What follows belongs to an exercise in optimizing a design on an open flow for small area; a production flow would make more cautious choices. RTL that was checked went through simulation tests only; none was proved equivalent to the original. Not every run is shown, and edits may drop behaviour that the tests do not exercise. The RTL of run 11 was laid out without a check of its function.

run_1/congestion_map.png
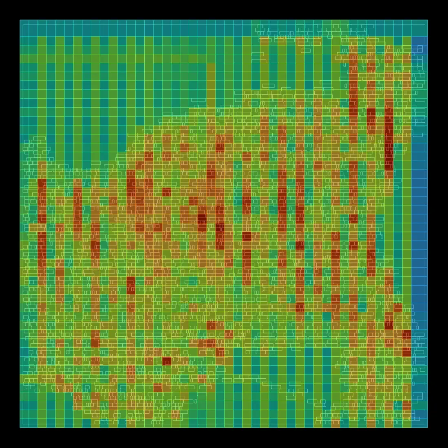
run_1/util_map.png
Scale: 1 px per um. 32 x 32 tiles, from white (low) to dark blue (high), 0 to 100% covered.
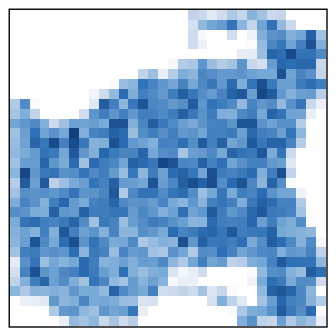
run_1/route_heat.png
Scale: 1 px per um. 32 x 32 tiles, from white (low) to dark blue (high), scaled to the fullest tile. Values are wire area over tile area, all layers added.
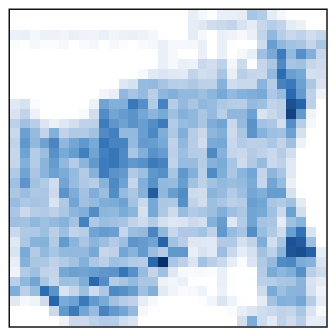
## flow/design.v in outline (module list and top-level ports)
// module chen_cordic: 5618 lines
module chen_cordic #(
    parameter ROTATE_TYPE = "ROTATE",
    parameter DATABITS = 17,
    parameter ITERATIONS = 16
)(
    input clk,
    input rst_n,
    input Validin,
    input signed [DATABITS-1:0] Xin,
    input signed [DATABITS-1:0] Yin,
    input signed [17:0] Ain,
    output Validout,
    output signed [DATABITS-1:0] Xout,
    output signed [DATABITS-1:0] Yout,
    output signed [17:0] Aout
);
  // ...
==> flow/run.sh <==
#!/bin/bash
# synth_recipe.tcl (not shown) runs the flow's synth.tcl, then flattens the netlist and writes it again
# the make line also repeats each setting of config.mk as NAME=value (left out here)
make -C /OpenROAD-flow-scripts/flow DESIGN_CONFIG=/design/flow/config.mk WORK_HOME=/design/flow/orfs CLKGATE_MAP_FILE= SYNTH_SCRIPT=/design/flow/synth_recipe.tcl finish
==> flow/config.mk <==
export PLATFORM = sky130hd
export DESIGN_NAME = chen_cordic
export DESIGN_NICKNAME = chen_cordic
export VERILOG_FILES = /design/flow/design.v
export SDC_FILE = /design/flow/constraint.sdc
export NUM_CORES = 4
export LEC_CHECK = 0
export CAP_MARGIN = 20
export CORE_MARGIN = 2
export CORE_UTILIZATION = 40
export SLEW_MARGIN = 20
==> flow/constraint.sdc <==
create_clock -name core_clock -period 6.5 [get_ports {clk}]
set_input_delay 1.3000 -clock core_clock [delete_from_list [all_inputs] [get_ports {clk}]]
set_output_delay 1.3000 -clock core_clock [all_outputs]
set_load 0.01 [all_outputs]
==> qor.txt, run 1 <==
ant diodes = 0
Clock Pin Slew Worst Setup and Hold Paths = 0.06 ns
Yosys warning count = 1
Fin. Hold Viols = 0
H-tree Lvls = 3
final worst slack = 0.223 ns
drt pass-1 iters = 4
top cells by area, synth = dfxtp_1, fa_1, inv_1
status = finished clean
Cell Count, Final, Fillers Out = 4,720
die area = 100,000 um2
drt total wl = 59.4 mm
Largest stage delay, worst path = 0.51 ns
CTS Root Cell = clkbuf_16
Fmax = 159 MHz
Routability Congestion = 0.812
number of clock buffers inserted by TritonCTS = 84
Slowest-stage cell, CP = fa_1
final setup fails = 0
pin count of the biggest net entering global routing = 35
Clock Tree Buf Depth = 3
FF-to-FF path depth = 17
number of flops mapped to enable cells by yosys = 0
Reg area = 15,300 um2
vias per cell = 4.14
Top-Level Pins = 108
clk sinks = 764
minimum clock period = 6.28 ns
reg-to-reg setup timing slack = 0.22 ns
worst slew pin tran = 0.999 ns
Nets = 4,176
# rows = 114
Buf+Inv Stages, Crit Path = 2
Area after DPL = 41,500 um2
crit start category = flop
Worst EP required = 7.03 ns
RSZ-0062 raised after global routing = no
Slew Limit Headroom = 0.330
Synth cell types = 62
Antenna Nets Post-Route = 0
multi-input logic area = 20,200 um2
Detailed Place HPWL = 48.5 mm
fin area = 44,500 um2
Seq cells = 764
Crit Path Class = flop to flop
First DRT Iteration DRCs = 640
Mapped Area = 39,000 um2
Largest delay share family, worst path = adder cells
Hold Slack = 0.321 ns
starting density of the core = 0.403
share of cells above drive strength 1 = 0.0700
max FFs per register = 14
cell mode on critical path = fa_1
first-pass GRT wire length = 103 mm
worst hold path type = flop to flop
Final Max Slew Viols = 0
top cells by count, synth = inv_1, dfxtp_1, fa_1
largest area contributor in the netlist = dfxtp_1
CP max FO = 2
fraction of area in multi-input gates = 0.454
cts-stage hold buffer count = 0
syn_nets = 4,025
top-count cell post-synth = inv_1
Async S/R FF share, synth = 0
WP data arrival = 6.81 ns
DRC viols = 0
CTS tree = yes
buffer share of cell area = 0.0318
Die Height = 316 um
Multi-In Gates = 1,555
nonclk buf count = 153
global route overflow = 0
count of non-CTS inverters in the layout = 822
max_cap viols = 0
syn_area_per_cell = 12.1 um2
sequential element share of the synthesized area = 0.392
Syn Inst Count = 3,229
Final Cycle Share = 0.966
pre-CTS setup slack = -0.0111 ns
# fillers = 8,871
clk_buf instances = 113
Synth Register Bits = 764
Skew-Pair Late Insertion Delay = 0.65 ns
area growth from synthesis to layout = 14.1%
Clock Skews = 0.0221 ns
setup TNS = 0 ns
-- congestion_map.png (at the start) --
met1 Use GR: 0.133
Core Util, Final: 0.460
routed len/inst: 12.6 um
grt met3 use: 0.0249
GRT Util Overall: 0.129

-- util_map.png (at the start) --
23% of the tiles are nearly empty. The mean over all tiles is 43%. 11% of the tiles are over 75% full. The fullest tile reaches 94%. The emptiest ninth of the die: upper left.

-- route_heat.png (at the start) --
The fullest tile reaches 0.33. 21% of the tiles are nearly empty. The emptiest ninth of the die: upper left.

[run 1: routing by layer]
metal	up-vias	global-route usage	part of all wire	wire, um
met5	-	0	0	0
met4	0	0.0426	0.030	1790
met3	107	0.0249	0.031	1830
met2	201	0.255	0.57	33600
met1	9589	0.133	0.37	22200
li1	9667	-	-	-
[run 1: cell usage in the layout, fill, tap and decap left out, types with 18 or more instances in the layout]
cell type,instances
a21oi_1,60
and2_1,18
buf_4,46
clkbuf_16,85
clkdlybuf4s50_1,107
dfxtp_1,761
fa_1,572
fa_2,33
ha_1,136
inv_1,821
nand2_1,21
nor2_1,47
o21ai_0,31
xnor2_1,304
xor2_1,157
[run 1: timing repair]
item / in CTS / in global routing
hold endpoints to repair: 0 / 0
pin swaps: 0 / 7
endpoints found under the setup margin: 2 / 29
buffers inserted: 0 / 1
resized for setup: 2 / 38
[run 1: kinds of logic (layout without fill, tap and decap cells)]
group / Yosys count / count (layout) / share of synthesized area
simple gates: 139 / 139 / 0.0176
mux: 21 / 21 / 0.00565
fa+ha+maj: 743 / 743 / 0.355
buf+inv: 910 / 1125 / 0.0927
flops: 764 / 764 / 0.392
compound gates: 183 / 183 / 0.0307
xor+xnor: 469 / 469 / 0.107
run_1/m1.png
Scale: 2 px per um. Supply wires on this layer in gray.
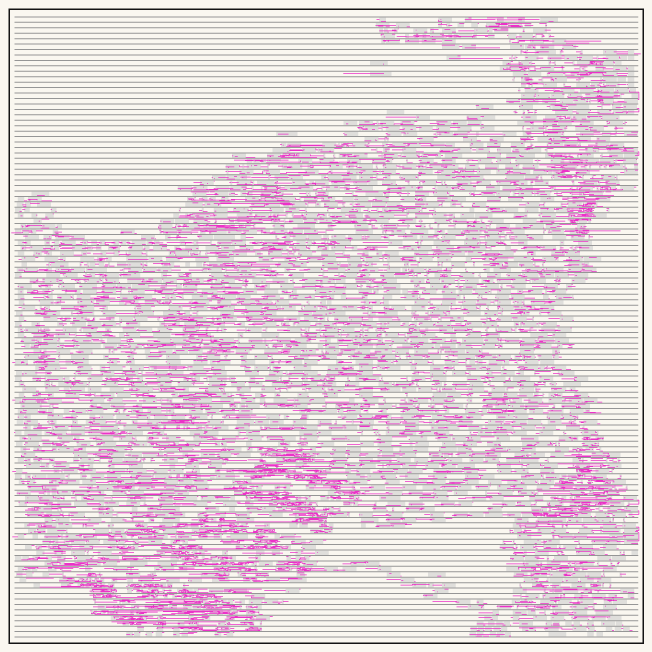

## Run 2: large edit since run 1, in outline
flow/design.v: 5618 -> 4800 lines; modules unchanged: 0
  chen_cordic: edited, 5618 -> 4792 lines
  cfa: new, 4 lines
  cha: new, 4 lines
==> module cfa as of run 2 <==
module cfa(input a, input b, input c, output s, output co);
    assign s = a ^ b ^ c;
    assign co = (a & b) | (a & c) | (b & c);
endmodule
==> module cha as of run 2 <==
module cha(input a, input b, output s, output co);
    assign s = a ^ b;
    assign co = a & b;
endmodule
--- a/flow/config.mk
+++ b/flow/config.mk
@@ -9,3 +9,8 @@
 export CORE_MARGIN = 2
 export CORE_UTILIZATION = 40
+export CTS_BUF_LIST = sky130_fd_sc_hd__clkbuf_4 sky130_fd_sc_hd__clkbuf_8 sky130_fd_sc_hd__clkbuf_16
+export CTS_CLUSTER_DIAMETER = 40
+export CTS_CLUSTER_SIZE = 16
 export SLEW_MARGIN = 20
+export SYNTH_HIERARCHICAL = 1
+export SYNTH_MINIMUM_KEEP_SIZE = 0
run_2/m1.png
Scale: 2 px per um. Supply wires on this layer in gray.
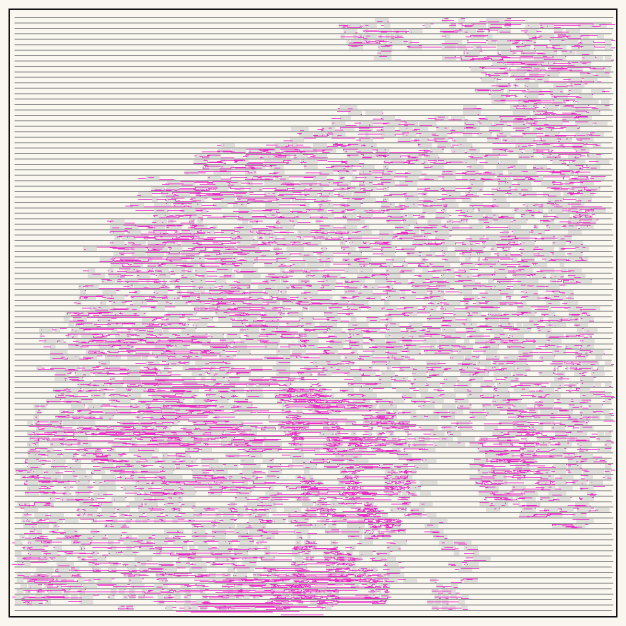
The layer carries 23.9 mm of wire. The longest straight run is 83.3 um.
drt total wl: 57.9 mm
vias: 16.6k
met1 Use GR: 0.164

run_2/congestion_map.png
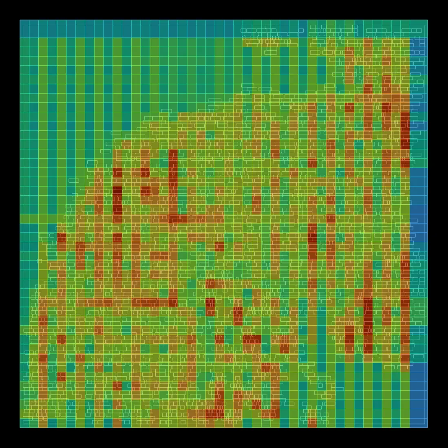
GRT Util Overall: 0.137
grt met3 use: 0.0271
routed len/inst: 15.1 um

run_2/route_heat.png
Scale: 1 px per um. 30 x 30 tiles, from white (low) to dark blue (high), scaled to the fullest tile. Values are wire area over tile area, all layers added.
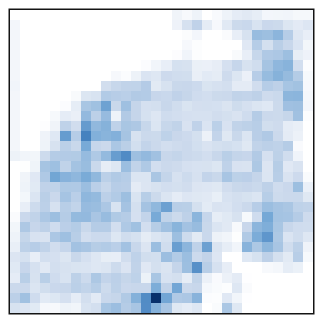

==> qor.txt, run 2 <==
Final Cycle Share = 0.977 (+0.0117)
max FFs per register = 14 (unchanged)
largest family of logic cells by synthesized area = adder cells
worst hold path type = flop to flop
number of flops mapped to enable cells by yosys = 0 (unchanged)
sequential element share of the synthesized area = 0.400 (+0.00766)
share of cells above drive strength 1 = 0.114 (+0.0437)
pre-CTS setup slack = -0.0301 ns (-0.0190 ns)
Syn Inst Count = 2,423 (-25%)
top-count cell post-synth = dfxtp_1
Clock Tree Buf Depth = 3 (unchanged)
final worst slack = 0.147 ns (-0.0759 ns)
Skew-Pair Late Insertion Delay = 0.65 ns (about the same)
Synth Register Bits = 714 (-6.5%)
Fin. Hold Viols = 0 (unchanged)
mux cell area share after synthesis = 0.00115 (-0.00449)
Hold Slack = 0.320 ns (-0.000281 ns)
minimum clock period = 6.35 ns (+0.0759 ns)
# rows = 109 (-4.4%)
Nets = 3,437 (-18%)
number of clock buffers inserted by TritonCTS = 95 (+13%)
Slew Limit Headroom = 0.341 (+0.0115)
reg-to-reg setup timing slack = 0.15 ns (-0.08 ns)
most common cell after layout, fill and taps aside = dfxtp_1
Synth Area in XOR/XNOR = 0.114 (+0.00710)
die area = 91,800 um2 (-8.2%)
syn_area_per_cell = 14.8 um2 (+22%)
CP max FO = 2 (unchanged)
Area after DPL = 38,100 um2 (-8.2%)
status = finished clean
Clock Skews = 0.0280 ns (+0.00595 ns)
Final Max Slew Viols = 0 (unchanged)
pin count of the biggest net entering global routing = 35 (unchanged)
Core Util, Final = 0.472 (+0.0119)
Async S/R FF share, synth = 0 (unchanged)
area growth from synthesis to layout = 16.9%
Synth cell types = 58 (-6.5%)
max_cap viols = 0 (unchanged)
worst slew pin tran = 0.987 ns (-0.0119 ns)
clk sinks = 714 (-6.5%)
# fillers = 7,636 (-14%)
top cells by area, synth = dfxtp_1, fa_1, xnor2_1
Mapped Area = 35,700 um2 (-8.3%)
drt pass-1 iters = 18 (+14)
crit start category = flop
Synth Area in Compound Gates = 0.0257 (-0.00502)
fin area = 41,800 um2 (-6.1%)
Yosys warning count = 7 (+6)
Top-Level Pins = 108 (unchanged)
starting density of the core = 0.404 (+0.000620)
setup TNS = 0 ns (unchanged)
DRC viols = 0 (unchanged)
First DRT Iteration DRCs = 577 (-9.8%)
WP data arrival = 6.86 ns (+0.05 ns)
CTS Root Cell = clkbuf_16
syn_nets = 3,272 (-19%)
top cells by count, synth = dfxtp_1, fa_1, xnor2_1
vias per cell = 4.34 (+4.8%)
post-synthesis adder-cell area fraction = 0.416 (+0.0614)
FF-to-FF path depth = 15 (-2)
H-tree Lvls = 3 (unchanged)
Worst EP required = 7.00 ns (-0.03 ns)
Cell Count, Final, Fillers Out = 3,830 (-19%)
ant diodes = 0 (unchanged)
Antenna Nets Post-Route = 0 (unchanged)
Routability Congestion = 0.802 (-1.1%)
Fmax = 157 MHz (-1.2%)
Synth Area in Simple Gates = 0.0160 (-0.00165)
Die Height = 303 um (-4.2%)
Crit Path Class = flop to flop
Detailed Place HPWL = 48.0 mm (-1.1%)
## run 2: critical path, stage by stage (launching register included)
cell     delay (ns)
dfxtp_1        0.31
fa_1           0.44
fa_1           0.39
fa_1           0.40
fa_1           0.40
fa_2           0.36
fa_1           0.40
fa_2           0.38
fa_2           0.36
fa_1           0.47
xor2_1         0.19
fa_1           0.43
fa_1           0.40
fa_1           0.42
fa_1           0.40
fa_1           0.44
## run 2: routing by layer
layer / vias up / global-route usage / share of wire
li1: 7843 / - / -
met1: 8495 / 0.164 / 0.41
met2: 213 / 0.246 / 0.53
met3: 89 / 0.0271 / 0.038
met4: 0 / 0.0426 / 0.022
met5: - / 0 / 0
## run 2: final cells by class
cell class / count / area [um2] / share of cell area
Clock buffer: 116 / 2650 / 0.0633
Clock inverter: 58 / 795 / 0.0190
Inverter: 112 / 420 / 0.0101
Multi-Input combinational cell: 1504 / 20700 / 0.495
Sequential cell: 714 / 14300 / 0.342
Tap cell: 1165 / 1460 / 0.0349
Timing Repair Buffer: 161 / 1480 / 0.0353
## run 2: timing repair
action / 4_1_cts / 5_1_grt
pin swaps: 0 / 17
buffers inserted: 0 / 6
setup endpoints to repair: 3 / 24
hold endpoints to repair: 0 / 0
resized for setup: 3 / 49
run_2/critical_path.png
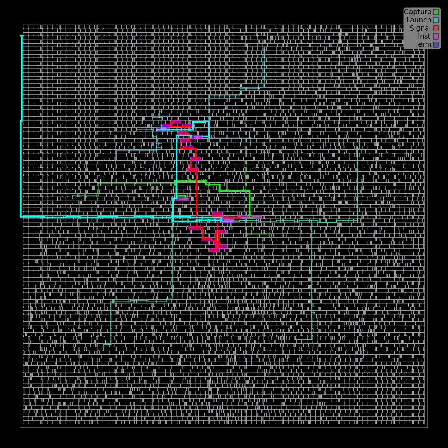

--- run 3 (diff from run 2) ---
--- a/flow/config.mk
+++ b/flow/config.mk
@@ -8,8 +8,8 @@
 export CAP_MARGIN = 20
 export CORE_MARGIN = 2
 export CORE_UTILIZATION = 40
-export CTS_BUF_LIST = sky130_fd_sc_hd__clkbuf_4 sky130_fd_sc_hd__clkbuf_8 sky130_fd_sc_hd__clkbuf_16
-export CTS_CLUSTER_DIAMETER = 40
+export CTS_BUF_LIST = sky130_fd_sc_hd__clkbuf_8
+export CTS_CLUSTER_DIAMETER = 50
 export CTS_CLUSTER_SIZE = 16
 export SLEW_MARGIN = 20
 export SYNTH_HIERARCHICAL = 1
run_3/critical_path.png
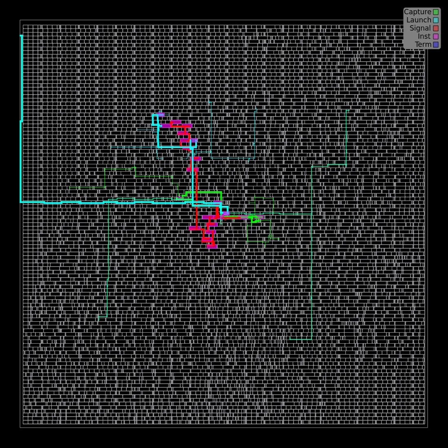
Cell Count, Final, Fillers Out: 3,807
minimum clock period: 6.33 ns
final worst slack: 0.170 ns
setup TNS: 0 ns

run_3/util_map.png
Scale: 1 px per um. 30 x 30 tiles, from white (low) to dark blue (high), 0 to 100% covered.
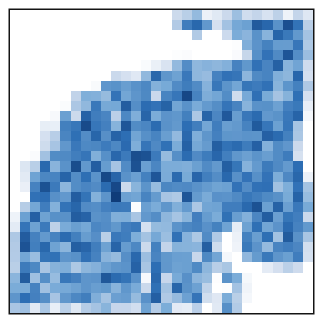
The mean over all tiles is 42%. 22% of the tiles are nearly empty. The fullest tile reaches 95%. 9.6% of the tiles are over 75% full. The emptiest ninth of the die: upper left.
starting density of the core: 0.404
CORE AREA: 88,500 um2
Core Util, Final: 0.454

run_3/route_heat.png
Scale: 1 px per um. 30 x 30 tiles, from white (low) to dark blue (high), scaled to the fullest tile. Values are wire area over tile area, all layers added.
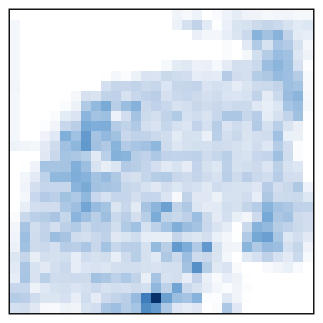
The emptiest ninth of the die: upper left. 1.8% of the tiles are over half the peak. The densest ninth of the die: bottom center. 22% of the tiles are nearly empty. The mean over all tiles is 0.097.

==> qor.txt, run 3 <==
# fillers = 7,820 (+2.4%)
Tapcells = 1,165 (unchanged)
Buf+Inv Stages, Crit Path = 0 (unchanged)
syn_area_per_cell = 14.8 um2 (unchanged)
Async S/R FF share, synth = 0 (unchanged)
routed len/inst = 15.2 um (+0.30%)
buffer share of cell area = 0.0363 (+0.00101)
Synth Area in Simple Gates = 0.0160 (unchanged)
most common cell after layout, fill and taps aside = dfxtp_1
Seq cells = 714 (unchanged)
Synth Area in Compound Gates = 0.0257 (unchanged)
largest family of logic cells by synthesized area = adder cells
Hold Slack = 0.324 ns (+0.00379 ns)
CTS Root Cell = clkbuf_8
top-count cell post-synth = dfxtp_1
number of flops mapped to enable cells by yosys = 0 (unchanged)
WP data arrival = 6.91 ns (+0.05 ns)
Detailed Place HPWL = 48.0 mm (unchanged)
reg-to-reg setup timing slack = 0.17 ns (+0.02 ns)
dpl cells = 3,650
largest area contributor in the netlist = dfxtp_1
Antenna Nets Post-Route = 0 (unchanged)
# rows = 109 (unchanged)
GRT Util Overall = 0.136 (-0.000670)
Reg area = 14,300 um2 (about the same)
Slew Limit Headroom = 0.349 (+0.00775)
crit end category = flop
vias in the first global route = 19.6k
cts-stage hold buffer count = 0
area growth from synthesis to layout = 12.5%
Die Height = 303 um (unchanged)
Syn Inst Count = 2,423 (unchanged)
FF-to-FF path depth = 15 (unchanged)
Seq/total area = 0.356 (+0.0135)
vias per cell = 4.35 (+0.24%)
clk_buf instances = 86 (-26%)
number of clock buffers inserted by TritonCTS = 82 (-14%)
drt pass-1 iters = 19 (+1)
mux cell area share after synthesis = 0.00115 (unchanged)
Synth top area share = 0.400
CTS tree = yes
crit start category = flop
CP max FO = 2 (unchanged)
Synth cell types = 58 (unchanged)
Final Cycle Share = 0.974 (-0.00346)
Largest stage delay, worst path = 0.59 ns (+0.12 ns)
Fmax = 158 MHz (+0.36%)
most frequent cells in the layout = dfxtp_1, fa_1, xnor2_1
crit-path cells = fa_1, fa_1, fa_1, fa_1, fa_2, fa_1, fa_2, fa_2, fa_1, fa_1, fa_1, fa_2, fa_2, xor2_2, fa_1
syn_nets = 3,272 (unchanged)
fraction of area in multi-input gates = 0.515 (+0.0193)
clk sinks = 714 (unchanged)
worst slew pin tran = 0.975 ns (-0.0116 ns)
worst hold path type = flop to flop
DRC viols = 0 (unchanged)
Yosys warning count = 7 (unchanged)
Nets = 3,422 (-0.44%)
cell mode on critical path = fa_1
Clock Skews = 0.0410 ns (+0.0130 ns)
Clock Pin Slew Worst Setup and Hold Paths = 0.09 ns
pre-CTS setup slack = -0.0301 ns (unchanged)
Area after DPL = 38,100 um2 (unchanged)
global route overflow = 0
Largest delay share family, worst path = adder cells
Clock Tree Buf Depth = 3 (unchanged)
top cells by area, synth = dfxtp_1, fa_1, xnor2_1
drt total wl = 57.7 mm (-0.30%)
port bufs = 107
share of cells above drive strength 1 = 0.103 (-0.0106)
max FFs per register = 14 (unchanged)
multi-input logic area = 20,700 um2 (about the same)
die area = 91,800 um2 (unchanged)
Worst EP required = 7.08 ns (+0.08 ns)
max_cap viols = 0 (unchanged)
status = finished clean
Main synth FF type = dfxtp_1
hold path depth = 0
Critical Path Stages = 15 (unchanged)
Mapped Area = 35,700 um2 (unchanged)
Slowest-stage cell, CP = fa_2
sequential element share of the synthesized area = 0.400 (unchanged)
First DRT Iteration DRCs = 530 (-8.1%)
count of non-CTS inverters in the layout = 112 (unchanged)
final setup fails = 0
ant diodes = 4 (+4)
Final Max Slew Viols = 0 (unchanged)
Crit Path Class = flop to flop
H-tree Lvls = 3 (unchanged)
nonclk buf count = 159 (-1.2%)
Routability Congestion = 0.802 (unchanged)
Skew-Pair Late Insertion Delay = 0.71 ns (+0.06 ns)
Top-Level Pins = 108 (unchanged)
fin area = 40,200 um2 (-3.8%)
Synth Area in XOR/XNOR = 0.114 (unchanged)
Die W = 303 um
clock network area share = 0.0465 (-0.0358)
largest class = multi-input gates
initial antenna violation count = 1
Fin. Hold Viols = 0 (unchanged)
pin count of the biggest net entering global routing = 35 (unchanged)
post-synthesis adder-cell area fraction = 0.416 (unchanged)
Multi-In Gates = 1,504 (unchanged)
top cells by count, synth = dfxtp_1, fa_1, xnor2_1
first-pass GRT wire length = 99.4 mm
Synth Register Bits = 714 (unchanged)
vias = 16.6k (-0.37%)
[run 3: timing repair]
action,CTS,global route
resized for setup,3,48
setup buffers,0,4
pin swaps,0,12
setup endpoints to repair,3,25
[run 3: cell families (layout without fill, tap and decap cells)]
logic type / after synthesis / count (layout)
adders and majority gates: 794 / 794
other: 0 / 4
and+or+nand+nor: 112 / 112
muxes: 4 / 4
xor gates and xnor gates: 463 / 463
AOI/OAI and AO/OA: 131 / 131
DFF: 714 / 714
buffers and inverters: 205 / 420
[run 3: layer usage]
| metal | wire length, um | track usage | vias to the layer above |
|---|---|---|---|
| met5 | 0 | 0 | - |
| met4 | 1180 | 0.0413 | 0 |
| met3 | 1950 | 0.0238 | 86 |
| met2 | 30400 | 0.246 | 207 |
| met1 | 24200 | 0.165 | 8470 |
| li1 | - | - | 7816 |
run_3/m1.png
Scale: 2 px per um. Supply wires on this layer in gray.
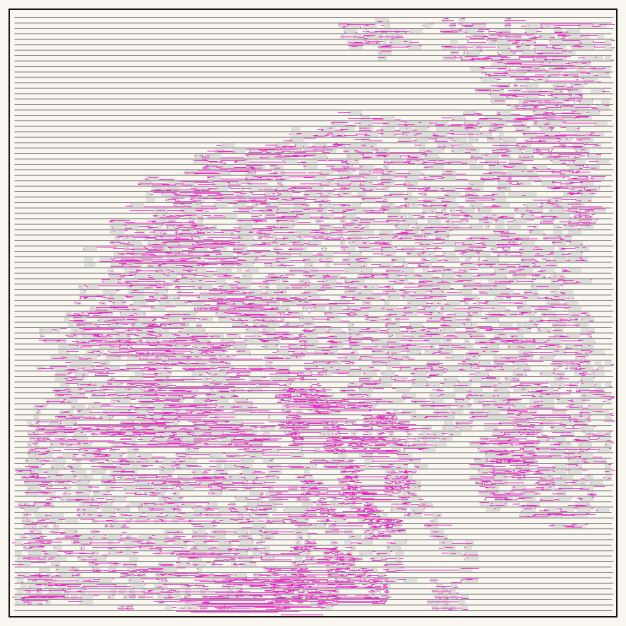

--- run 4 (diff from run 3) ---
--- a/flow/config.mk
+++ b/flow/config.mk
@@ -9,8 +9,8 @@
 export CORE_MARGIN = 2
 export CORE_UTILIZATION = 40
 export CTS_BUF_LIST = sky130_fd_sc_hd__clkbuf_8
-export CTS_CLUSTER_DIAMETER = 50
-export CTS_CLUSTER_SIZE = 16
+export CTS_CLUSTER_DIAMETER = 40
+export CTS_CLUSTER_SIZE = 20
 export SLEW_MARGIN = 20
 export SYNTH_HIERARCHICAL = 1
 export SYNTH_MINIMUM_KEEP_SIZE = 0
run_4/m1.png
Scale: 2 px per um. Supply wires on this layer in gray.
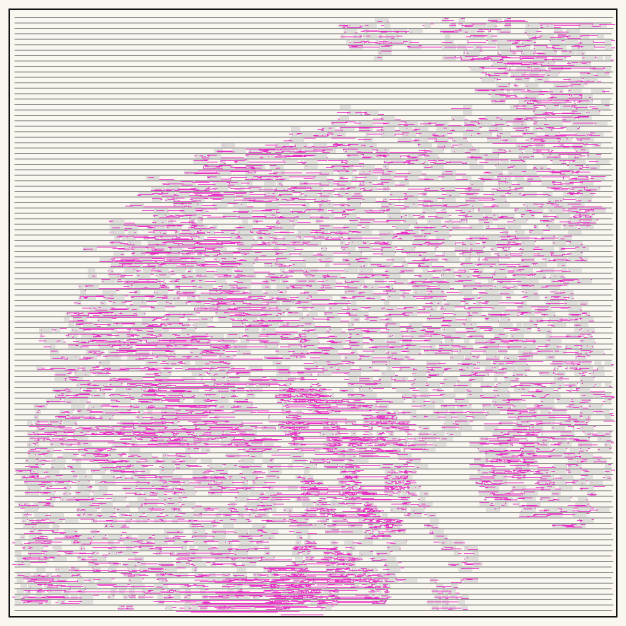
drt total wl: 57.8 mm
vias: 16.7k
met1 Use GR: 0.163

run_4/critical_path.png
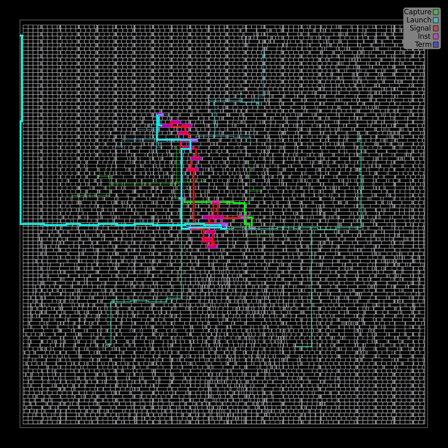
final worst slack: 0.181 ns
minimum clock period: 6.32 ns

==> qor.txt, run 4 <==
Synth Register Bits = 714 (unchanged)
# rows = 109 (unchanged)
CP max FO = 2 (unchanged)
grt met3 use = 0.0258 (+0.00201)
hold path depth = 0 (unchanged)
number of flops mapped to enable cells by yosys = 0 (unchanged)
top-count cell post-synth = dfxtp_1
number of clock buffers inserted by TritonCTS = 95 (+16%)
worst slew pin tran = 1.02 ns (+0.0410 ns)
Skew-Pair Late Insertion Delay = 0.71 ns (about the same)
Main synth FF type = dfxtp_1
port bufs = 107 (unchanged)
Max Used Layer = met4
most used routing layer = met2
multi-input logic area = 20,700 um2 (about the same)
Fmax = 158 MHz (+0.17%)
Yosys warning count = 7 (unchanged)
CTS Root Cell = clkbuf_8
Met3 Wirelength = 2.11 mm (+8.2%)
global-route track usage on met2 = 0.246 (+0.000761)
DR WL met2 = 30.4 mm (+0.31%)
most frequent cells in the layout = dfxtp_1, fa_1, xnor2_1
area growth from synthesis to layout = 13.7%
CTS tree = yes
Worst EP required = 7.07 ns (about the same)
Antenna Nets Post-Route = 0 (unchanged)
Critical Path Stages = 15 (unchanged)
CORE AREA = 88,500 um2 (unchanged)
mux cell area share after synthesis = 0.00115 (unchanged)
Routability Congestion = 0.802 (unchanged)
post-synthesis adder-cell area fraction = 0.416 (unchanged)
top cells by area, synth = dfxtp_1, fa_1, xnor2_1
Clock Tree Buf Depth = 3 (unchanged)
syn_nets = 3,272 (unchanged)
Mapped Area = 35,700 um2 (unchanged)
Clock Skews = 0.0369 ns (-0.00407 ns)
WP data arrival = 6.89 ns (-0.02 ns)
Synth Area in Compound Gates = 0.0257 (unchanged)
initial antenna violation count = 1 (unchanged)
crit end category = flop
share of cells above drive strength 1 = 0.114 (+0.0105)
Area after DPL = 38,100 um2 (unchanged)
routed len/inst = 15.1 um (-0.56%)
DRC viols = 0 (unchanged)
Final Max Slew Viols = 0 (unchanged)
FF-to-FF path depth = 15 (unchanged)
largest area contributor in the netlist = dfxtp_1
largest family of logic cells by synthesized area = adder cells
Die W = 303 um (unchanged)
cts-stage hold buffer count = 0 (unchanged)
syn_area_per_cell = 14.8 um2 (unchanged)
# Post-CTS Setup Buffers = 0 (unchanged)
Detailed Place HPWL = 48.0 mm (unchanged)
Fin. Hold Viols = 0 (unchanged)
top cells by count, synth = dfxtp_1, fa_1, xnor2_1
Die Height = 303 um (unchanged)
status = finished clean
most common cell after layout, fill and taps aside = dfxtp_1
wl on met1 = 23.9 mm (-1.2%)
drt pass-1 iters = 18 (-1)
die area = 91,800 um2 (unchanged)
setup TNS = 0 ns (unchanged)
Slew Limit Headroom = 0.321 (-0.0274)
crit start category = flop
GRT Util Overall = 0.136 (+0.000290)
worst hold path type = flop to flop
fin area = 40,700 um2 (+1.1%)
Buf+Inv Stages, Crit Path = 0 (unchanged)
first-pass GRT wire length = 99.7 mm (+0.26%)
reg-to-reg setup timing slack = 0.18 ns (about the same)
Reg area = 14,300 um2 (unchanged)
Crit Path Class = flop to flop
Nets = 3,439 (+0.50%)
Clock Pin Slew Worst Setup and Hold Paths = 0.08 ns (about the same)
Synth cell types = 58 (unchanged)
sequential element share of the synthesized area = 0.400 (unchanged)
vias per cell = 4.35 (about the same)
Synth top area share = 0.400 (unchanged)
Final Cycle Share = 0.972 (-0.00167)
max FFs per register = 14 (unchanged)
max_cap viols = 0 (unchanged)
Slowest-stage cell, CP = fa_2
# fillers = 7,761 (-0.75%)
dpl cells = 3,650 (unchanged)
Largest stage delay, worst path = 0.58 ns (about the same)
global route overflow = 0 (unchanged)
H-tree Lvls = 3 (unchanged)
crit-path cells = fa_1, fa_1, fa_1, fa_1, fa_2, fa_1, fa_2, fa_2, fa_1, fa_1, fa_1, fa_2, fa_2, xor2_2, fa_1
starting density of the core = 0.404 (unchanged)
final setup fails = 0 (unchanged)
pin count of the biggest net entering global routing = 35 (unchanged)
Syn Inst Count = 2,423 (unchanged)
Async S/R FF share, synth = 0 (unchanged)
Synth Area in XOR/XNOR = 0.114 (unchanged)
clk sinks = 714 (unchanged)
Cell Count, Final, Fillers Out = 3,833 (+0.68%)
Largest delay share family, worst path = adder cells
cell mode on critical path = fa_1
Top-Level Pins = 108 (unchanged)
Synth Area in Simple Gates = 0.0160 (unchanged)
post-CTS resize count = 3 (unchanged)
First DRT Iteration DRCs = 510 (-3.8%)
vias in the first global route = 19.8k (+0.90%)
run_4/util_map.png
Scale: 1 px per um. 30 x 30 tiles, from white (low) to dark blue (high), 0 to 100% covered.
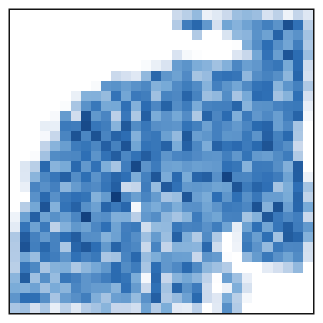
Core Util, Final: 0.459

run 4: cell count changes in the layout (fill, tap and decap cells not counted), moves of 4 or more:
| cell | change |
|---|---|
| buf_4 | +4 |
| bufinv_16 | +7 |
| clkbuf_8 | +23 |
| clkinv_2 | +8 |
| clkinvlp_4 | -5 |
| fa_1 | -4 |
| fa_2 | +4 |
| inv_6 | -4 |
| inv_8 | -5 |
run 4: area by class of cell:
| class | count | share of cell area |
|---|---|---|
| timing repair buffer | 163 | 0.0367 |
| inverter | 112 | 0.0103 |
| clock inverter | 65 | 0.0194 |
| antenna | 1 | 0.0000615 |
| clock buffer | 109 | 0.0369 |
| multi-input combinational | 1504 | 0.509 |
| tap | 1165 | 0.0358 |
| sequential | 714 | 0.352 |
run 4: per-stage QoR:
stage | worst slack, ns | hold WS, ns
detailed placement | -0.0301 | 0.312
floorplan | 0.154 | 0.310
CTS | 0.0132 | 0.303
global placement | 0.0339 | 0.311
global route | -0.0137 | 0.316
finish | 0.181 | 0.311
run_4/m2.png
Scale: 1 px per um.
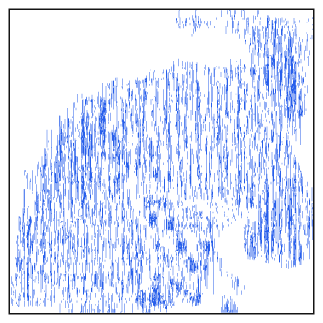

--- run 5 (diff from run 4) ---
--- a/flow/config.mk
+++ b/flow/config.mk
@@ -9,7 +9,7 @@
 export CORE_MARGIN = 2
 export CORE_UTILIZATION = 40
 export CTS_BUF_LIST = sky130_fd_sc_hd__clkbuf_8
-export CTS_CLUSTER_DIAMETER = 40
+export CTS_CLUSTER_DIAMETER = 60
 export CTS_CLUSTER_SIZE = 20
 export SLEW_MARGIN = 20
 export SYNTH_HIERARCHICAL = 1
run_5/m2.png
Scale: 1 px per um.
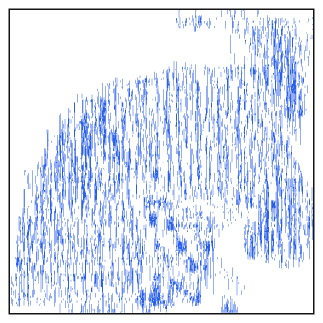
The longest straight run is 69.7 um. The wires run mostly vertical. 2,958 nets have wire on it. The layer holds 53% of the routed length.

run_5/critical_path.png
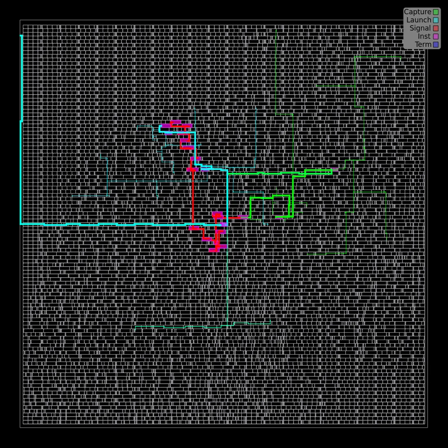
minimum clock period: 6.36 ns
final worst slack: 0.140 ns
Cell Count, Final, Fillers Out: 3,767
Core Util, Final: 0.450

run_5/congestion_map.png
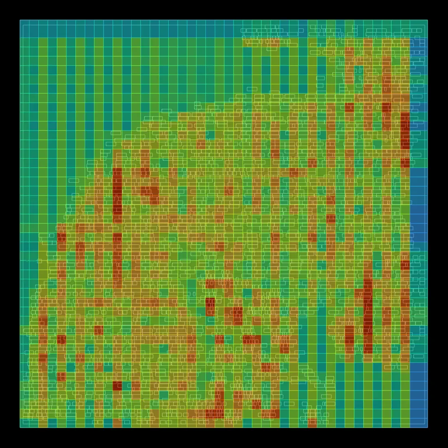
grt met3 use: 0.0213
GRT Util Overall: 0.134
met1 Use GR: 0.165

==> qor.txt, run 5 <==
status = finished clean
Final Max Slew Viols = 0 (unchanged)
CTS tree = yes
worst slew pin tran = 0.981 ns (-0.0358 ns)
Yosys warning count = 7 (unchanged)
sequential element share of the synthesized area = 0.400 (unchanged)
die area = 91,800 um2 (unchanged)
most common cell after layout, fill and taps aside = dfxtp_1
Crit Path Class = flop to flop
fin area = 39,800 um2 (-2.1%)
crit-path cells = fa_1, fa_1, fa_1, fa_1, fa_2, fa_1, fa_2, fa_1, fa_1, xor2_1, fa_1, fa_1, fa_1, fa_1, fa_1
Die Height = 303 um (unchanged)
final setup fails = 0 (unchanged)
Final Cycle Share = 0.978 (+0.00621)
global-route track usage on met2 = 0.244 (-0.00250)
Skew-Pair Late Insertion Delay = 0.73 ns (+0.02 ns)
First DRT Iteration DRCs = 559 (+9.6%)
Buf+Inv Stages, Crit Path = 0 (unchanged)
top-count cell post-synth = dfxtp_1
Syn Inst Count = 2,423 (unchanged)
pre-CTS setup slack = -0.0301 ns (unchanged)
share of cells above drive strength 1 = 0.0927 (-0.0210)
Clock Skews = 0.0523 ns (+0.0153 ns)
# rows = 109 (unchanged)
Largest stage delay, worst path = 0.48 ns (-0.10 ns)
CP max FO = 2 (unchanged)
reg-to-reg setup timing slack = 0.14 ns (-0.04 ns)
Largest delay share family, worst path = adder cells
vias in the first global route = 19.4k (-2.1%)
Synth cell types = 58 (unchanged)
Main synth FF type = dfxtp_1
CTS Root Cell = clkbuf_8
number of flops mapped to enable cells by yosys = 0 (unchanged)
Fin. Hold Viols = 0 (unchanged)
first-pass GRT wire length = 98.3 mm (-1.3%)
Mapped Area = 35,700 um2 (unchanged)
worst hold path type = flop to flop
Top-Level Pins = 108 (unchanged)
Nets = 3,403 (-1.0%)
# Post-CTS Setup Buffers = 0 (unchanged)
max FFs per register = 14 (unchanged)
post-CTS resize count = 2 (-1)
hold path depth = 0 (unchanged)
Detailed Place HPWL = 48.0 mm (unchanged)
Synth top area share = 0.400 (unchanged)
H-tree Lvls = 2 (-1)
wl on met1 = 24.1 mm (+0.81%)
Met3 Wirelength = 1.62 mm (-23%)
Slew Limit Headroom = 0.345 (+0.0239)
Clock Pin Slew Worst Setup and Hold Paths = 0.11 ns (+0.03 ns)
top cells by area, synth = dfxtp_1, fa_1, xnor2_1
area growth from synthesis to layout = 11.3%
syn_area_per_cell = 14.8 um2 (unchanged)
drt pass-1 iters = 19 (+1)
Fmax = 157 MHz (-0.63%)
Max Used Layer = met4
WP data arrival = 6.98 ns (+0.09 ns)
cts-stage hold buffer count = 0 (unchanged)
DRC viols = 0 (unchanged)
Die W = 303 um (unchanged)
Hold Slack = 0.317 ns (+0.00650 ns)
# fillers = 7,811 (+0.64%)
port bufs = 107 (unchanged)
Synth Register Bits = 714 (unchanged)
Async S/R FF share, synth = 0 (unchanged)
Clock Tree Buf Depth = 3 (unchanged)
starting density of the core = 0.404 (unchanged)
global route overflow = 0 (unchanged)
routed len/inst = 15.1 um (+0.35%)
CORE AREA = 88,500 um2 (unchanged)
crit end category = flop
syn_nets = 3,272 (unchanged)
dpl cells = 3,650 (unchanged)
clk sinks = 714 (unchanged)
max_cap viols = 0 (unchanged)
number of clock buffers inserted by TritonCTS = 59 (-38%)
initial antenna violation count = 1 (unchanged)
most frequent cells in the layout = dfxtp_1, fa_1, xnor2_1
DR WL met2 = 30.1 mm (-1.3%)
Slowest-stage cell, CP = fa_1
multi-input logic area = 20,700 um2 (about the same)
vias per cell = 4.37 (+0.32%)
top cells by count, synth = dfxtp_1, fa_1, xnor2_1
vias = 16.4k (-1.4%)
crit start category = flop
largest area contributor in the netlist = dfxtp_1
cell mode on critical path = fa_1
Worst EP required = 7.12 ns (+0.05 ns)
Area after DPL = 38,100 um2 (unchanged)
drt total wl = 57.0 mm (-1.4%)
setup TNS = 0 ns (unchanged)
Routability Congestion = 0.802 (unchanged)
most used routing layer = met2
Antenna Nets Post-Route = 0 (unchanged)
Reg area = 14,300 um2 (unchanged)
pin count of the biggest net entering global routing = 35 (unchanged)
Critical Path Stages = 15 (unchanged)
FF-to-FF path depth = 15 (unchanged)
==> run 5: area by class of cell <==
type | instances | area share
flip-flops and latches | 714 | 0.359
repair buffers | 163 | 0.0375
inverters | 112 | 0.0106
clock inverters | 47 | 0.0148
clock buffers | 61 | 0.0211
well taps | 1165 | 0.0366
diodes | 1 | 0.0000629
multi-input cells | 1504 | 0.520
==> run 5: cells by family (layout without fill, tap and decap cells) <==
logic type / Yosys count / after routing / synth area share
adder cells (fa/ha/maj): 794 / 794 / 0.416
flip-flops: 714 / 714 / 0.400
XOR/XNOR: 463 / 463 / 0.114
buffers and inverters: 205 / 383 / 0.0277
AO/OA/AOI/OAI: 131 / 131 / 0.0257
AND/OR/NAND/NOR: 112 / 112 / 0.0160
multiplexers: 4 / 4 / 0.00115
other: 0 / 1 / 0
run_5/m1.png
Scale: 2 px per um. Supply wires on this layer in gray.
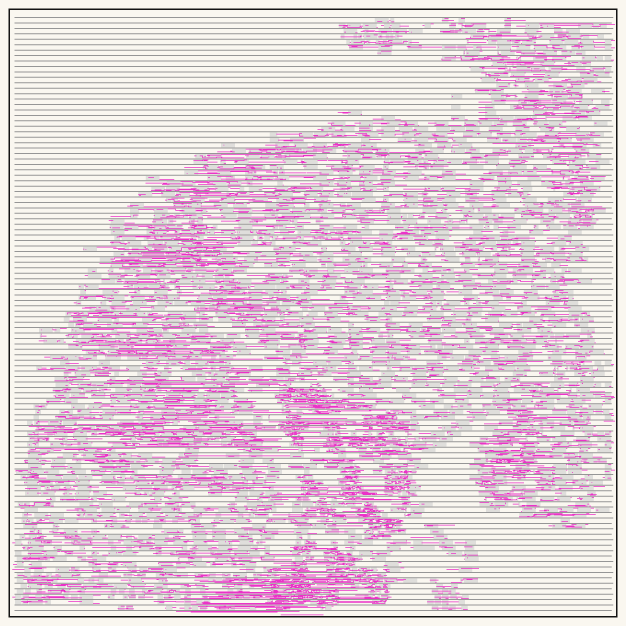

--- run 6 (diff from run 5) ---
--- a/flow/config.mk
+++ b/flow/config.mk
@@ -8,9 +8,6 @@
 export CAP_MARGIN = 20
 export CORE_MARGIN = 2
 export CORE_UTILIZATION = 40
-export CTS_BUF_LIST = sky130_fd_sc_hd__clkbuf_8
-export CTS_CLUSTER_DIAMETER = 60
-export CTS_CLUSTER_SIZE = 20
 export SLEW_MARGIN = 20
 export SYNTH_HIERARCHICAL = 1
 export SYNTH_MINIMUM_KEEP_SIZE = 0
run_6/m1.png
Scale: 2 px per um. Supply wires on this layer in gray.
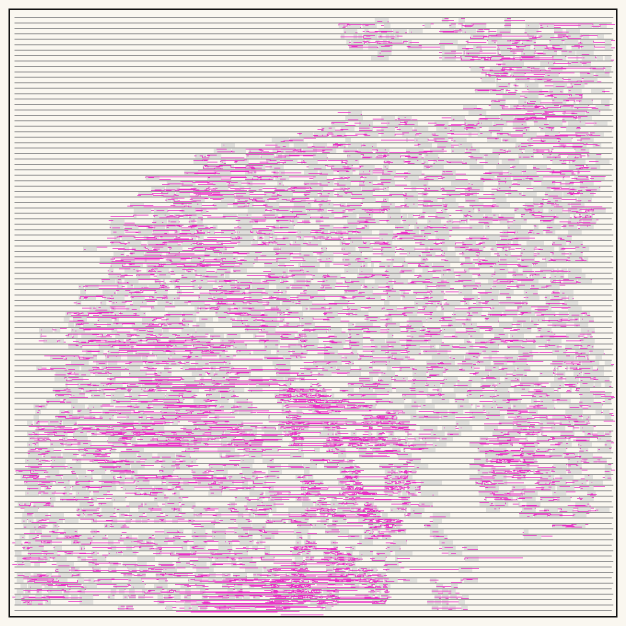
drt total wl: 58.0 mm
vias: 16.6k
met1 Use GR: 0.166

run_6/route_heat.png
Scale: 1 px per um. 30 x 30 tiles, from white (low) to dark blue (high), scaled to the fullest tile. Values are wire area over tile area, all layers added.
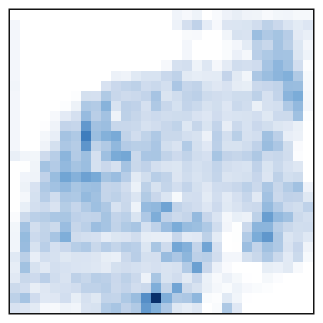
The mean over all tiles is 0.097. The densest ninth of the die: bottom center. 1.8% of the tiles are over half the peak. 21% of the tiles are nearly empty. The emptiest ninth of the die: upper left. The fullest tile reaches 0.53.

run_6/critical_path.png
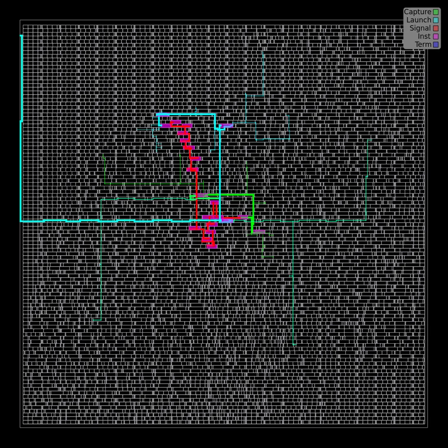
minimum clock period: 6.33 ns
Cell Count, Final, Fillers Out: 3,799
final worst slack: 0.174 ns

==> qor.txt, run 6 <==
status = finished clean
max_cap viols = 0 (unchanged)
Final Max Slew Viols = 0 (unchanged)
Detailed Place HPWL = 48.0 mm (unchanged)
initial antenna violation count = 0 (-1)
starting density of the core = 0.404 (unchanged)
Worst EP required = 7.00 ns (-0.12 ns)
Antenna Nets Post-Route = 0 (unchanged)
Nets = 3,419 (+0.47%)
cts-stage hold buffer count = 0 (unchanged)
most frequent cells in the layout = dfxtp_1, fa_1, xnor2_1
global route overflow = 0 (unchanged)
vias in the first global route = 19.8k (+2.2%)
Crit Path Class = flop to flop
Final Cycle Share = 0.973 (-0.00522)
worst slew pin tran = 1.00 ns (+0.0190 ns)
FF-to-FF path depth = 15 (unchanged)
Fin. Hold Viols = 0 (unchanged)
global-route track usage on met2 = 0.249 (+0.00478)
CORE AREA = 88,500 um2 (unchanged)
top-count cell post-synth = dfxtp_1
hold path depth = 0 (unchanged)
CP max FO = 2 (unchanged)
Slew Limit Headroom = 0.333 (-0.0127)
Hold Slack = 0.318 ns (+0.000208 ns)
Synth Register Bits = 714 (unchanged)
Clock Skews = 0.0171 ns (-0.0351 ns)
Die Height = 303 um (unchanged)
dpl cells = 3,650 (unchanged)
DR WL met2 = 30.6 mm (+1.7%)
Critical Path Stages = 15 (unchanged)
share of cells above drive strength 1 = 0.0998 (+0.00719)
final setup fails = 0 (unchanged)
number of clock buffers inserted by TritonCTS = 79 (+34%)
die area = 91,800 um2 (unchanged)
Mapped Area = 35,700 um2 (unchanged)
Slowest-stage cell, CP = fa_2
Skew-Pair Late Insertion Delay = 0.63 ns (-0.10 ns)
H-tree Lvls = 3 (+1)
Fmax = 158 MHz (+0.54%)
syn_area_per_cell = 14.8 um2 (unchanged)
crit start category = flop
top cells by area, synth = dfxtp_1, fa_1, xnor2_1
Die W = 303 um (unchanged)
Met3 Wirelength = 1.82 mm (+12%)
# rows = 109 (unchanged)
Synth cell types = 58 (unchanged)
grt met3 use = 0.0232 (+0.00193)
syn_nets = 3,272 (unchanged)
clk sinks = 714 (unchanged)
First DRT Iteration DRCs = 567 (+1.4%)
most common cell after layout, fill and taps aside = dfxtp_1
Routability Congestion = 0.802 (unchanged)
pin count of the biggest net entering global routing = 35 (unchanged)
drt pass-1 iters = 19 (unchanged)
routed len/inst = 15.3 um (+0.89%)
Max Used Layer = met4
reg-to-reg setup timing slack = 0.17 ns (+0.03 ns)
Area after DPL = 38,100 um2 (unchanged)
Clock Pin Slew Worst Setup and Hold Paths = 0.06 ns (-0.05 ns)
crit end category = flop
top cells by count, synth = dfxtp_1, fa_1, xnor2_1
Core Util, Final = 0.464 (+0.0142)
Main synth FF type = dfxtp_1
cell mode on critical path = fa_1
CTS tree = yes
GRT Util Overall = 0.137 (+0.00343)
Buf+Inv Stages, Crit Path = 0 (unchanged)
CTS Root Cell = clkbuf_16
Top-Level Pins = 108 (unchanged)
port bufs = 107 (unchanged)
first-pass GRT wire length = 100 mm (+1.9%)
crit-path cells = fa_1, fa_1, fa_1, fa_1, fa_2, fa_1, fa_2, fa_2, fa_1, fa_1, fa_1, fa_2, fa_2, xor2_2, fa_1
pre-CTS setup slack = -0.0301 ns (unchanged)
Async S/R FF share, synth = 0 (unchanged)
sequential element share of the synthesized area = 0.400 (unchanged)
DRC viols = 0 (unchanged)
vias per cell = 4.36 (-0.16%)
number of flops mapped to enable cells by yosys = 0 (unchanged)
worst hold path type = flop to flop
setup TNS = 0 ns (unchanged)
most used routing layer = met2
Largest delay share family, worst path = adder cells
Synth top area share = 0.400 (unchanged)
wl on met1 = 24.3 mm (+0.59%)
largest area contributor in the netlist = dfxtp_1
WP data arrival = 6.82 ns (-0.16 ns)
Yosys warning count = 7 (unchanged)
ant diodes = 0 (-1)
area growth from synthesis to layout = 14.8%
max FFs per register = 14 (unchanged)
fin area = 41,100 um2 (+3.2%)
run 6: cell count changes in the layout (fill, tap and decap cells not counted), moves of 2 or more:
cell        previous run  this run
clkinv_8               5         2
clkinv_2               4        14
xnor2_1              247       245
clkbuf_16              0        79
clkbuf_1               0        13
inv_12                 5         0
bufinv_16              4         6
xnor2_2                5         7
buf_4                 56        52
inv_1                114       111
clkbuf_8              61        15
clkinv_16              0         2
clkinvlp_4             3         5
inv_8                 12         0
run 6: area by class of cell:
| type | instances | area (um2) |
|---|---|---|
| Inverter | 112 | 420 |
| Fill cell | 7697 | 47500 |
| Timing Repair Buffer | 159 | 1460 |
| Clock inverter | 38 | 482 |
| Clock buffer | 107 | 2230 |
| Multi-Input combinational cell | 1504 | 20700 |
| Tap cell | 1165 | 1460 |
| Sequential cell | 714 | 14300 |
run 6: logic make-up after synthesis:
group	Yosys count	share of synthesized area
simple gates	112	0.0160
buf+inv	205	0.0277
compound gates	131	0.0257
xor+xnor	463	0.114
flops	714	0.400
fa+ha+maj	794	0.416
mux	4	0.00115
run 6: repair_timing:
action,in CTS,in global routing
hold endpoints to repair,0,0
pin swaps,0,13
setup buffers,0,4
resized for setup,3,53
setup endpoints to repair,3,25
run_6/congestion_map.png
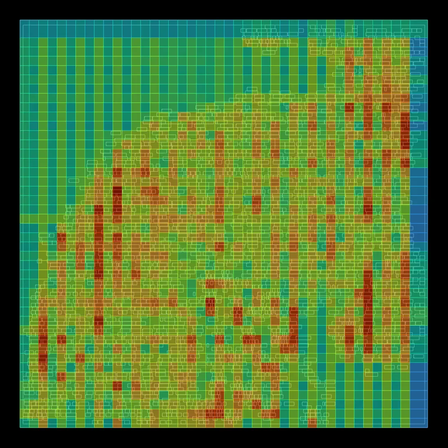

--- run 7 (diff from run 6) ---
--- a/flow/config.mk
+++ b/flow/config.mk
@@ -8,6 +8,9 @@
 export CAP_MARGIN = 20
 export CORE_MARGIN = 2
 export CORE_UTILIZATION = 40
+export CTS_BUF_LIST = sky130_fd_sc_hd__clkbuf_4 sky130_fd_sc_hd__clkbuf_8
+export CTS_CLUSTER_DIAMETER = 40
+export CTS_CLUSTER_SIZE = 12
 export SLEW_MARGIN = 20
 export SYNTH_HIERARCHICAL = 1
 export SYNTH_MINIMUM_KEEP_SIZE = 0
run_7/congestion_map.png
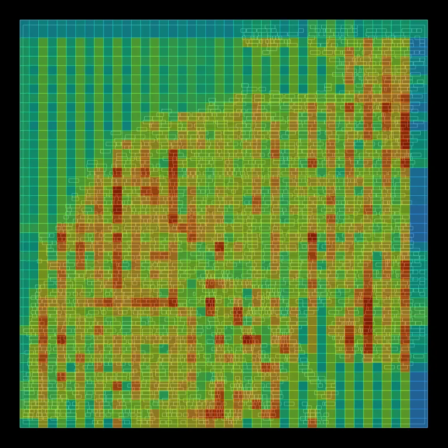
routed len/inst: 15.1 um
Core Util, Final: 0.458
met1 Use GR: 0.163
most used routing layer: met2
grt met3 use: 0.0253

run_7/critical_path.png
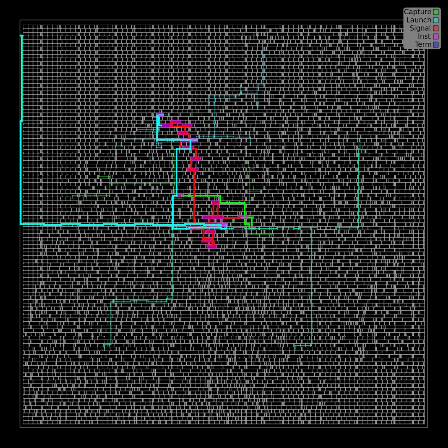
minimum clock period: 6.32 ns
final worst slack: 0.182 ns
Cell Count, Final, Fillers Out: 3,825

run_7/m1.png
Scale: 2 px per um. Supply wires on this layer in gray.
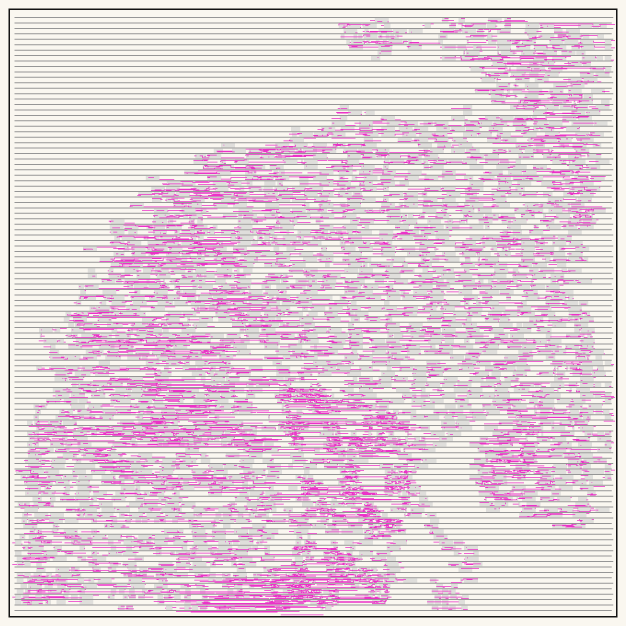
The wires run mostly horizontal. The longest straight run is 83.3 um.
drt total wl: 57.6 mm
vias: 16.7k

==> qor.txt, run 7 <==
status = finished clean
# Post-CTS Setup Buffers = 0 (unchanged)
share of cells above drive strength 1 = 0.113 (+0.0134)
top-count cell post-synth = dfxtp_1
crit start category = flop
worst hold path type = flop to flop
Clock Tree Buf Depth = 3
starting density of the core = 0.404 (unchanged)
FF-to-FF path depth = 15 (unchanged)
Synth Area in Simple Gates = 0.0160 (unchanged)
WP data arrival = 6.90 ns (+0.08 ns)
reg-to-reg setup timing slack = 0.18 ns (about the same)
Top-Level Pins = 108 (unchanged)
fraction of area in multi-input gates = 0.511 (+0.00649)
Antenna Nets Post-Route = 0 (unchanged)
worst slew pin tran = 1.02 ns (+0.0181 ns)
clk sinks = 714 (unchanged)
multi-input logic area = 20,700 um2 (unchanged)
crit end category = flop
Yosys warning count = 7 (unchanged)
Worst EP required = 7.08 ns (+0.08 ns)
port bufs = 107 (unchanged)
area growth from synthesis to layout = 13.4%
Clock Skews = 0.0472 ns (+0.0300 ns)
number of clock buffers inserted by TritonCTS = 95 (+20%)
Nets = 3,438 (+0.56%)
first-pass GRT wire length = 99.5 mm (-0.70%)
vias per cell = 4.36 (about the same)
Die W = 303 um (unchanged)
Final Cycle Share = 0.972 (-0.00124)
Seq/total area = 0.353 (+0.00451)
# fillers = 7,772 (+0.97%)
top cells by area, synth = dfxtp_1, fa_1, xnor2_1
Mapped Area = 35,700 um2 (unchanged)
Tapcells = 1,165 (unchanged)
post-synthesis adder-cell area fraction = 0.416 (unchanged)
Async S/R FF share, synth = 0 (unchanged)
CTS Root Cell = clkbuf_8
largest family of logic cells by synthesized area = adder cells
post-CTS resize count = 3 (unchanged)
Crit Path Class = flop to flop
drt pass-1 iters = 18 (-1)
Synth Area in XOR/XNOR = 0.114 (unchanged)
pre-CTS setup slack = -0.0301 ns (unchanged)
max_cap viols = 0 (unchanged)
die area = 91,800 um2 (unchanged)
mux cell area share after synthesis = 0.00115 (unchanged)
DRC viols = 0 (unchanged)
top cells by count, synth = dfxtp_1, fa_1, xnor2_1
CTS tree = yes
Routability Congestion = 0.802 (unchanged)
Multi-In Gates = 1,504 (unchanged)
Die Height = 303 um (unchanged)
Fin. Hold Viols = 0 (unchanged)
cts-stage hold buffer count = 0 (unchanged)
most common cell after layout, fill and taps aside = dfxtp_1
CORE AREA = 88,500 um2 (unchanged)
sequential element share of the synthesized area = 0.400 (unchanged)
First DRT Iteration DRCs = 622 (+9.7%)
Synth Area in Compound Gates = 0.0257 (unchanged)
pin count of the biggest net entering global routing = 35 (unchanged)
Seq cells = 714 (unchanged)
Synth top area share = 0.400 (unchanged)
number of flops mapped to enable cells by yosys = 0 (unchanged)
GRT Util Overall = 0.136 (-0.000974)
CP max FO = 2 (unchanged)
H-tree Lvls = 3 (unchanged)
clock network area share = 0.0534 (-0.0127)
Syn Inst Count = 2,423
ant diodes = 1 (+1)
syn_area_per_cell = 14.8 um2 (unchanged)
syn_nets = 3,272 (unchanged)
hold path depth = 0 (unchanged)
most frequent cells in the layout = dfxtp_1, fa_1, xnor2_1
largest area contributor in the netlist = dfxtp_1
Final Max Slew Viols = 0 (unchanged)
Skew-Pair Late Insertion Delay = 0.72 ns (+0.09 ns)
Reg area = 14,300 um2 (about the same)
vias in the first global route = 19.8k (-0.24%)
Slew Limit Headroom = 0.321 (-0.0121)
initial antenna violation count = 1 (+1)
largest class = multi-input gates
Synth cell types = 58 (unchanged)
nonclk buf count = 162 (+1.9%)
global route overflow = 0 (unchanged)
buffer share of cell area = 0.0366 (+0.00101)
Synth Register Bits = 714 (unchanged)
final setup fails = 0 (unchanged)
Detailed Place HPWL = 48.0 mm (unchanged)
max FFs per register = 14 (unchanged)
Clock Pin Slew Worst Setup and Hold Paths = 0.07 ns (about the same)
Fmax = 158 MHz (+0.13%)
# rows = 109 (unchanged)
clk_buf instances = 117 (+9.3%)
Main synth FF type = dfxtp_1
count of non-CTS inverters in the layout = 112 (unchanged)
[run 7: cell counts after synthesis]
No cell type changed its count.
[run 7: per-layer routing]
layer	wire length (um)	track usage	vias to the layer above
li1	-	-	7827
met1	24000	0.163	8526
met2	30400	0.246	213
met3	1910	0.0253	102
met4	1330	0.0440	0
met5	0	0	-
[run 7: per-stage QoR]
stage	area (um2)	TNS (ns)	hold WS [ns]	instances
floorplan	35800	0	0.310	2423
global placement	38100	0	0.311	3650
detailed placement	38100	-0.0630	0.312	3650
CTS	40300	0	0.289	3817
global route	40500	-0.0237	0.302	3825
finish	40500	0	0.297	3825
[run 7: critical path: stages, from the launching register on]
cell and delay (ns):
dfxtp_1 0.32, fa_1 0.44, fa_1 0.39, fa_1 0.40, fa_1 0.40, fa_2 0.36, fa_1 0.39, fa_2 0.38
fa_2 0.36, fa_1 0.39, fa_1 0.40, fa_1 0.40, fa_2 0.36, fa_2 0.58, xor2_2 0.17, fa_1 0.43
run_7/route_heat.png
Scale: 1 px per um. 30 x 30 tiles, from white (low) to dark blue (high), scaled to the fullest tile. Values are wire area over tile area, all layers added.
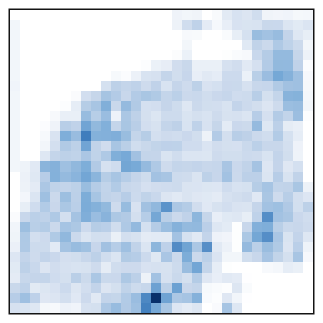

--- run 8 (diff from run 7) ---
==> flow/flow/run.sh (new file) <==
#!/bin/bash
# The standard layout (standard.sh, all steps), with one change: the buffer that
# placement puts on every input and output port is a plain sky130_fd_sc_hd__buf_2 instead of
# the cell buffer_ports picks by itself (a 10 um2 delay buffer). Every port still gets its buffer.
set -euo pipefail
export BUFFER_PORTS_ARGS="-buffer_cell sky130_fd_sc_hd__buf_2"
bash standard.sh > standard.log 2>&1
==> flow/standard.sh (new file) <==
#!/bin/bash
# synth_recipe.tcl (not shown) runs the flow's synth.tcl, then flattens the netlist and writes it again
# the make line also repeats each setting of config.mk as NAME=value (left out here)
make -C /OpenROAD-flow-scripts/flow DESIGN_CONFIG=/design/flow/config.mk WORK_HOME=/design/flow/orfs CLKGATE_MAP_FILE= SYNTH_SCRIPT=/design/flow/synth_recipe.tcl "${@:-finish}"
--- a/flow/config.mk
+++ b/flow/config.mk
@@ -8,9 +8,9 @@
 export CAP_MARGIN = 20
 export CORE_MARGIN = 2
 export CORE_UTILIZATION = 40
-export CTS_BUF_LIST = sky130_fd_sc_hd__clkbuf_4 sky130_fd_sc_hd__clkbuf_8
-export CTS_CLUSTER_DIAMETER = 40
-export CTS_CLUSTER_SIZE = 12
+export CTS_BUF_LIST = sky130_fd_sc_hd__clkbuf_8
+export CTS_CLUSTER_DIAMETER = 50
+export CTS_CLUSTER_SIZE = 16
 export SLEW_MARGIN = 20
 export SYNTH_HIERARCHICAL = 1
 export SYNTH_MINIMUM_KEEP_SIZE = 0
removed: flow/run.sh
run_8/route_heat.png
Scale: 1 px per um. 30 x 30 tiles, from white (low) to dark blue (high), scaled to the fullest tile. Values are wire area over tile area, all layers added.
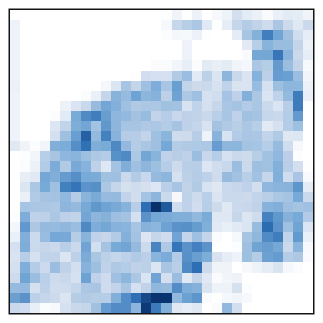
drt total wl: 58.2 mm
GRT Util Overall: 0.137
routed len/inst: 15.3 um

run_8/congestion_map.png
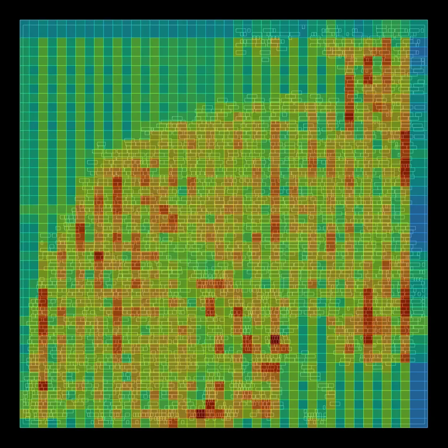
grt met3 use: 0.0282
met1 Use GR: 0.163

run_8/m1.png
Scale: 2 px per um. Supply wires on this layer in gray.
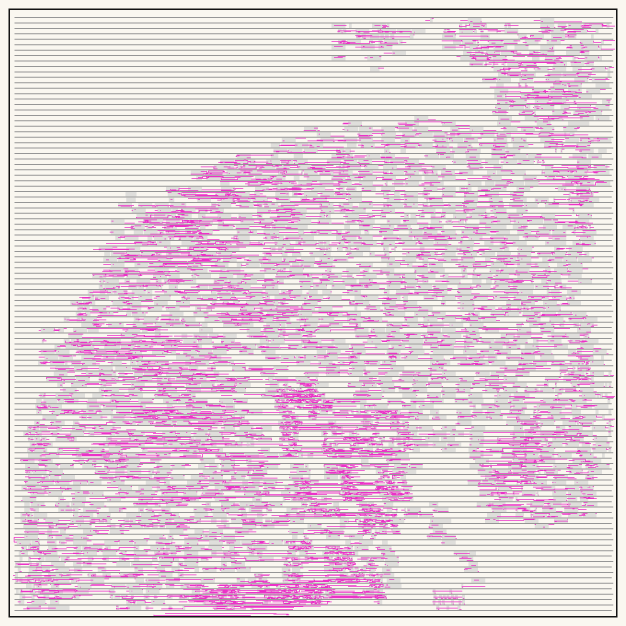
The wires run mostly horizontal. The longest straight run is 74.5 um. The layer holds 41% of the routed length. The layer carries 24.0 mm of wire. 3,185 nets have wire on it.
vias: 16.7k

==> qor.txt, run 8 <==
most frequent cells in the layout = dfxtp_1, fa_1, xnor2_1
# rows = 109 (unchanged)
global route overflow = 0 (unchanged)
Synth top area share = 0.400 (unchanged)
max FFs per register = 14 (unchanged)
area growth from synthesis to layout = 11.3%
die area = 91,800 um2 (unchanged)
pin count of the biggest net entering global routing = 35 (unchanged)
final setup fails = 0 (unchanged)
sequential element share of the synthesized area = 0.400 (unchanged)
Final Max Slew Viols = 0 (unchanged)
top cells by count, synth = dfxtp_1, fa_1, xnor2_1
Clock Pin Slew Worst Setup and Hold Paths = 0.09 ns (+0.02 ns)
CTS Root Cell = clkbuf_8
crit start category = flop
WP data arrival = 6.91 ns (about the same)
Top-Level Pins = 108 (unchanged)
post-CTS resize count = 2 (-1)
pre-CTS setup slack = -0.00310 ns (+0.0270 ns)
Main synth FF type = dfxtp_1
DR WL met2 = 30.4 mm (about the same)
Clock Tree Buf Depth = 3 (unchanged)
Routability Congestion = 0.813 (+1.4%)
minimum clock period = 6.34 ns (+0.0268 ns)
Met3 Wirelength = 2.42 mm (+27%)
reg-to-reg setup timing slack = 0.16 ns (-0.03 ns)
worst slew pin tran = 1.02 ns (+0.00404 ns)
Fmax = 158 MHz (-0.42%)
Yosys warning count = 7 (unchanged)
Cell Count, Final, Fillers Out = 3,805 (-0.52%)
First DRT Iteration DRCs = 531 (-15%)
Synth cell types = 58 (unchanged)
number of clock buffers inserted by TritonCTS = 83 (-13%)
Skew-Pair Late Insertion Delay = 0.70 ns (-0.02 ns)
Synth Register Bits = 714 (unchanged)
# Post-CTS Setup Buffers = 0 (unchanged)
starting density of the core = 0.404 (unchanged)
DRC viols = 0 (unchanged)
syn_area_per_cell = 14.8 um2 (unchanged)
CTS tree = yes
status = finished clean
vias per cell = 4.39 (+0.74%)
Max Used Layer = met4
dpl cells = 3,648 (-0.055%)
Detailed Place HPWL = 48.5 mm (+1.0%)
drt pass-1 iters = 20 (+2)
number of flops mapped to enable cells by yosys = 0 (unchanged)
top-count cell post-synth = dfxtp_1
setup TNS = 0 ns (unchanged)
initial antenna violation count = 1 (unchanged)
Hold Slack = 0.319 ns (+0.0219 ns)
Clock Skews = 0.0343 ns (-0.0129 ns)
Nets = 3,421 (-0.49%)
Area after DPL = 37,500 um2 (-1.4%)
Slew Limit Headroom = 0.318 (-0.00270)
Fin. Hold Viols = 0 (unchanged)
worst hold path type = flop to flop
CP max FO = 2 (unchanged)
vias in the first global route = 19.9k (+0.48%)
Async S/R FF share, synth = 0 (unchanged)
largest area contributor in the netlist = dfxtp_1
cts-stage hold buffer count = 0 (unchanged)
Syn Inst Count = 2,423 (unchanged)
Core Util, Final = 0.450 (-0.00840)
final worst slack = 0.156 ns (-0.0268 ns)
wl on met1 = 24.0 mm (+0.30%)
Antenna Nets Post-Route = 0 (unchanged)
Worst EP required = 7.07 ns (about the same)
CORE AREA = 88,500 um2 (unchanged)
top cells by area, synth = dfxtp_1, fa_1, xnor2_1
Die Height = 303 um (unchanged)
hold path depth = 0 (unchanged)
fin area = 39,800 um2 (-1.8%)
most used routing layer = met2
clk sinks = 714 (unchanged)
max_cap viols = 0 (unchanged)
Crit Path Class = flop to flop
global-route track usage on met2 = 0.247 (+0.00120)
first-pass GRT wire length = 99.8 mm (+0.29%)
Mapped Area = 35,700 um2 (unchanged)
Final Cycle Share = 0.976 (+0.00412)
syn_nets = 3,272 (unchanged)
most common cell after layout, fill and taps aside = dfxtp_1
share of cells above drive strength 1 = 0.145 (+0.0319)
Die W = 303 um (unchanged)
port bufs = 107 (unchanged)
H-tree Lvls = 3 (unchanged)
crit end category = flop
FF-to-FF path depth = 15 (unchanged)
run 8: critical path, cell delays in order (launching register included):
cell and delay, ns:
dfxtp_1 0.33, fa_2 0.62, xor2_2 0.17, fa_1 0.48
xor2_1 0.20, fa_1 0.43, fa_2 0.37, fa_1 0.40
fa_1 0.39, fa_1 0.39, fa_1 0.41, fa_1 0.40
fa_1 0.40, fa_1 0.40, fa_1 0.39, fa_1 0.45
run 8: layout make-up:
cell class                 count  area, um2
clock buffer                  86       1180
antenna                        1       2.50
timing repair buffer         157        911
tap                         1165       1460
fill                        7794      48700
inverter                     112        420
sequential                   714      14300
clock inverter                66        828
multi-input combinational   1504      20700
run 8: kinds of logic after synthesis:
logic type / share of synthesized area
adder cells (fa/ha/maj): 0.416
flip-flops: 0.400
XOR/XNOR: 0.114
buffers and inverters: 0.0277
AO/OA/AOI/OAI: 0.0257
AND/OR/NAND/NOR: 0.0160
multiplexers: 0.00115
run_8/util_map.png
Scale: 1 px per um. 30 x 30 tiles, from white (low) to dark blue (high), 0 to 100% covered.
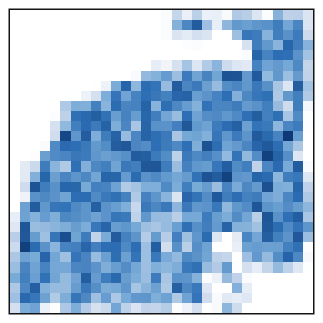

--- run 9: outline of the changes from run 8 ---
flow/design.v: 4800 -> 4740 lines; modules unchanged: 2
  chen_cordic: edited, 4792 -> 4732 lines
==> flow/flow/run.sh (replaced) <==
#!/bin/bash
# The standard layout (standard.sh, all steps), with one change: the buffer that
# placement puts on every input and output port is a plain sky130_fd_sc_hd__buf_1 instead of
# the cell buffer_ports picks by itself (a 10 um2 delay buffer). Every port still gets its buffer.
set -euo pipefail
export BUFFER_PORTS_ARGS="-buffer_cell sky130_fd_sc_hd__buf_1"
bash standard.sh > standard.log 2>&1
--- a/flow/config.mk
+++ b/flow/config.mk
@@ -10,6 +10,6 @@
 export CORE_UTILIZATION = 40
 export CTS_BUF_LIST = sky130_fd_sc_hd__clkbuf_8
-export CTS_CLUSTER_DIAMETER = 50
-export CTS_CLUSTER_SIZE = 16
+export CTS_CLUSTER_DIAMETER = 60
+export CTS_CLUSTER_SIZE = 20
 export SLEW_MARGIN = 20
 export SYNTH_HIERARCHICAL = 1
run_9/util_map.png
Scale: 1 px per um. 30 x 30 tiles, from white (low) to dark blue (high), 0 to 100% covered.
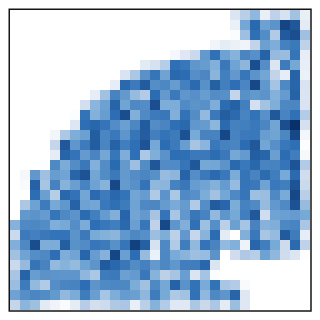
The mean over all tiles is 41%. The emptiest ninth of the die: upper left. 11% of the tiles are over 75% full. 25% of the tiles are nearly empty.
CORE AREA: 86,900 um2
Core Util, Final: 0.445
starting density of the core: 0.404

run_9/m1.png
Scale: 2 px per um. Supply wires on this layer in gray.
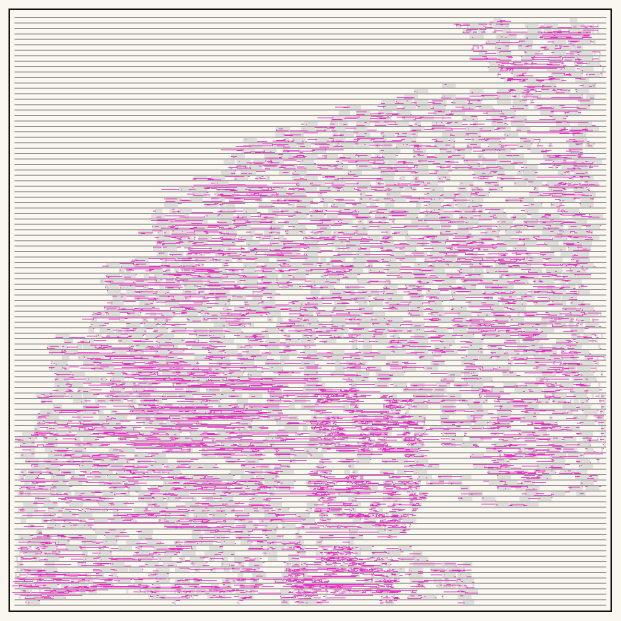
met1 Use GR: 0.160
vias: 16.2k
drt total wl: 55.9 mm

run_9/congestion_map.png
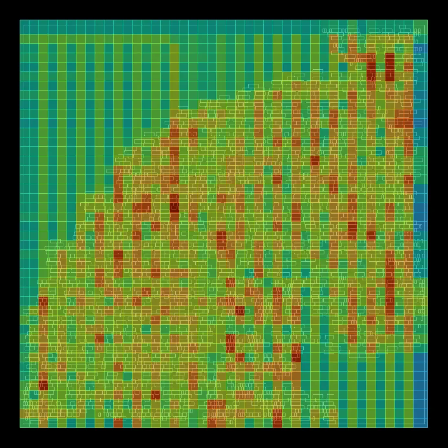
global-route track usage on met2: 0.248
grt met3 use: 0.0212
GRT Util Overall: 0.133

==> qor.txt, run 9 <==
status = finished clean
pre-CTS setup slack = -0.0513 ns (-0.0482 ns)
worst hold path type = flop to flop
Clock Skews = 0.0896 ns (+0.0553 ns)
Final Max Slew Viols = 0 (unchanged)
H-tree Lvls = 2 (-1)
initial antenna violation count = 1 (unchanged)
crit start category = flop
crit-path cells = fa_1, fa_1, fa_1, fa_2, fa_1, fa_1, xnor2_1, fa_2, fa_1, fa_1, fa_2, fa_2, fa_1, fa_2, fa_1
number of flops mapped to enable cells by yosys = 0 (unchanged)
most common cell after layout, fill and taps aside = dfxtp_1
DRC viols = 0 (unchanged)
Skew-Pair Late Insertion Delay = 0.73 ns (+0.03 ns)
Area after DPL = 36,900 um2 (-1.6%)
Fin. Hold Viols = 0 (unchanged)
Nets = 3,400 (-0.61%)
Crit Path Class = flop to flop
max_cap viols = 0 (unchanged)
Final Cycle Share = 0.977 (about the same)
top-count cell post-synth = dfxtp_1
routed len/inst = 14.9 um (-2.6%)
clk sinks = 680 (-4.8%)
dpl cells = 3,639 (-0.25%)
Top-Level Pins = 108 (unchanged)
cell mode on critical path = fa_1
Largest stage delay, worst path = 0.54 ns (-0.08 ns)
FF-to-FF path depth = 15 (unchanged)
Clock Tree Buf Depth = 3 (unchanged)
post-CTS resize count = 8 (+6)
final worst slack = 0.152 ns (-0.00332 ns)
global route overflow = 0 (unchanged)
max FFs per register = 13 (-1)
Die W = 300 um (-0.88%)
sequential element share of the synthesized area = 0.388 (-0.0121)
Synth top area share = 0.388 (-0.0121)
hold path depth = 0 (unchanged)
Die Height = 300 um (-0.88%)
CTS tree = yes
Clock Pin Slew Worst Setup and Hold Paths = 0.11 ns (+0.02 ns)
vias in the first global route = 19.3k (-2.8%)
syn_nets = 3,248 (-0.73%)
first-pass GRT wire length = 96.9 mm (-2.9%)
top cells by area, synth = dfxtp_1, fa_1, xnor2_1
vias per cell = 4.33 (-1.4%)
pin count of the biggest net entering global routing = 32 (-8.6%)
port bufs = 107 (unchanged)
cts-stage hold buffer count = 0 (unchanged)
Mapped Area = 35,100 um2 (-1.8%)
Cell Count, Final, Fillers Out = 3,752 (-1.4%)
fin area = 38,700 um2 (-2.7%)
Detailed Place HPWL = 47.2 mm (-2.6%)
WP data arrival = 6.93 ns (+0.02 ns)
Fmax = 158 MHz (about the same)
CTS Root Cell = clkbuf_8
area growth from synthesis to layout = 10.2%
CP max FO = 2 (unchanged)
Worst EP required = 7.08 ns (about the same)
Routability Congestion = 0.820 (+0.77%)
share of cells above drive strength 1 = 0.117 (-0.0284)
most frequent cells in the layout = dfxtp_1, fa_1, xnor2_1
Main synth FF type = dfxtp_1
final setup fails = 0 (unchanged)
top cells by count, synth = dfxtp_1, fa_1, xnor2_1
syn_area_per_cell = 14.6 um2 (-0.80%)
# Post-CTS Setup Buffers = 1 (+1)
minimum clock period = 6.35 ns (+0.00332 ns)
reg-to-reg setup timing slack = 0.15 ns (about the same)
First DRT Iteration DRCs = 457 (-14%)
Slew Limit Headroom = 0.449 (+0.131)
Hold Slack = 0.316 ns (-0.00240 ns)
Antenna Nets Post-Route = 0 (unchanged)
Synth cell types = 64 (+10%)
die area = 90,200 um2 (-1.8%)
Async S/R FF share, synth = 0 (unchanged)
worst slew pin tran = 0.825 ns (-0.197 ns)
crit end category = flop
Syn Inst Count = 2,399 (-0.99%)
Synth Register Bits = 680 (-4.8%)
Yosys warning count = 7 (unchanged)
largest area contributor in the netlist = dfxtp_1
setup TNS = 0 ns (unchanged)
drt pass-1 iters = 5 (-75%)
number of clock buffers inserted by TritonCTS = 59 (-29%)
# rows = 108 (-0.92%)
Slowest-stage cell, CP = fa_1
-- run 9: area by class of cell --
cell class | count | area [um2]
fillers | 7763 | 48200
multi-input cells | 1503 | 20800
flip-flops and latches | 680 | 13600
well taps | 1155 | 1450
repair buffers | 184 | 980
clock buffers | 66 | 908
clock inverters | 40 | 518
inverters | 123 | 462
diodes | 1 | 2.50
-- run 9: critical path, delay by kind of cell (launching register included) --
family,cells,cell delay [ns]
XOR/XNOR,1,0.17
adder cells (fa/ha/maj),14,5.69
flip-flops,1,0.35
-- run 9: layer usage --
layer | up-vias | part of all wire | GRT usage
met5 | - | 0 | 0
met4 | 0 | 0.019 | 0.0286
met3 | 71 | 0.033 | 0.0212
met2 | 191 | 0.54 | 0.248
met1 | 8293 | 0.41 | 0.160
li1 | 7688 | - | -
-- run 9: cell families after synthesis --
family,count (synthesis),share of synthesized area
muxes,2,0.000570
and+or+nand+nor,121,0.0175
buffers and inverters,216,0.0296
DFF,680,0.388
AOI/OAI and AO/OA,129,0.0243
adders and majority gates,794,0.424
xor gates and xnor gates,457,0.117
run_9/critical_path.png
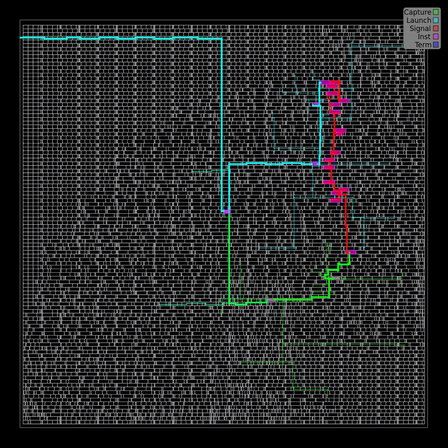

--- run 10 (diff from run 9) ---
==> flow/run.sh (new file) <==
#!/bin/bash
# synth_recipe.tcl (not shown) runs the flow's synth.tcl, then flattens the netlist and writes it again
# the make line also repeats each setting of config.mk as NAME=value (left out here)
make -C /OpenROAD-flow-scripts/flow DESIGN_CONFIG=/design/flow/config.mk WORK_HOME=/design/flow/orfs CLKGATE_MAP_FILE= SYNTH_SCRIPT=/design/flow/synth_recipe.tcl finish
removed: flow/flow/run.sh
removed: flow/standard.sh
run_10/critical_path.png
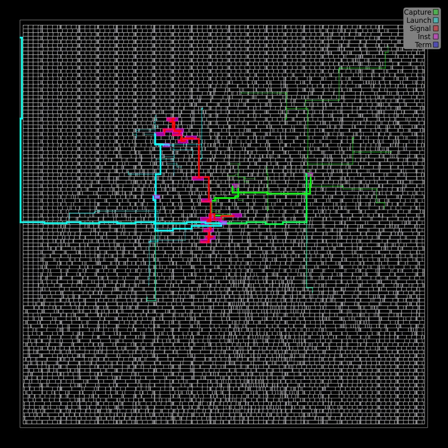
final worst slack: 0.179 ns
Core Util, Final: 0.456
Cell Count, Final, Fillers Out: 3,783

run_10/congestion_map.png
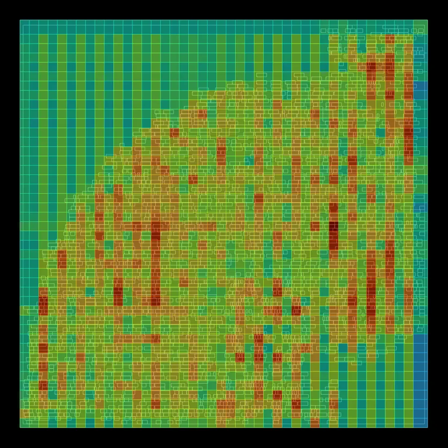
grt met3 use: 0.0204
global-route track usage on met2: 0.252

run_10/m2.png
Scale: 1 px per um.
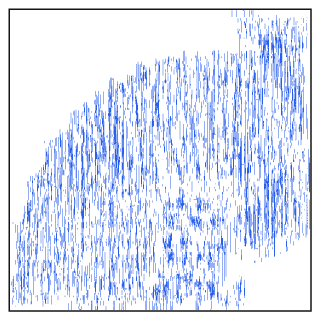
The layer holds 53% of the routed length. The longest straight run is 73.8 um. The wires run mostly vertical.

==> qor.txt, run 10 <==
Area after DPL = 37,800 um2 (+2.4%)
Yosys warning count = 7 (unchanged)
reg-to-reg setup timing slack = 0.18 ns (+0.03 ns)
CTS Root Cell = clkbuf_8
Mapped Area = 35,100 um2 (unchanged)
RSZ-0062 raised after global routing = yes
Worst EP required = 7.10 ns (+0.02 ns)
top cells by area, synth = dfxtp_1, fa_1, xnor2_1
First DRT Iteration DRCs = 530 (+16%)
vias in the first global route = 20.0k (+3.5%)
most frequent cells in the layout = dfxtp_1, fa_1, xnor2_1
crit start category = flop
largest class = multi-input gates
Tapcells = 1,155 (unchanged)
sequential element share of the synthesized area = 0.388 (unchanged)
Seq/total area = 0.344 (-0.00807)
syn_area_per_cell = 14.6 um2 (unchanged)
Fin. Hold Viols = 0 (unchanged)
vias per cell = 4.32 (-0.11%)
crit-path cells = fa_1, fa_2, fa_1, fa_1, fa_1, fa_2, fa_2, fa_1, fa_1, fa_1, fa_1, fa_1, fa_1, xor2_1, fa_1
clk_buf instances = 63 (-4.5%)
first-pass GRT wire length = 98.4 mm (+1.6%)
WP data arrival = 6.92 ns (about the same)
largest area contributor in the netlist = dfxtp_1
Synth Register Bits = 680 (unchanged)
Crit Path Class = flop to flop
Antenna Nets Post-Route = 0 (unchanged)
starting density of the core = 0.404 (unchanged)
ant diodes = 1 (unchanged)
DRC viols = 0 (unchanged)
drt total wl = 56.2 mm (+0.54%)
initial antenna violation count = 1 (unchanged)
Async S/R FF share, synth = 0 (unchanged)
GRT Util Overall = 0.135 (+0.00209)
Routability Congestion = 0.874 (+6.6%)
area growth from synthesis to layout = 12.8%
cell mode on critical path = fa_1
port bufs = 107 (unchanged)
Clock Skews = 0.0707 ns (-0.0189 ns)
Skew-Pair Late Insertion Delay = 0.72 ns (about the same)
number of flops mapped to enable cells by yosys = 0 (unchanged)
Largest delay share family, worst path = adder cells
Nets = 3,429 (+0.85%)
Clock Pin Slew Worst Setup and Hold Paths = 0.11 ns (about the same)
met1 Use GR = 0.160 (+0.000165)
status = finished clean
clk sinks = 680 (unchanged)
clock network area share = 0.0373 (+0.000394)
multi-input logic area = 20,700 um2 (-0.16%)
die area = 90,200 um2 (unchanged)
most used routing layer = met2
Final Max Slew Viols = 0 (unchanged)
# rows = 108 (unchanged)
Die W = 300 um (unchanged)
top-count cell post-synth = dfxtp_1
final setup fails = 0 (unchanged)
pin count of the biggest net entering global routing = 31 (-3.1%)
Die Height = 300 um (unchanged)
worst hold path type = flop to flop
drt pass-1 iters = 5 (unchanged)
Top-Level Pins = 108 (unchanged)
Syn Inst Count = 2,399 (unchanged)
Seq cells = 680 (unchanged)
Reg area = 13,600 um2 (about the same)
hold path depth = 0 (unchanged)
CTS tree = yes
cts-stage hold buffer count = 0 (unchanged)
H-tree Lvls = 2 (unchanged)
max_cap viols = 0 (unchanged)
buffer share of cell area = 0.0471 (+0.0218)
Clock Tree Buf Depth = 3 (unchanged)
minimum clock period = 6.32 ns (-0.0262 ns)
pre-CTS setup slack = -0.235 ns (-0.184 ns)
max FFs per register = 13 (unchanged)
Synth top area share = 0.388 (unchanged)
number of clock buffers inserted by TritonCTS = 59 (unchanged)
crit end category = flop
fraction of area in multi-input gates = 0.524 (-0.0130)
Buf+Inv Stages, Crit Path = 0 (unchanged)
FF-to-FF path depth = 15 (unchanged)
most common cell after layout, fill and taps aside = dfxtp_1
Detailed Place HPWL = 47.5 mm (+0.65%)
worst slew pin tran = 0.856 ns (+0.0310 ns)
Largest stage delay, worst path = 0.53 ns (about the same)
Main synth FF type = dfxtp_1
CORE AREA = 86,900 um2 (unchanged)
Slew Limit Headroom = 0.427 (-0.0227)
global route overflow = 0 (unchanged)
Multi-In Gates = 1,503 (unchanged)
# fillers = 7,680 (-1.1%)
vias = 16.4k (+0.71%)
nonclk buf count = 213 (+16%)
Critical Path Stages = 15 (unchanged)
Slowest-stage cell, CP = fa_1
CP max FO = 2 (unchanged)
Final Cycle Share = 0.973 (-0.00404)
Synth cell types = 64 (unchanged)
syn_nets = 3,248 (unchanged)
routed len/inst = 14.9 um (-0.28%)
top cells by count, synth = dfxtp_1, fa_1, xnor2_1
Fmax = 158 MHz (+0.41%)
count of non-CTS inverters in the layout = 123 (unchanged)
fin area = 39,600 um2 (+2.3%)
share of cells above drive strength 1 = 0.123 (+0.00662)
## run 10: logic make-up (layout without fill, tap and decap cells)
group                      Yosys count  in the layout  synth area share
xor gates and xnor gates           457            457             0.117
DFF                                680            680             0.388
other                                0              1                 0
and+or+nand+nor                    121            121            0.0175
AOI/OAI and AO/OA                  129            129            0.0243
muxes                                2              2          0.000570
buffers and inverters              216            444            0.0296
adders and majority gates          794            794             0.424
## run 10: repair_timing
action,4_1_cts,5_1_grt
setup buffers,0,5
endpoints found under the hold margin,0,0
gates resized for setup,13,77
setup endpoints to repair,6,46
pin swaps,5,10
## run 10: through the flow
stage	utilization	hold WS, ns	std cells	setup TNS [ns]
floorplan	-	0.310	2399	0
global placement	0.435	0.310	3669	-0.197
detailed placement	0.435	0.312	3669	-0.804
CTS	0.453	0.325	3777	0
global route	0.456	0.323	3783	-0.0293
finish	0.456	0.324	3783	0
## run 10: per-layer routing
metal  up-vias  wire length, um
li1       7751                -
met1      8316            23300
met2       199            29700
met3        93             1860
met4         0             1390
met5         -                0
run_10/m1.png
Scale: 2 px per um. Supply wires on this layer in gray.
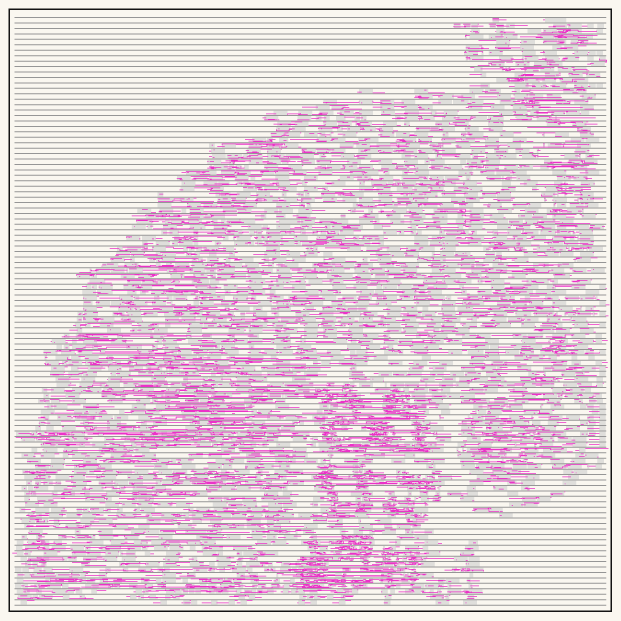

--- run 11: outline of the changes from run 10 ---
flow/design.v: 4740 -> 4692 lines; modules unchanged: 2
  chen_cordic: edited, 4732 -> 4684 lines
==> flow/flow/run.sh (new file) <==
#!/bin/bash
# The standard layout (standard.sh, all steps), with one change: the buffer that
# placement puts on every input and output port is a plain sky130_fd_sc_hd__buf_1 instead of
# the cell buffer_ports picks by itself (a 10 um2 delay buffer). Every port still gets its buffer.
set -euo pipefail
export BUFFER_PORTS_ARGS="-buffer_cell sky130_fd_sc_hd__buf_1"
bash standard.sh > standard.log 2>&1
==> flow/standard.sh (new file) <==
#!/bin/bash
# synth_recipe.tcl (not shown) runs the flow's synth.tcl, then flattens the netlist and writes it again
# the make line also repeats each setting of config.mk as NAME=value (left out here)
make -C /OpenROAD-flow-scripts/flow DESIGN_CONFIG=/design/flow/config.mk WORK_HOME=/design/flow/orfs CLKGATE_MAP_FILE= SYNTH_SCRIPT=/design/flow/synth_recipe.tcl "${@:-finish}"
removed: flow/run.sh
run_11/m1.png
Scale: 2 px per um. Supply wires on this layer in gray.
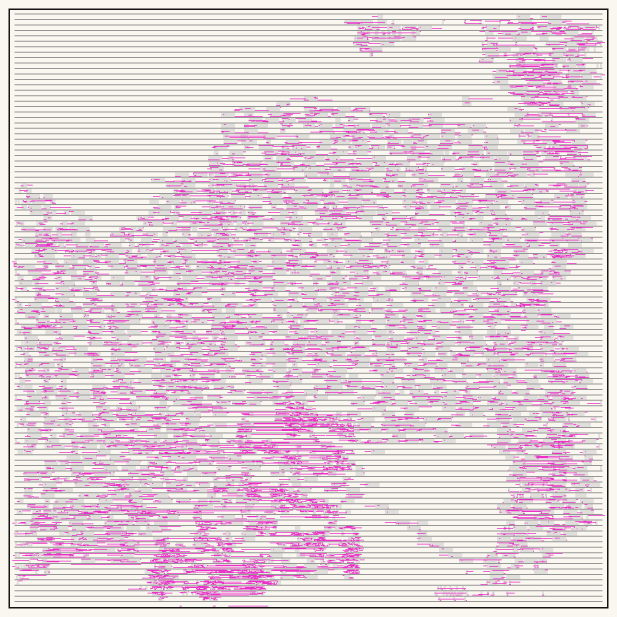
3,144 nets have wire on it. The wires run mostly horizontal. The layer holds 37% of the routed length.
vias: 16.5k
drt total wl: 56.4 mm
met1 Use GR: 0.140

run_11/route_heat.png
Scale: 1 px per um. 30 x 30 tiles, from white (low) to dark blue (high), scaled to the fullest tile. Values are wire area over tile area, all layers added.
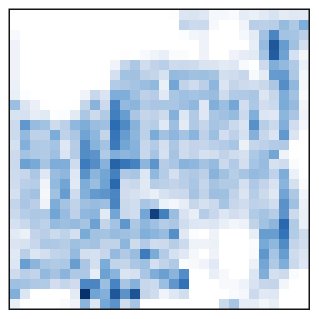
The fullest tile reaches 0.41. 21% of the tiles are nearly empty. The mean over all tiles is 0.098. The emptiest ninth of the die: upper left.

==> qor.txt, run 11 <==
CP max FO = 2 (unchanged)
share of cells above drive strength 1 = 0.132 (+0.00837)
Area after DPL = 36,700 um2 (-2.9%)
cell mode on critical path = fa_1
crit-path cells = fa_1, fa_1, fa_2, fa_2, xnor2_1, fa_2, fa_2, fa_1, fa_1, fa_1, fa_2, fa_1, fa_2, fa_1, fa_1
post-CTS resize count = 33 (+20)
clk sinks = 654 (-3.8%)
Nets = 3,420 (-0.26%)
worst slew pin tran = 0.761 ns (-0.0952 ns)
number of flops mapped to enable cells by yosys = 0 (unchanged)
Routability Congestion = 0.815 (-6.7%)
Top-Level Pins = 108 (unchanged)
Clock Tree Buf Depth = 3 (unchanged)
final worst slack = 0.148 ns (-0.0304 ns)
Final Max Slew Viols = 0 (unchanged)
status = finished clean
FF-to-FF path depth = 15 (unchanged)
Yosys warning count = 7 (unchanged)
initial antenna violation count = 1 (unchanged)
Cell Count, Final, Fillers Out = 3,769 (-0.37%)
RSZ-0062 raised after global routing = yes
CTS Root Cell = clkbuf_8
CTS tree = yes
drt pass-1 iters = 4 (-1)
global route overflow = 0 (unchanged)
Crit Path Class = flop to flop
setup TNS = 0 ns (unchanged)
# Post-CTS Setup Buffers = 0 (unchanged)
# rows = 108 (unchanged)
top cells by area, synth = fa_1, dfxtp_1, xor2_1
number of clock buffers inserted by TritonCTS = 56 (-5.1%)
top cells by count, synth = fa_1, dfxtp_1, xor2_1
max_cap viols = 0 (unchanged)
Hold Slack = 0.316 ns (-0.00811 ns)
Die Height = 299 um (-0.58%)
Antenna Nets Post-Route = 0 (unchanged)
GRT Util Overall = 0.133 (-0.00160)
CORE AREA = 86,300 um2 (-0.62%)
Synth cell types = 62 (-3.1%)
max FFs per register = 13 (unchanged)
Fin. Hold Viols = 0 (unchanged)
Largest delay share family, worst path = adder cells
Main synth FF type = dfxtp_1
die area = 89,100 um2 (-1.2%)
Async S/R FF share, synth = 0 (unchanged)
most common cell after layout, fill and taps aside = dfxtp_1
first-pass GRT wire length = 96.3 mm (-2.1%)
top-count cell post-synth = fa_1
crit end category = flop
Critical Path Stages = 15 (unchanged)
DRC viols = 0 (unchanged)
Clock Skews = 0.0658 ns (-0.00495 ns)
fin area = 38,500 um2 (-2.7%)
Slowest-stage cell, CP = fa_2
cts-stage hold buffer count = 0 (unchanged)
Final Cycle Share = 0.977 (+0.00468)
Largest stage delay, worst path = 0.62 ns (+0.09 ns)
Slew Limit Headroom = 0.489 (+0.0626)
routed len/inst = 15.0 um (+0.72%)
minimum clock period = 6.35 ns (+0.0304 ns)
vias per cell = 4.39 (+1.4%)
Skew-Pair Late Insertion Delay = 0.70 ns (-0.02 ns)
Syn Inst Count = 2,396 (-0.13%)
Mapped Area = 34,700 um2 (-1.2%)
Worst EP required = 7.08 ns (-0.02 ns)
sequential element share of the synthesized area = 0.377 (-0.0104)
worst hold path type = flop to flop
First DRT Iteration DRCs = 492 (-7.2%)
area growth from synthesis to layout = 11.0%
Synth Register Bits = 654 (-3.8%)
WP data arrival = 6.93 ns (about the same)
vias in the first global route = 19.8k (-0.93%)
final setup fails = 0 (unchanged)
most frequent cells in the layout = dfxtp_1, fa_1, xor2_1
H-tree Lvls = 2 (unchanged)
Fmax = 157 MHz (-0.48%)
Die W = 299 um (-0.58%)
port bufs = 107 (unchanged)
dpl cells = 3,662 (-0.19%)
Buf+Inv Stages, Crit Path = 0 (unchanged)
pin count of the biggest net entering global routing = 33 (+6.5%)
pre-CTS setup slack = -0.324 ns (-0.0890 ns)
syn_area_per_cell = 14.5 um2 (-1.1%)
syn_nets = 3,245 (-0.092%)
Synth top area share = 0.380 (-0.00807)
crit start category = flop
hold path depth = 0 (unchanged)
Clock Pin Slew Worst Setup and Hold Paths = 0.10 ns (about the same)
reg-to-reg setup timing slack = 0.15 ns (-0.03 ns)
Detailed Place HPWL = 47.5 mm (about the same)
largest area contributor in the netlist = fa_1
run_11/util_map.png
Scale: 1 px per um. 30 x 30 tiles, from white (low) to dark blue (high), 0 to 100% covered.
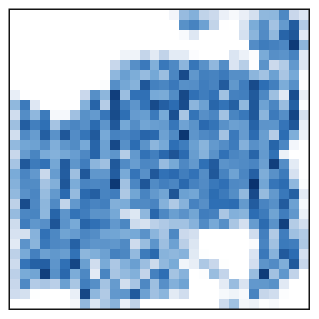
starting density of the core: 0.402
Core Util, Final: 0.446

[run 11: final cells by class]
cell class | count | area, um2
Antenna cell | 2 | 5.00
Multi-Input combinational cell | 1532 | 21000
Fill cell | 7724 | 47800
Clock inverter | 40 | 547
Clock buffer | 59 | 812
Timing Repair Buffer | 211 | 1180
Tap cell | 1155 | 1450
Inverter | 116 | 435
Sequential cell | 654 | 13100
[run 11: cells by family after synthesis]
group / count (synthesis) / synth area share
adder cells (fa/ha/maj): 794 / 0.429
buffers and inverters: 210 / 0.0294
AO/OA/AOI/OAI: 122 / 0.0247
multiplexers: 5 / 0.00151
AND/OR/NAND/NOR: 152 / 0.0225
XOR/XNOR: 459 / 0.116
flip-flops: 654 / 0.377
[run 11: layer usage]
metal  global-route usage  up-vias  part of all wire
li1                     -     7760                 -
met1                0.140     8455              0.37
met2                0.269      225              0.57
met3               0.0193       90             0.030
met4               0.0402        0             0.028
met5                    0        -                 0
run_11/congestion_map.png
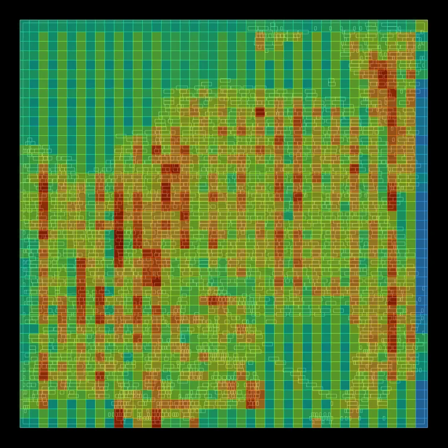

==> run 12: too many edits to list; what changed since run 11 <==
flow/design.v: 4692 -> 4706 lines; modules unchanged: 2
  chen_cordic: edited, 4684 -> 4698 lines
--- a/flow/config.mk
+++ b/flow/config.mk
@@ -8,5 +8,5 @@
 export CAP_MARGIN = 20
 export CORE_MARGIN = 2
-export CORE_UTILIZATION = 40
+export CORE_UTILIZATION = 55
 export CTS_BUF_LIST = sky130_fd_sc_hd__clkbuf_8
 export CTS_CLUSTER_DIAMETER = 60
run_12/congestion_map.png
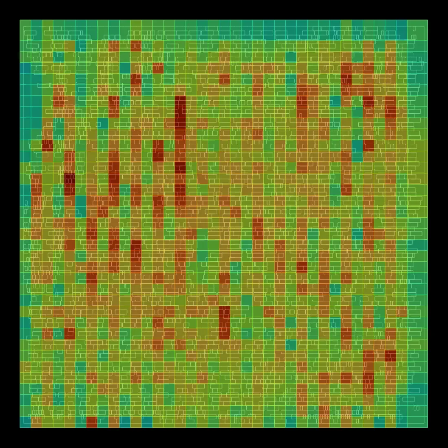
GRT Util Overall: 0.199
Core Util, Final: 0.603

run_12/m2.png
Scale: 1.5 px per um.
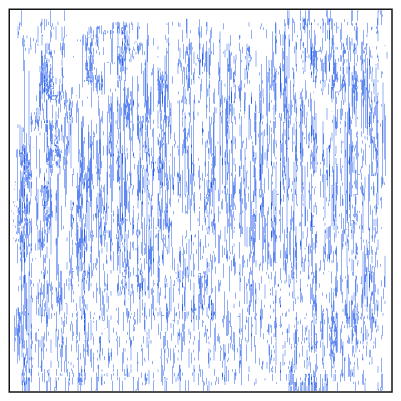
2,903 nets have wire on it. The layer holds 54% of the routed length. The longest straight run is 118 um. The wires run mostly vertical.
vias: 16.1k
drt total wl: 58.8 mm

==> qor.txt, run 12 <==
status = finished clean
worst slew pin tran = 0.849 ns (+0.0879 ns)
Largest delay share family, worst path = adder cells
cell mode on critical path = fa_1
Largest stage delay, worst path = 0.55 ns (-0.07 ns)
final setup fails = 0 (unchanged)
Clock Tree Buf Depth = 3 (unchanged)
syn_nets = 3,200 (-1.4%)
pin count of the biggest net entering global routing = 31 (-6.1%)
CTS tree = yes
minimum clock period = 6.32 ns (-0.0295 ns)
Top-Level Pins = 108 (unchanged)
Nets = 3,348 (-2.1%)
most common cell after layout, fill and taps aside = dfxtp_1
Synth top area share = 0.383 (+0.00294)
Final Cycle Share = 0.973 (-0.00454)
DRC viols = 0 (unchanged)
largest area contributor in the netlist = fa_1
first-pass GRT wire length = 98.4 mm (+2.2%)
Antenna Nets Post-Route = 0 (unchanged)
Mapped Area = 34,400 um2 (-0.77%)
Clock Pin Slew Worst Setup and Hold Paths = 0.12 ns (+0.02 ns)
H-tree Lvls = 2 (unchanged)
buffer share of cell area = 0.0263 (-0.00444)
Crit Path Class = flop to flop
Buf+Inv Stages, Crit Path = 1 (+1)
Async S/R FF share, synth = 0 (unchanged)
RSZ-0062 raised after global routing = no
First DRT Iteration DRCs = 566 (+15%)
routed len/inst = 17.5 um (+17%)
fin area = 37,300 um2 (-3.1%)
global route overflow = 0 (unchanged)
area growth from synthesis to layout = 8.31%
initial antenna violation count = 1 (unchanged)
Yosys warning count = 7 (unchanged)
Fin. Hold Viols = 0 (unchanged)
Slew Limit Headroom = 0.420 (-0.0696)
max FFs per register = 13 (unchanged)
multi-input logic area = 20,600 um2 (-1.8%)
top cells by count, synth = fa_1, dfxtp_1, xnor2_1
CTS Root Cell = clkbuf_8
Synth cell types = 56 (-9.7%)
Skew-Pair Late Insertion Delay = 0.67 ns (-0.03 ns)
Final Max Slew Viols = 0 (unchanged)
Worst EP required = 7.04 ns (-0.04 ns)
Synth Register Bits = 655 (+0.15%)
top cells by area, synth = fa_1, dfxtp_1, xnor2_1
clock network area share = 0.0292 (-0.00607)
largest family of logic cells by synthesized area = adder cells
Reg area = 13,100 um2 (+0.16%)
vias per cell = 4.76 (+8.6%)
crit end category = flop
fraction of area in multi-input gates = 0.553 (+0.00782)
Detailed Place HPWL = 49.3 mm (+3.8%)
number of clock buffers inserted by TritonCTS = 50 (-11%)
clk sinks = 655 (+0.15%)
Synth Area in Compound Gates = 0.0253 (+0.000627)
Die W = 254 um (-15%)
syn_area_per_cell = 14.6 um2 (+1.1%)
Seq cells = 655 (+0.15%)
Area after DPL = 35,900 um2 (-2.3%)
nonclk buf count = 184 (-13%)
Main synth FF type = dfxtp_1
sequential element share of the synthesized area = 0.381 (+0.00350)
Slowest-stage cell, CP = fa_1
number of flops mapped to enable cells by yosys = 0 (unchanged)
drt pass-1 iters = 4 (unchanged)
Seq/total area = 0.352 (+0.0116)
count of non-CTS inverters in the layout = 118 (+1.7%)
largest class = multi-input gates
# rows = 91 (-16%)
Die Height = 254 um (-15%)
top-count cell post-synth = fa_1
CP max FO = 3 (+1)
port bufs = 107 (unchanged)
Syn Inst Count = 2,351 (-1.9%)
run_12/util_map.png
Scale: 1.5 px per um. 25 x 25 tiles, from white (low) to dark blue (high), 0 to 100% covered.
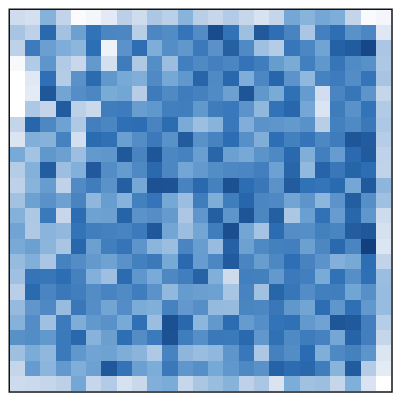
CORE AREA: 61,800 um2
starting density of the core: 0.557

==> run 12: per-stage QoR <==
step	setup TNS (ns)	worst slack [ns]	hold WS (ns)	std cells
6_report	0	0.178	0.336	3369
3_3_place_gp	0	0.0403	0.311	3276
5_1_grt	0	0.00251	0.331	3369
2_1_floorplan	0	0.0166	0.310	2351
4_1_cts	0	0.00314	0.338	3360
3_5_place_dp	-0.0156	-0.0156	0.312	3276
==> run 12: kinds of logic (layout without fill, tap and decap cells) <==
logic type                 after synthesis  after routing
other                                    0              1
buffers and inverters                  206            386
xor gates and xnor gates               459            459
and+or+nand+nor                        112            112
DFF                                    655            655
adders and majority gates              794            794
AOI/OAI and AO/OA                      125            125
==> run 12: routing by layer <==
metal	global-route usage	share of wire	up-vias
met5	0	0	-
met4	0.0588	0.029	0
met3	0.0277	0.029	99
met2	0.366	0.54	170
met1	0.242	0.40	8244
li1	-	-	7538
==> run 12: repair_timing <==
action / 4_1_cts / 5_1_grt
gates cloned: 0 / 0
setup endpoints to repair: 2 / 39
hold buffers: 0 / 0
pin swaps: 0 / 14
resized for setup: 2 / 81
buffers inserted: 0 / 8
run_12/critical_path.png
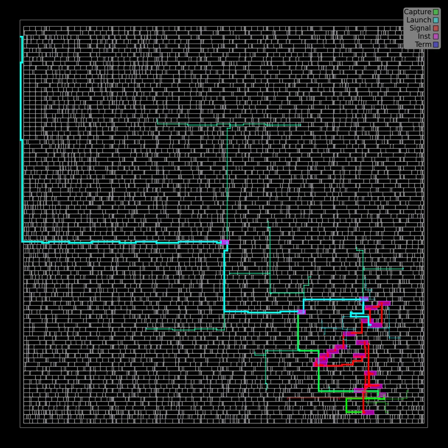

--- run 13 (diff from run 12) ---
--- a/flow/config.mk
+++ b/flow/config.mk
@@ -7,7 +7,7 @@
 export LEC_CHECK = 0
 export CAP_MARGIN = 20
 export CORE_MARGIN = 2
-export CORE_UTILIZATION = 55
+export CORE_UTILIZATION = 70
 export CTS_BUF_LIST = sky130_fd_sc_hd__clkbuf_8
 export CTS_CLUSTER_DIAMETER = 60
 export CTS_CLUSTER_SIZE = 20
run_13/critical_path.png
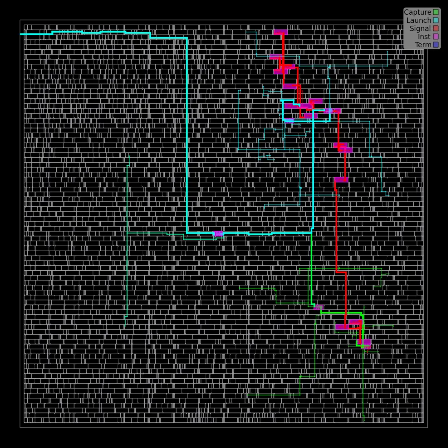
Cell Count, Final, Fillers Out: 3,178
minimum clock period: 6.38 ns
Core Util, Final: 0.756

run_13/m1.png
Scale: 3 px per um. Supply wires on this layer in gray.
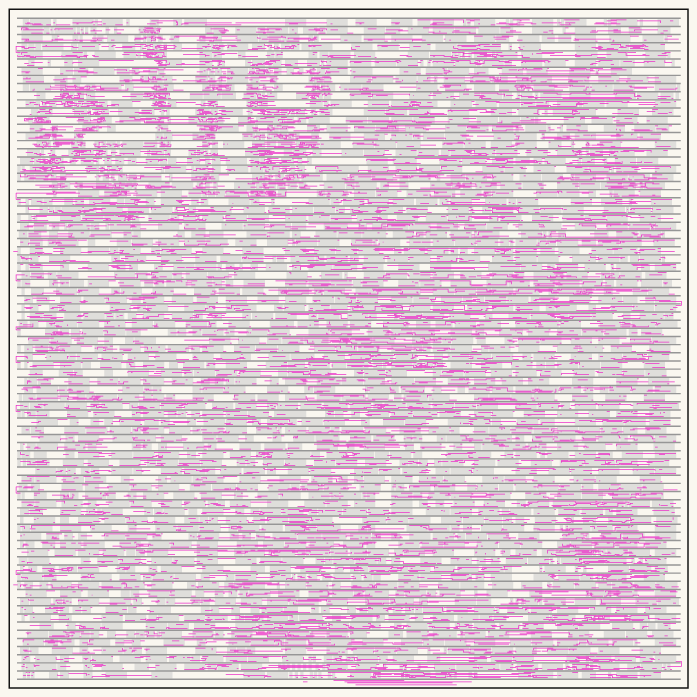
The longest straight run is 52.0 um. The layer holds 38% of the routed length.

==> qor.txt, run 13 <==
status = finished clean
global route overflow = 0 (unchanged)
sequential element share of the synthesized area = 0.381 (unchanged)
Async S/R FF share, synth = 0 (unchanged)
share of cells above drive strength 1 = 0.0927
Detailed Place HPWL = 48.0 mm (-2.6%)
Clock Tree Buf Depth = 3 (unchanged)
Main synth FF type = dfxtp_1
pin count of the biggest net entering global routing = 31 (unchanged)
final setup fails = 0 (unchanged)
Area after DPL = 35,600 um2 (-0.79%)
Crit Path Class = flop to flop
First DRT Iteration DRCs = 616 (+8.8%)
top cells by count, synth = fa_1, dfxtp_1, xnor2_1
worst slew pin tran = 0.898 ns (+0.0492 ns)
Routability Congestion = 0.874
cell mode on critical path = fa_1
H-tree Lvls = 2 (unchanged)
CORE AREA = 48,700 um2 (-21%)
Synth Register Bits = 655 (unchanged)
multi-input logic area = 20,600 um2 (unchanged)
initial antenna violation count = 1 (unchanged)
vias in the first global route = 19.2k
hold path depth = 0
largest area contributor in the netlist = fa_1
Top-Level Pins = 108 (unchanged)
number of flops mapped to enable cells by yosys = 0 (unchanged)
Critical Path Stages = 14
# fillers = 3,100
most used routing layer = met2
drt pass-1 iters = 4 (unchanged)
met1 Use GR = 0.284 (+0.0417)
Skew-Pair Late Insertion Delay = 0.69 ns (+0.02 ns)
Die W = 226 um (-11%)
CTS Root Cell = clkbuf_8
Mapped Area = 34,400 um2 (unchanged)
setup TNS = 0 ns (unchanged)
area growth from synthesis to layout = 7.08%
syn_nets = 3,200 (unchanged)
CP max FO = 4 (+1)
dpl cells = 3,094 (-5.6%)
number of clock buffers inserted by TritonCTS = 46 (-8.0%)
Die Height = 226 um (-11%)
port bufs = 107 (unchanged)
Buf+Inv Stages, Crit Path = 0 (-1)
final worst slack = 0.120 ns (-0.0578 ns)
syn_area_per_cell = 14.6 um2 (unchanged)
Yosys warning count = 7 (unchanged)
first-pass GRT wire length = 95.1 mm (-3.3%)
Final Cycle Share = 0.982 (+0.00890)
FF-to-FF path depth = 14
crit end category = flop
Synth cell types = 56 (unchanged)
fin area = 36,900 um2 (-1.1%)
Largest stage delay, worst path = 0.55 ns (about the same)
global-route track usage on met2 = 0.463 (+0.0970)
die area = 51,000 um2
Worst EP required = 7.03 ns (about the same)
# rows = 81 (-11%)
starting density of the core = 0.706 (+0.149)
CTS tree = yes
Reg area = 13,100 um2 (about the same)
max_cap viols = 0
Antenna Nets Post-Route = 0 (unchanged)
Hold Slack = 0.304 ns (-0.0322 ns)
Nets = 3,331 (-0.51%)
Clock Skews = 0.0415 ns
Synth top area share = 0.383 (unchanged)
most frequent cells in the layout = dfxtp_1, fa_1, xnor2_1
reg-to-reg setup timing slack = 0.12 ns
vias per cell = 5.12 (+7.5%)
WP data arrival = 6.91 ns
top-count cell post-synth = fa_1
pre-CTS setup slack = -0.0503 ns (-0.0347 ns)
Slowest-stage cell, CP = fa_1
crit-path cells = fa_1, fa_1, fa_1, fa_1, fa_1, fa_1, fa_1, fa_1, xnor2_1, fa_1, fa_1, fa_1, fa_1, fa_1
worst hold path type = flop to flop
Final Max Slew Viols = 0 (unchanged)
Clock Pin Slew Worst Setup and Hold Paths = 0.12 ns (about the same)
Syn Inst Count = 2,351 (unchanged)
GRT Util Overall = 0.243 (+0.0441)
top cells by area, synth = fa_1, dfxtp_1, xnor2_1
Slew Limit Headroom = 0.401 (-0.0190)
Fmax = 157 MHz
grt met3 use = 0.0284 (+0.000705)
Fin. Hold Viols = 0 (unchanged)
DRC viols = 0 (unchanged)
clk sinks = 655 (unchanged)
most common cell after layout, fill and taps aside = dfxtp_1
Largest delay share family, worst path = adder cells
max FFs per register = 13 (unchanged)
crit start category = flop
run_13/route_heat.png
Scale: 1.5 px per um. 23 x 23 tiles, from white (low) to dark blue (high), scaled to the fullest tile. Values are wire area over tile area, all layers added.
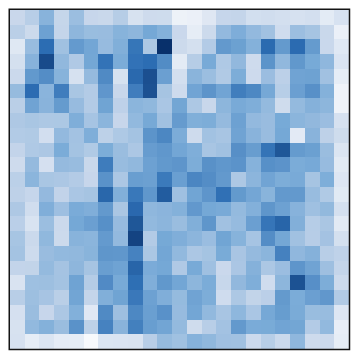
routed len/inst: 17.8 um
vias: 16.3k
drt total wl: 56.5 mm

run 13: changes by cell type in the layout (fill, tap and decap cells not counted), sizes merged:
cell	change
buf	-13
bufinv	-1
clkbuf	-5
clkinv	+4
clkinvlp	-3
run 13: cells by family after synthesis:
| family | count (synthesis) | share of synthesized area |
|---|---|---|
| AND/OR/NAND/NOR | 112 | 0.0169 |
| adder cells (fa/ha/maj) | 794 | 0.432 |
| AO/OA/AOI/OAI | 125 | 0.0253 |
| flip-flops | 655 | 0.381 |
| XOR/XNOR | 459 | 0.117 |
| buffers and inverters | 206 | 0.0281 |
run 13: cell type report:
class,instances,share of cell area
multi-input cells,1490,0.559
clock inverters,28,0.00757
repair buffers,171,0.0239
clock buffers,51,0.0190
flip-flops and latches,655,0.356
well taps,664,0.0225
diodes,1,0.0000679
inverters,118,0.0120
run 13: per-layer routing:
layer	routed length (um)	vias up
met5	0	-
met4	1740	0
met3	1440	85
met2	31700	167
met1	21700	8501
li1	-	7517
run 13: repair_timing:
action | in CTS | in global routing
setup buffers | 0 | 4
pin swaps | 0 | 15
gates resized for setup | 5 | 76
setup endpoints to repair | 6 | 39
gates cloned | 0 | 0
hold buffers | 0 | 0
run_13/util_map.png
Scale: 1.5 px per um. 23 x 23 tiles, from white (low) to dark blue (high), 0 to 100% covered.
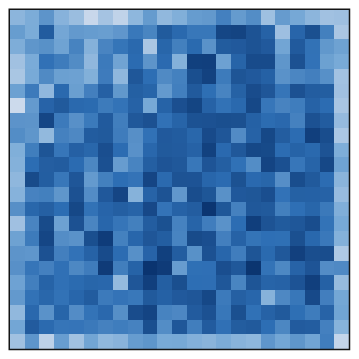

--- run 14 (diff from run 13) ---
--- a/flow/config.mk
+++ b/flow/config.mk
@@ -7,7 +7,7 @@
 export LEC_CHECK = 0
 export CAP_MARGIN = 20
 export CORE_MARGIN = 2
-export CORE_UTILIZATION = 70
+export CORE_UTILIZATION = 82
 export CTS_BUF_LIST = sky130_fd_sc_hd__clkbuf_8
 export CTS_CLUSTER_DIAMETER = 60
 export CTS_CLUSTER_SIZE = 20
run_14/util_map.png
Scale: 2 px per um. 21 x 21 tiles, from white (low) to dark blue (high), 0 to 100% covered.
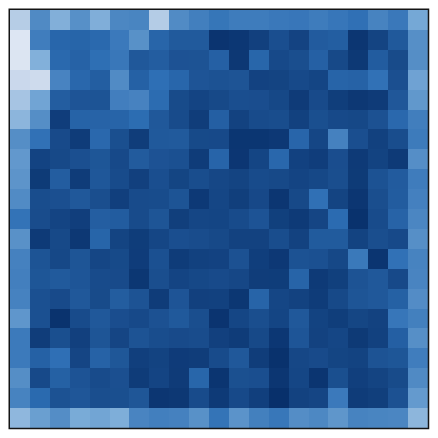
The mean over all tiles is 83%. The emptiest ninth of the die: upper left. 77% of the tiles are over 75% full.

run_14/m2.png
Scale: 2 px per um.
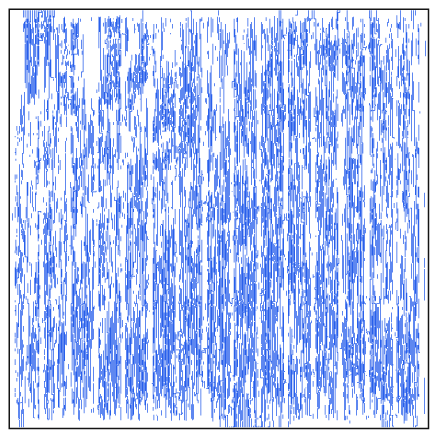
The longest straight run is 75.5 um. The layer holds 58% of the routed length. The wires run mostly vertical.

run_14/congestion_map.png
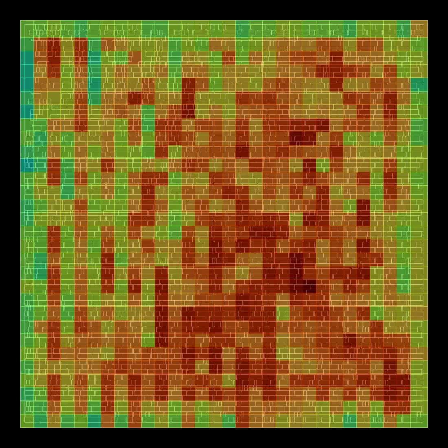
routed len/inst: 22.2 um
grt met3 use: 0.0490

==> qor.txt, run 14 <==
status = failed layout checks
SO Faults = setup timing
Die Height = 209 um (-7.5%)
worst hold path type = flop to flop
Routability Congestion = 0.893 (+2.2%)
top cells by area, synth = fa_1, dfxtp_1, xnor2_1
reg-to-reg setup timing slack = -0.06 ns (-0.18 ns)
setup TNS = -0.0945 ns (-0.0945 ns)
global route overflow = 0 (unchanged)
Antenna Nets Post-Route = 0 (unchanged)
CP max FO = 2 (-2)
Die W = 209 um (-7.5%)
max FFs per register = 13 (unchanged)
first-pass GRT wire length = 104 mm (+9.3%)
top cells by count, synth = fa_1, dfxtp_1, xnor2_1
minimum clock period = 6.56 ns (+0.185 ns)
Final Max Slew Viols = 0 (unchanged)
sequential element share of the synthesized area = 0.381 (unchanged)
met1 Use GR = 0.348 (+0.0639)
Top-Level Pins = 108 (unchanged)
First DRT Iteration DRCs = 990 (+61%)
hold path depth = 0 (unchanged)
Hold Slack = 0.303 ns (-0.00131 ns)
global-route track usage on met2 = 0.609 (+0.145)
starting density of the core = 0.826 (+0.120)
DR WL met2 = 39.1 mm (+23%)
Critical Path Stages = 15 (+1)
Slowest-stage cell, CP = fa_1
number of flops mapped to enable cells by yosys = 0 (unchanged)
ant diodes = 0 (-1)
CTS Root Cell = clkbuf_8
crit end category = flop
Mapped Area = 34,400 um2 (unchanged)
Fin. Hold Viols = 0 (unchanged)
largest area contributor in the netlist = fa_1
vias in the first global route = 20.2k (+5.2%)
Main synth FF type = dfxtp_1
Synth cell types = 56 (unchanged)
dpl cells = 2,969 (-4.0%)
worst slew pin tran = 1.01 ns (+0.113 ns)
final setup fails = 2 (+2)
syn_nets = 3,200 (unchanged)
Clock Skews = 0.0343 ns (-0.00718 ns)
crit-path cells = fa_2, fa_1, xor2_1, fa_1, fa_2, fa_1, fa_2, fa_2, fa_1, fa_1, fa_1, fa_2, fa_1, xor2_2, fa_1
GRT Util Overall = 0.314 (+0.0716)
Largest delay share family, worst path = adder cells
Clock Tree Buf Depth = 3 (unchanged)
FF-to-FF path depth = 15 (+1)
area growth from synthesis to layout = 6.61%
number of clock buffers inserted by TritonCTS = 44 (-4.3%)
Area after DPL = 35,500 um2 (-0.44%)
wl on met1 = 23.0 mm (+6.3%)
DRC viols = 0 (unchanged)
syn_area_per_cell = 14.6 um2 (unchanged)
share of cells above drive strength 1 = 0.100 (+0.00748)
Synth top area share = 0.383 (unchanged)
vias = 17.1k (+5.2%)
fin area = 36,700 um2 (-0.44%)
Final Cycle Share = 1.01 (+0.0284)
CORE AREA = 41,700 um2 (-15%)
most used routing layer = met2
Max Used Layer = met5
max_cap viols = 0 (unchanged)
Largest stage delay, worst path = 0.65 ns (+0.10 ns)
clk sinks = 655 (unchanged)
WP data arrival = 7.12 ns (+0.21 ns)
port bufs = 107 (unchanged)
drt total wl = 67.4 mm (+19%)
die area = 43,600 um2 (-14%)
Async S/R FF share, synth = 0 (unchanged)
cell mode on critical path = fa_1
Fmax = 152 MHz (-2.8%)
drt pass-1 iters = 5 (+1)
Yosys warning count = 7 (unchanged)
initial antenna violation count = 1 (unchanged)
Core Util, Final = 0.881 (+0.125)
Met3 Wirelength = 2.28 mm (+59%)
Synth Register Bits = 655 (unchanged)
Buf+Inv Stages, Crit Path = 0 (unchanged)
Crit Path Class = flop to flop
Cell Count, Final, Fillers Out = 3,044 (-4.2%)
Detailed Place HPWL = 50.8 mm (+5.8%)
pin count of the biggest net entering global routing = 32 (+3.2%)
most frequent cells in the layout = dfxtp_1, fa_1, xnor2_1
pre-CTS setup slack = -0.240 ns (-0.190 ns)
Nets = 3,332 (+0.030%)
final worst slack = -0.0647 ns (-0.185 ns)
CTS tree = yes
Clock Pin Slew Worst Setup and Hold Paths = 0.12 ns (about the same)
H-tree Lvls = 2 (unchanged)
Syn Inst Count = 2,351 (unchanged)
Slew Limit Headroom = 0.326 (-0.0751)
top-count cell post-synth = fa_1
Skew-Pair Late Insertion Delay = 0.67 ns (-0.02 ns)
Worst EP required = 7.05 ns (+0.02 ns)
# rows = 75 (-7.4%)
crit start category = flop
vias per cell = 5.62 (+9.9%)
most common cell after layout, fill and taps aside = dfxtp_1
run 14: cell count changes in the layout (fill, tap and decap cells not counted), sizes merged:
cell	before	now
clkbuf	51	45
buf	171	174
inv	132	130
diode	1	0
bufinv	2	3
clkinv	8	6
clkinvlp	4	2
run 14: kinds of logic (layout without fill, tap and decap cells):
kind of cell / count (synthesis) / count (layout) / synth area share
compound gates: 125 / 125 / 0.0253
fa+ha+maj: 794 / 794 / 0.432
buf+inv: 206 / 360 / 0.0281
flops: 655 / 655 / 0.381
xor+xnor: 459 / 459 / 0.117
simple gates: 112 / 112 / 0.0169
run 14: layout make-up:
cell class	count	area (um2)
clock inverter	23	267
multi-input combinational	1490	20700
inverter	118	443
tap	539	674
clock buffer	45	619
fill	1741	4960
timing repair buffer	174	905
sequential	655	13100
run 14: what timing repair did:
item / 4_1_cts / 5_1_grt
hold endpoints to repair: 0 / 0
resized for setup: 33 / 75
setup buffers: 3 / 4
endpoints found under the setup margin: 19 / 43
pin swaps: 6 / 13
hold buffers: 0 / 0

## afterwards: timing with drivers on the ports
No port has a modelled driver above. Below, the same layouts with a new extraction and two added sets of constraints. Step 1 sets driving cells, clkbuf_16 on the clock port and buf_2 on the other inputs (assumed; they add their load-dependent delay and slew). Step 2, shift: input delay + t, output delay - t, t = (earliest + latest rising clock arrival at the registers) / 2. This alone moves slack from input paths to output paths. a / b / c = ideal / step 1 / step 2; a / b = the first two.
run | t, ns | setup slack, ns | cell pins on the clock port's net
run 1 | 0.698 | 0.223 / 0.223 / 0.223 | 1
run 2 | 0.696 | 0.147 / 0.147 / 0.147 | 1
run 3 | 0.752 | 0.170 / 0.170 / 0.170 | 1
run 4 | 0.755 | 0.181 / 0.181 / 0.181 | 1
run 5 | 0.764 | 0.140 / 0.140 / 0.140 | 1
run 6 | 0.684 | 0.174 / 0.174 / 0.174 | 1
run 7 | 0.758 | 0.182 / 0.182 / 0.182 | 1
run 8 | 0.736 | 0.156 / 0.156 / 0.156 | 1
run 9 | 0.745 | 0.152 / 0.152 / 0.017 | 1
run 10 | 0.738 | 0.179 / 0.179 / -0.159 | 1
run 11 | 0.726 | 0.148 / 0.148 / -0.071 | 1
run 12 | 0.708 | 0.178 / 0.178 / 0.178 | 1
run 13 | 0.722 | 0.120 / 0.120 / 0.120 | 1
run 14 | 0.698 | -0.065 / -0.065 / -0.065 | 1
With both steps, setup timing fails in run 10 and run 11, where it was met with ideal ports. For run 10, which loses most, drivers alone change the setup slack by 0.000 ns; drivers and shift together by -0.338 ns.
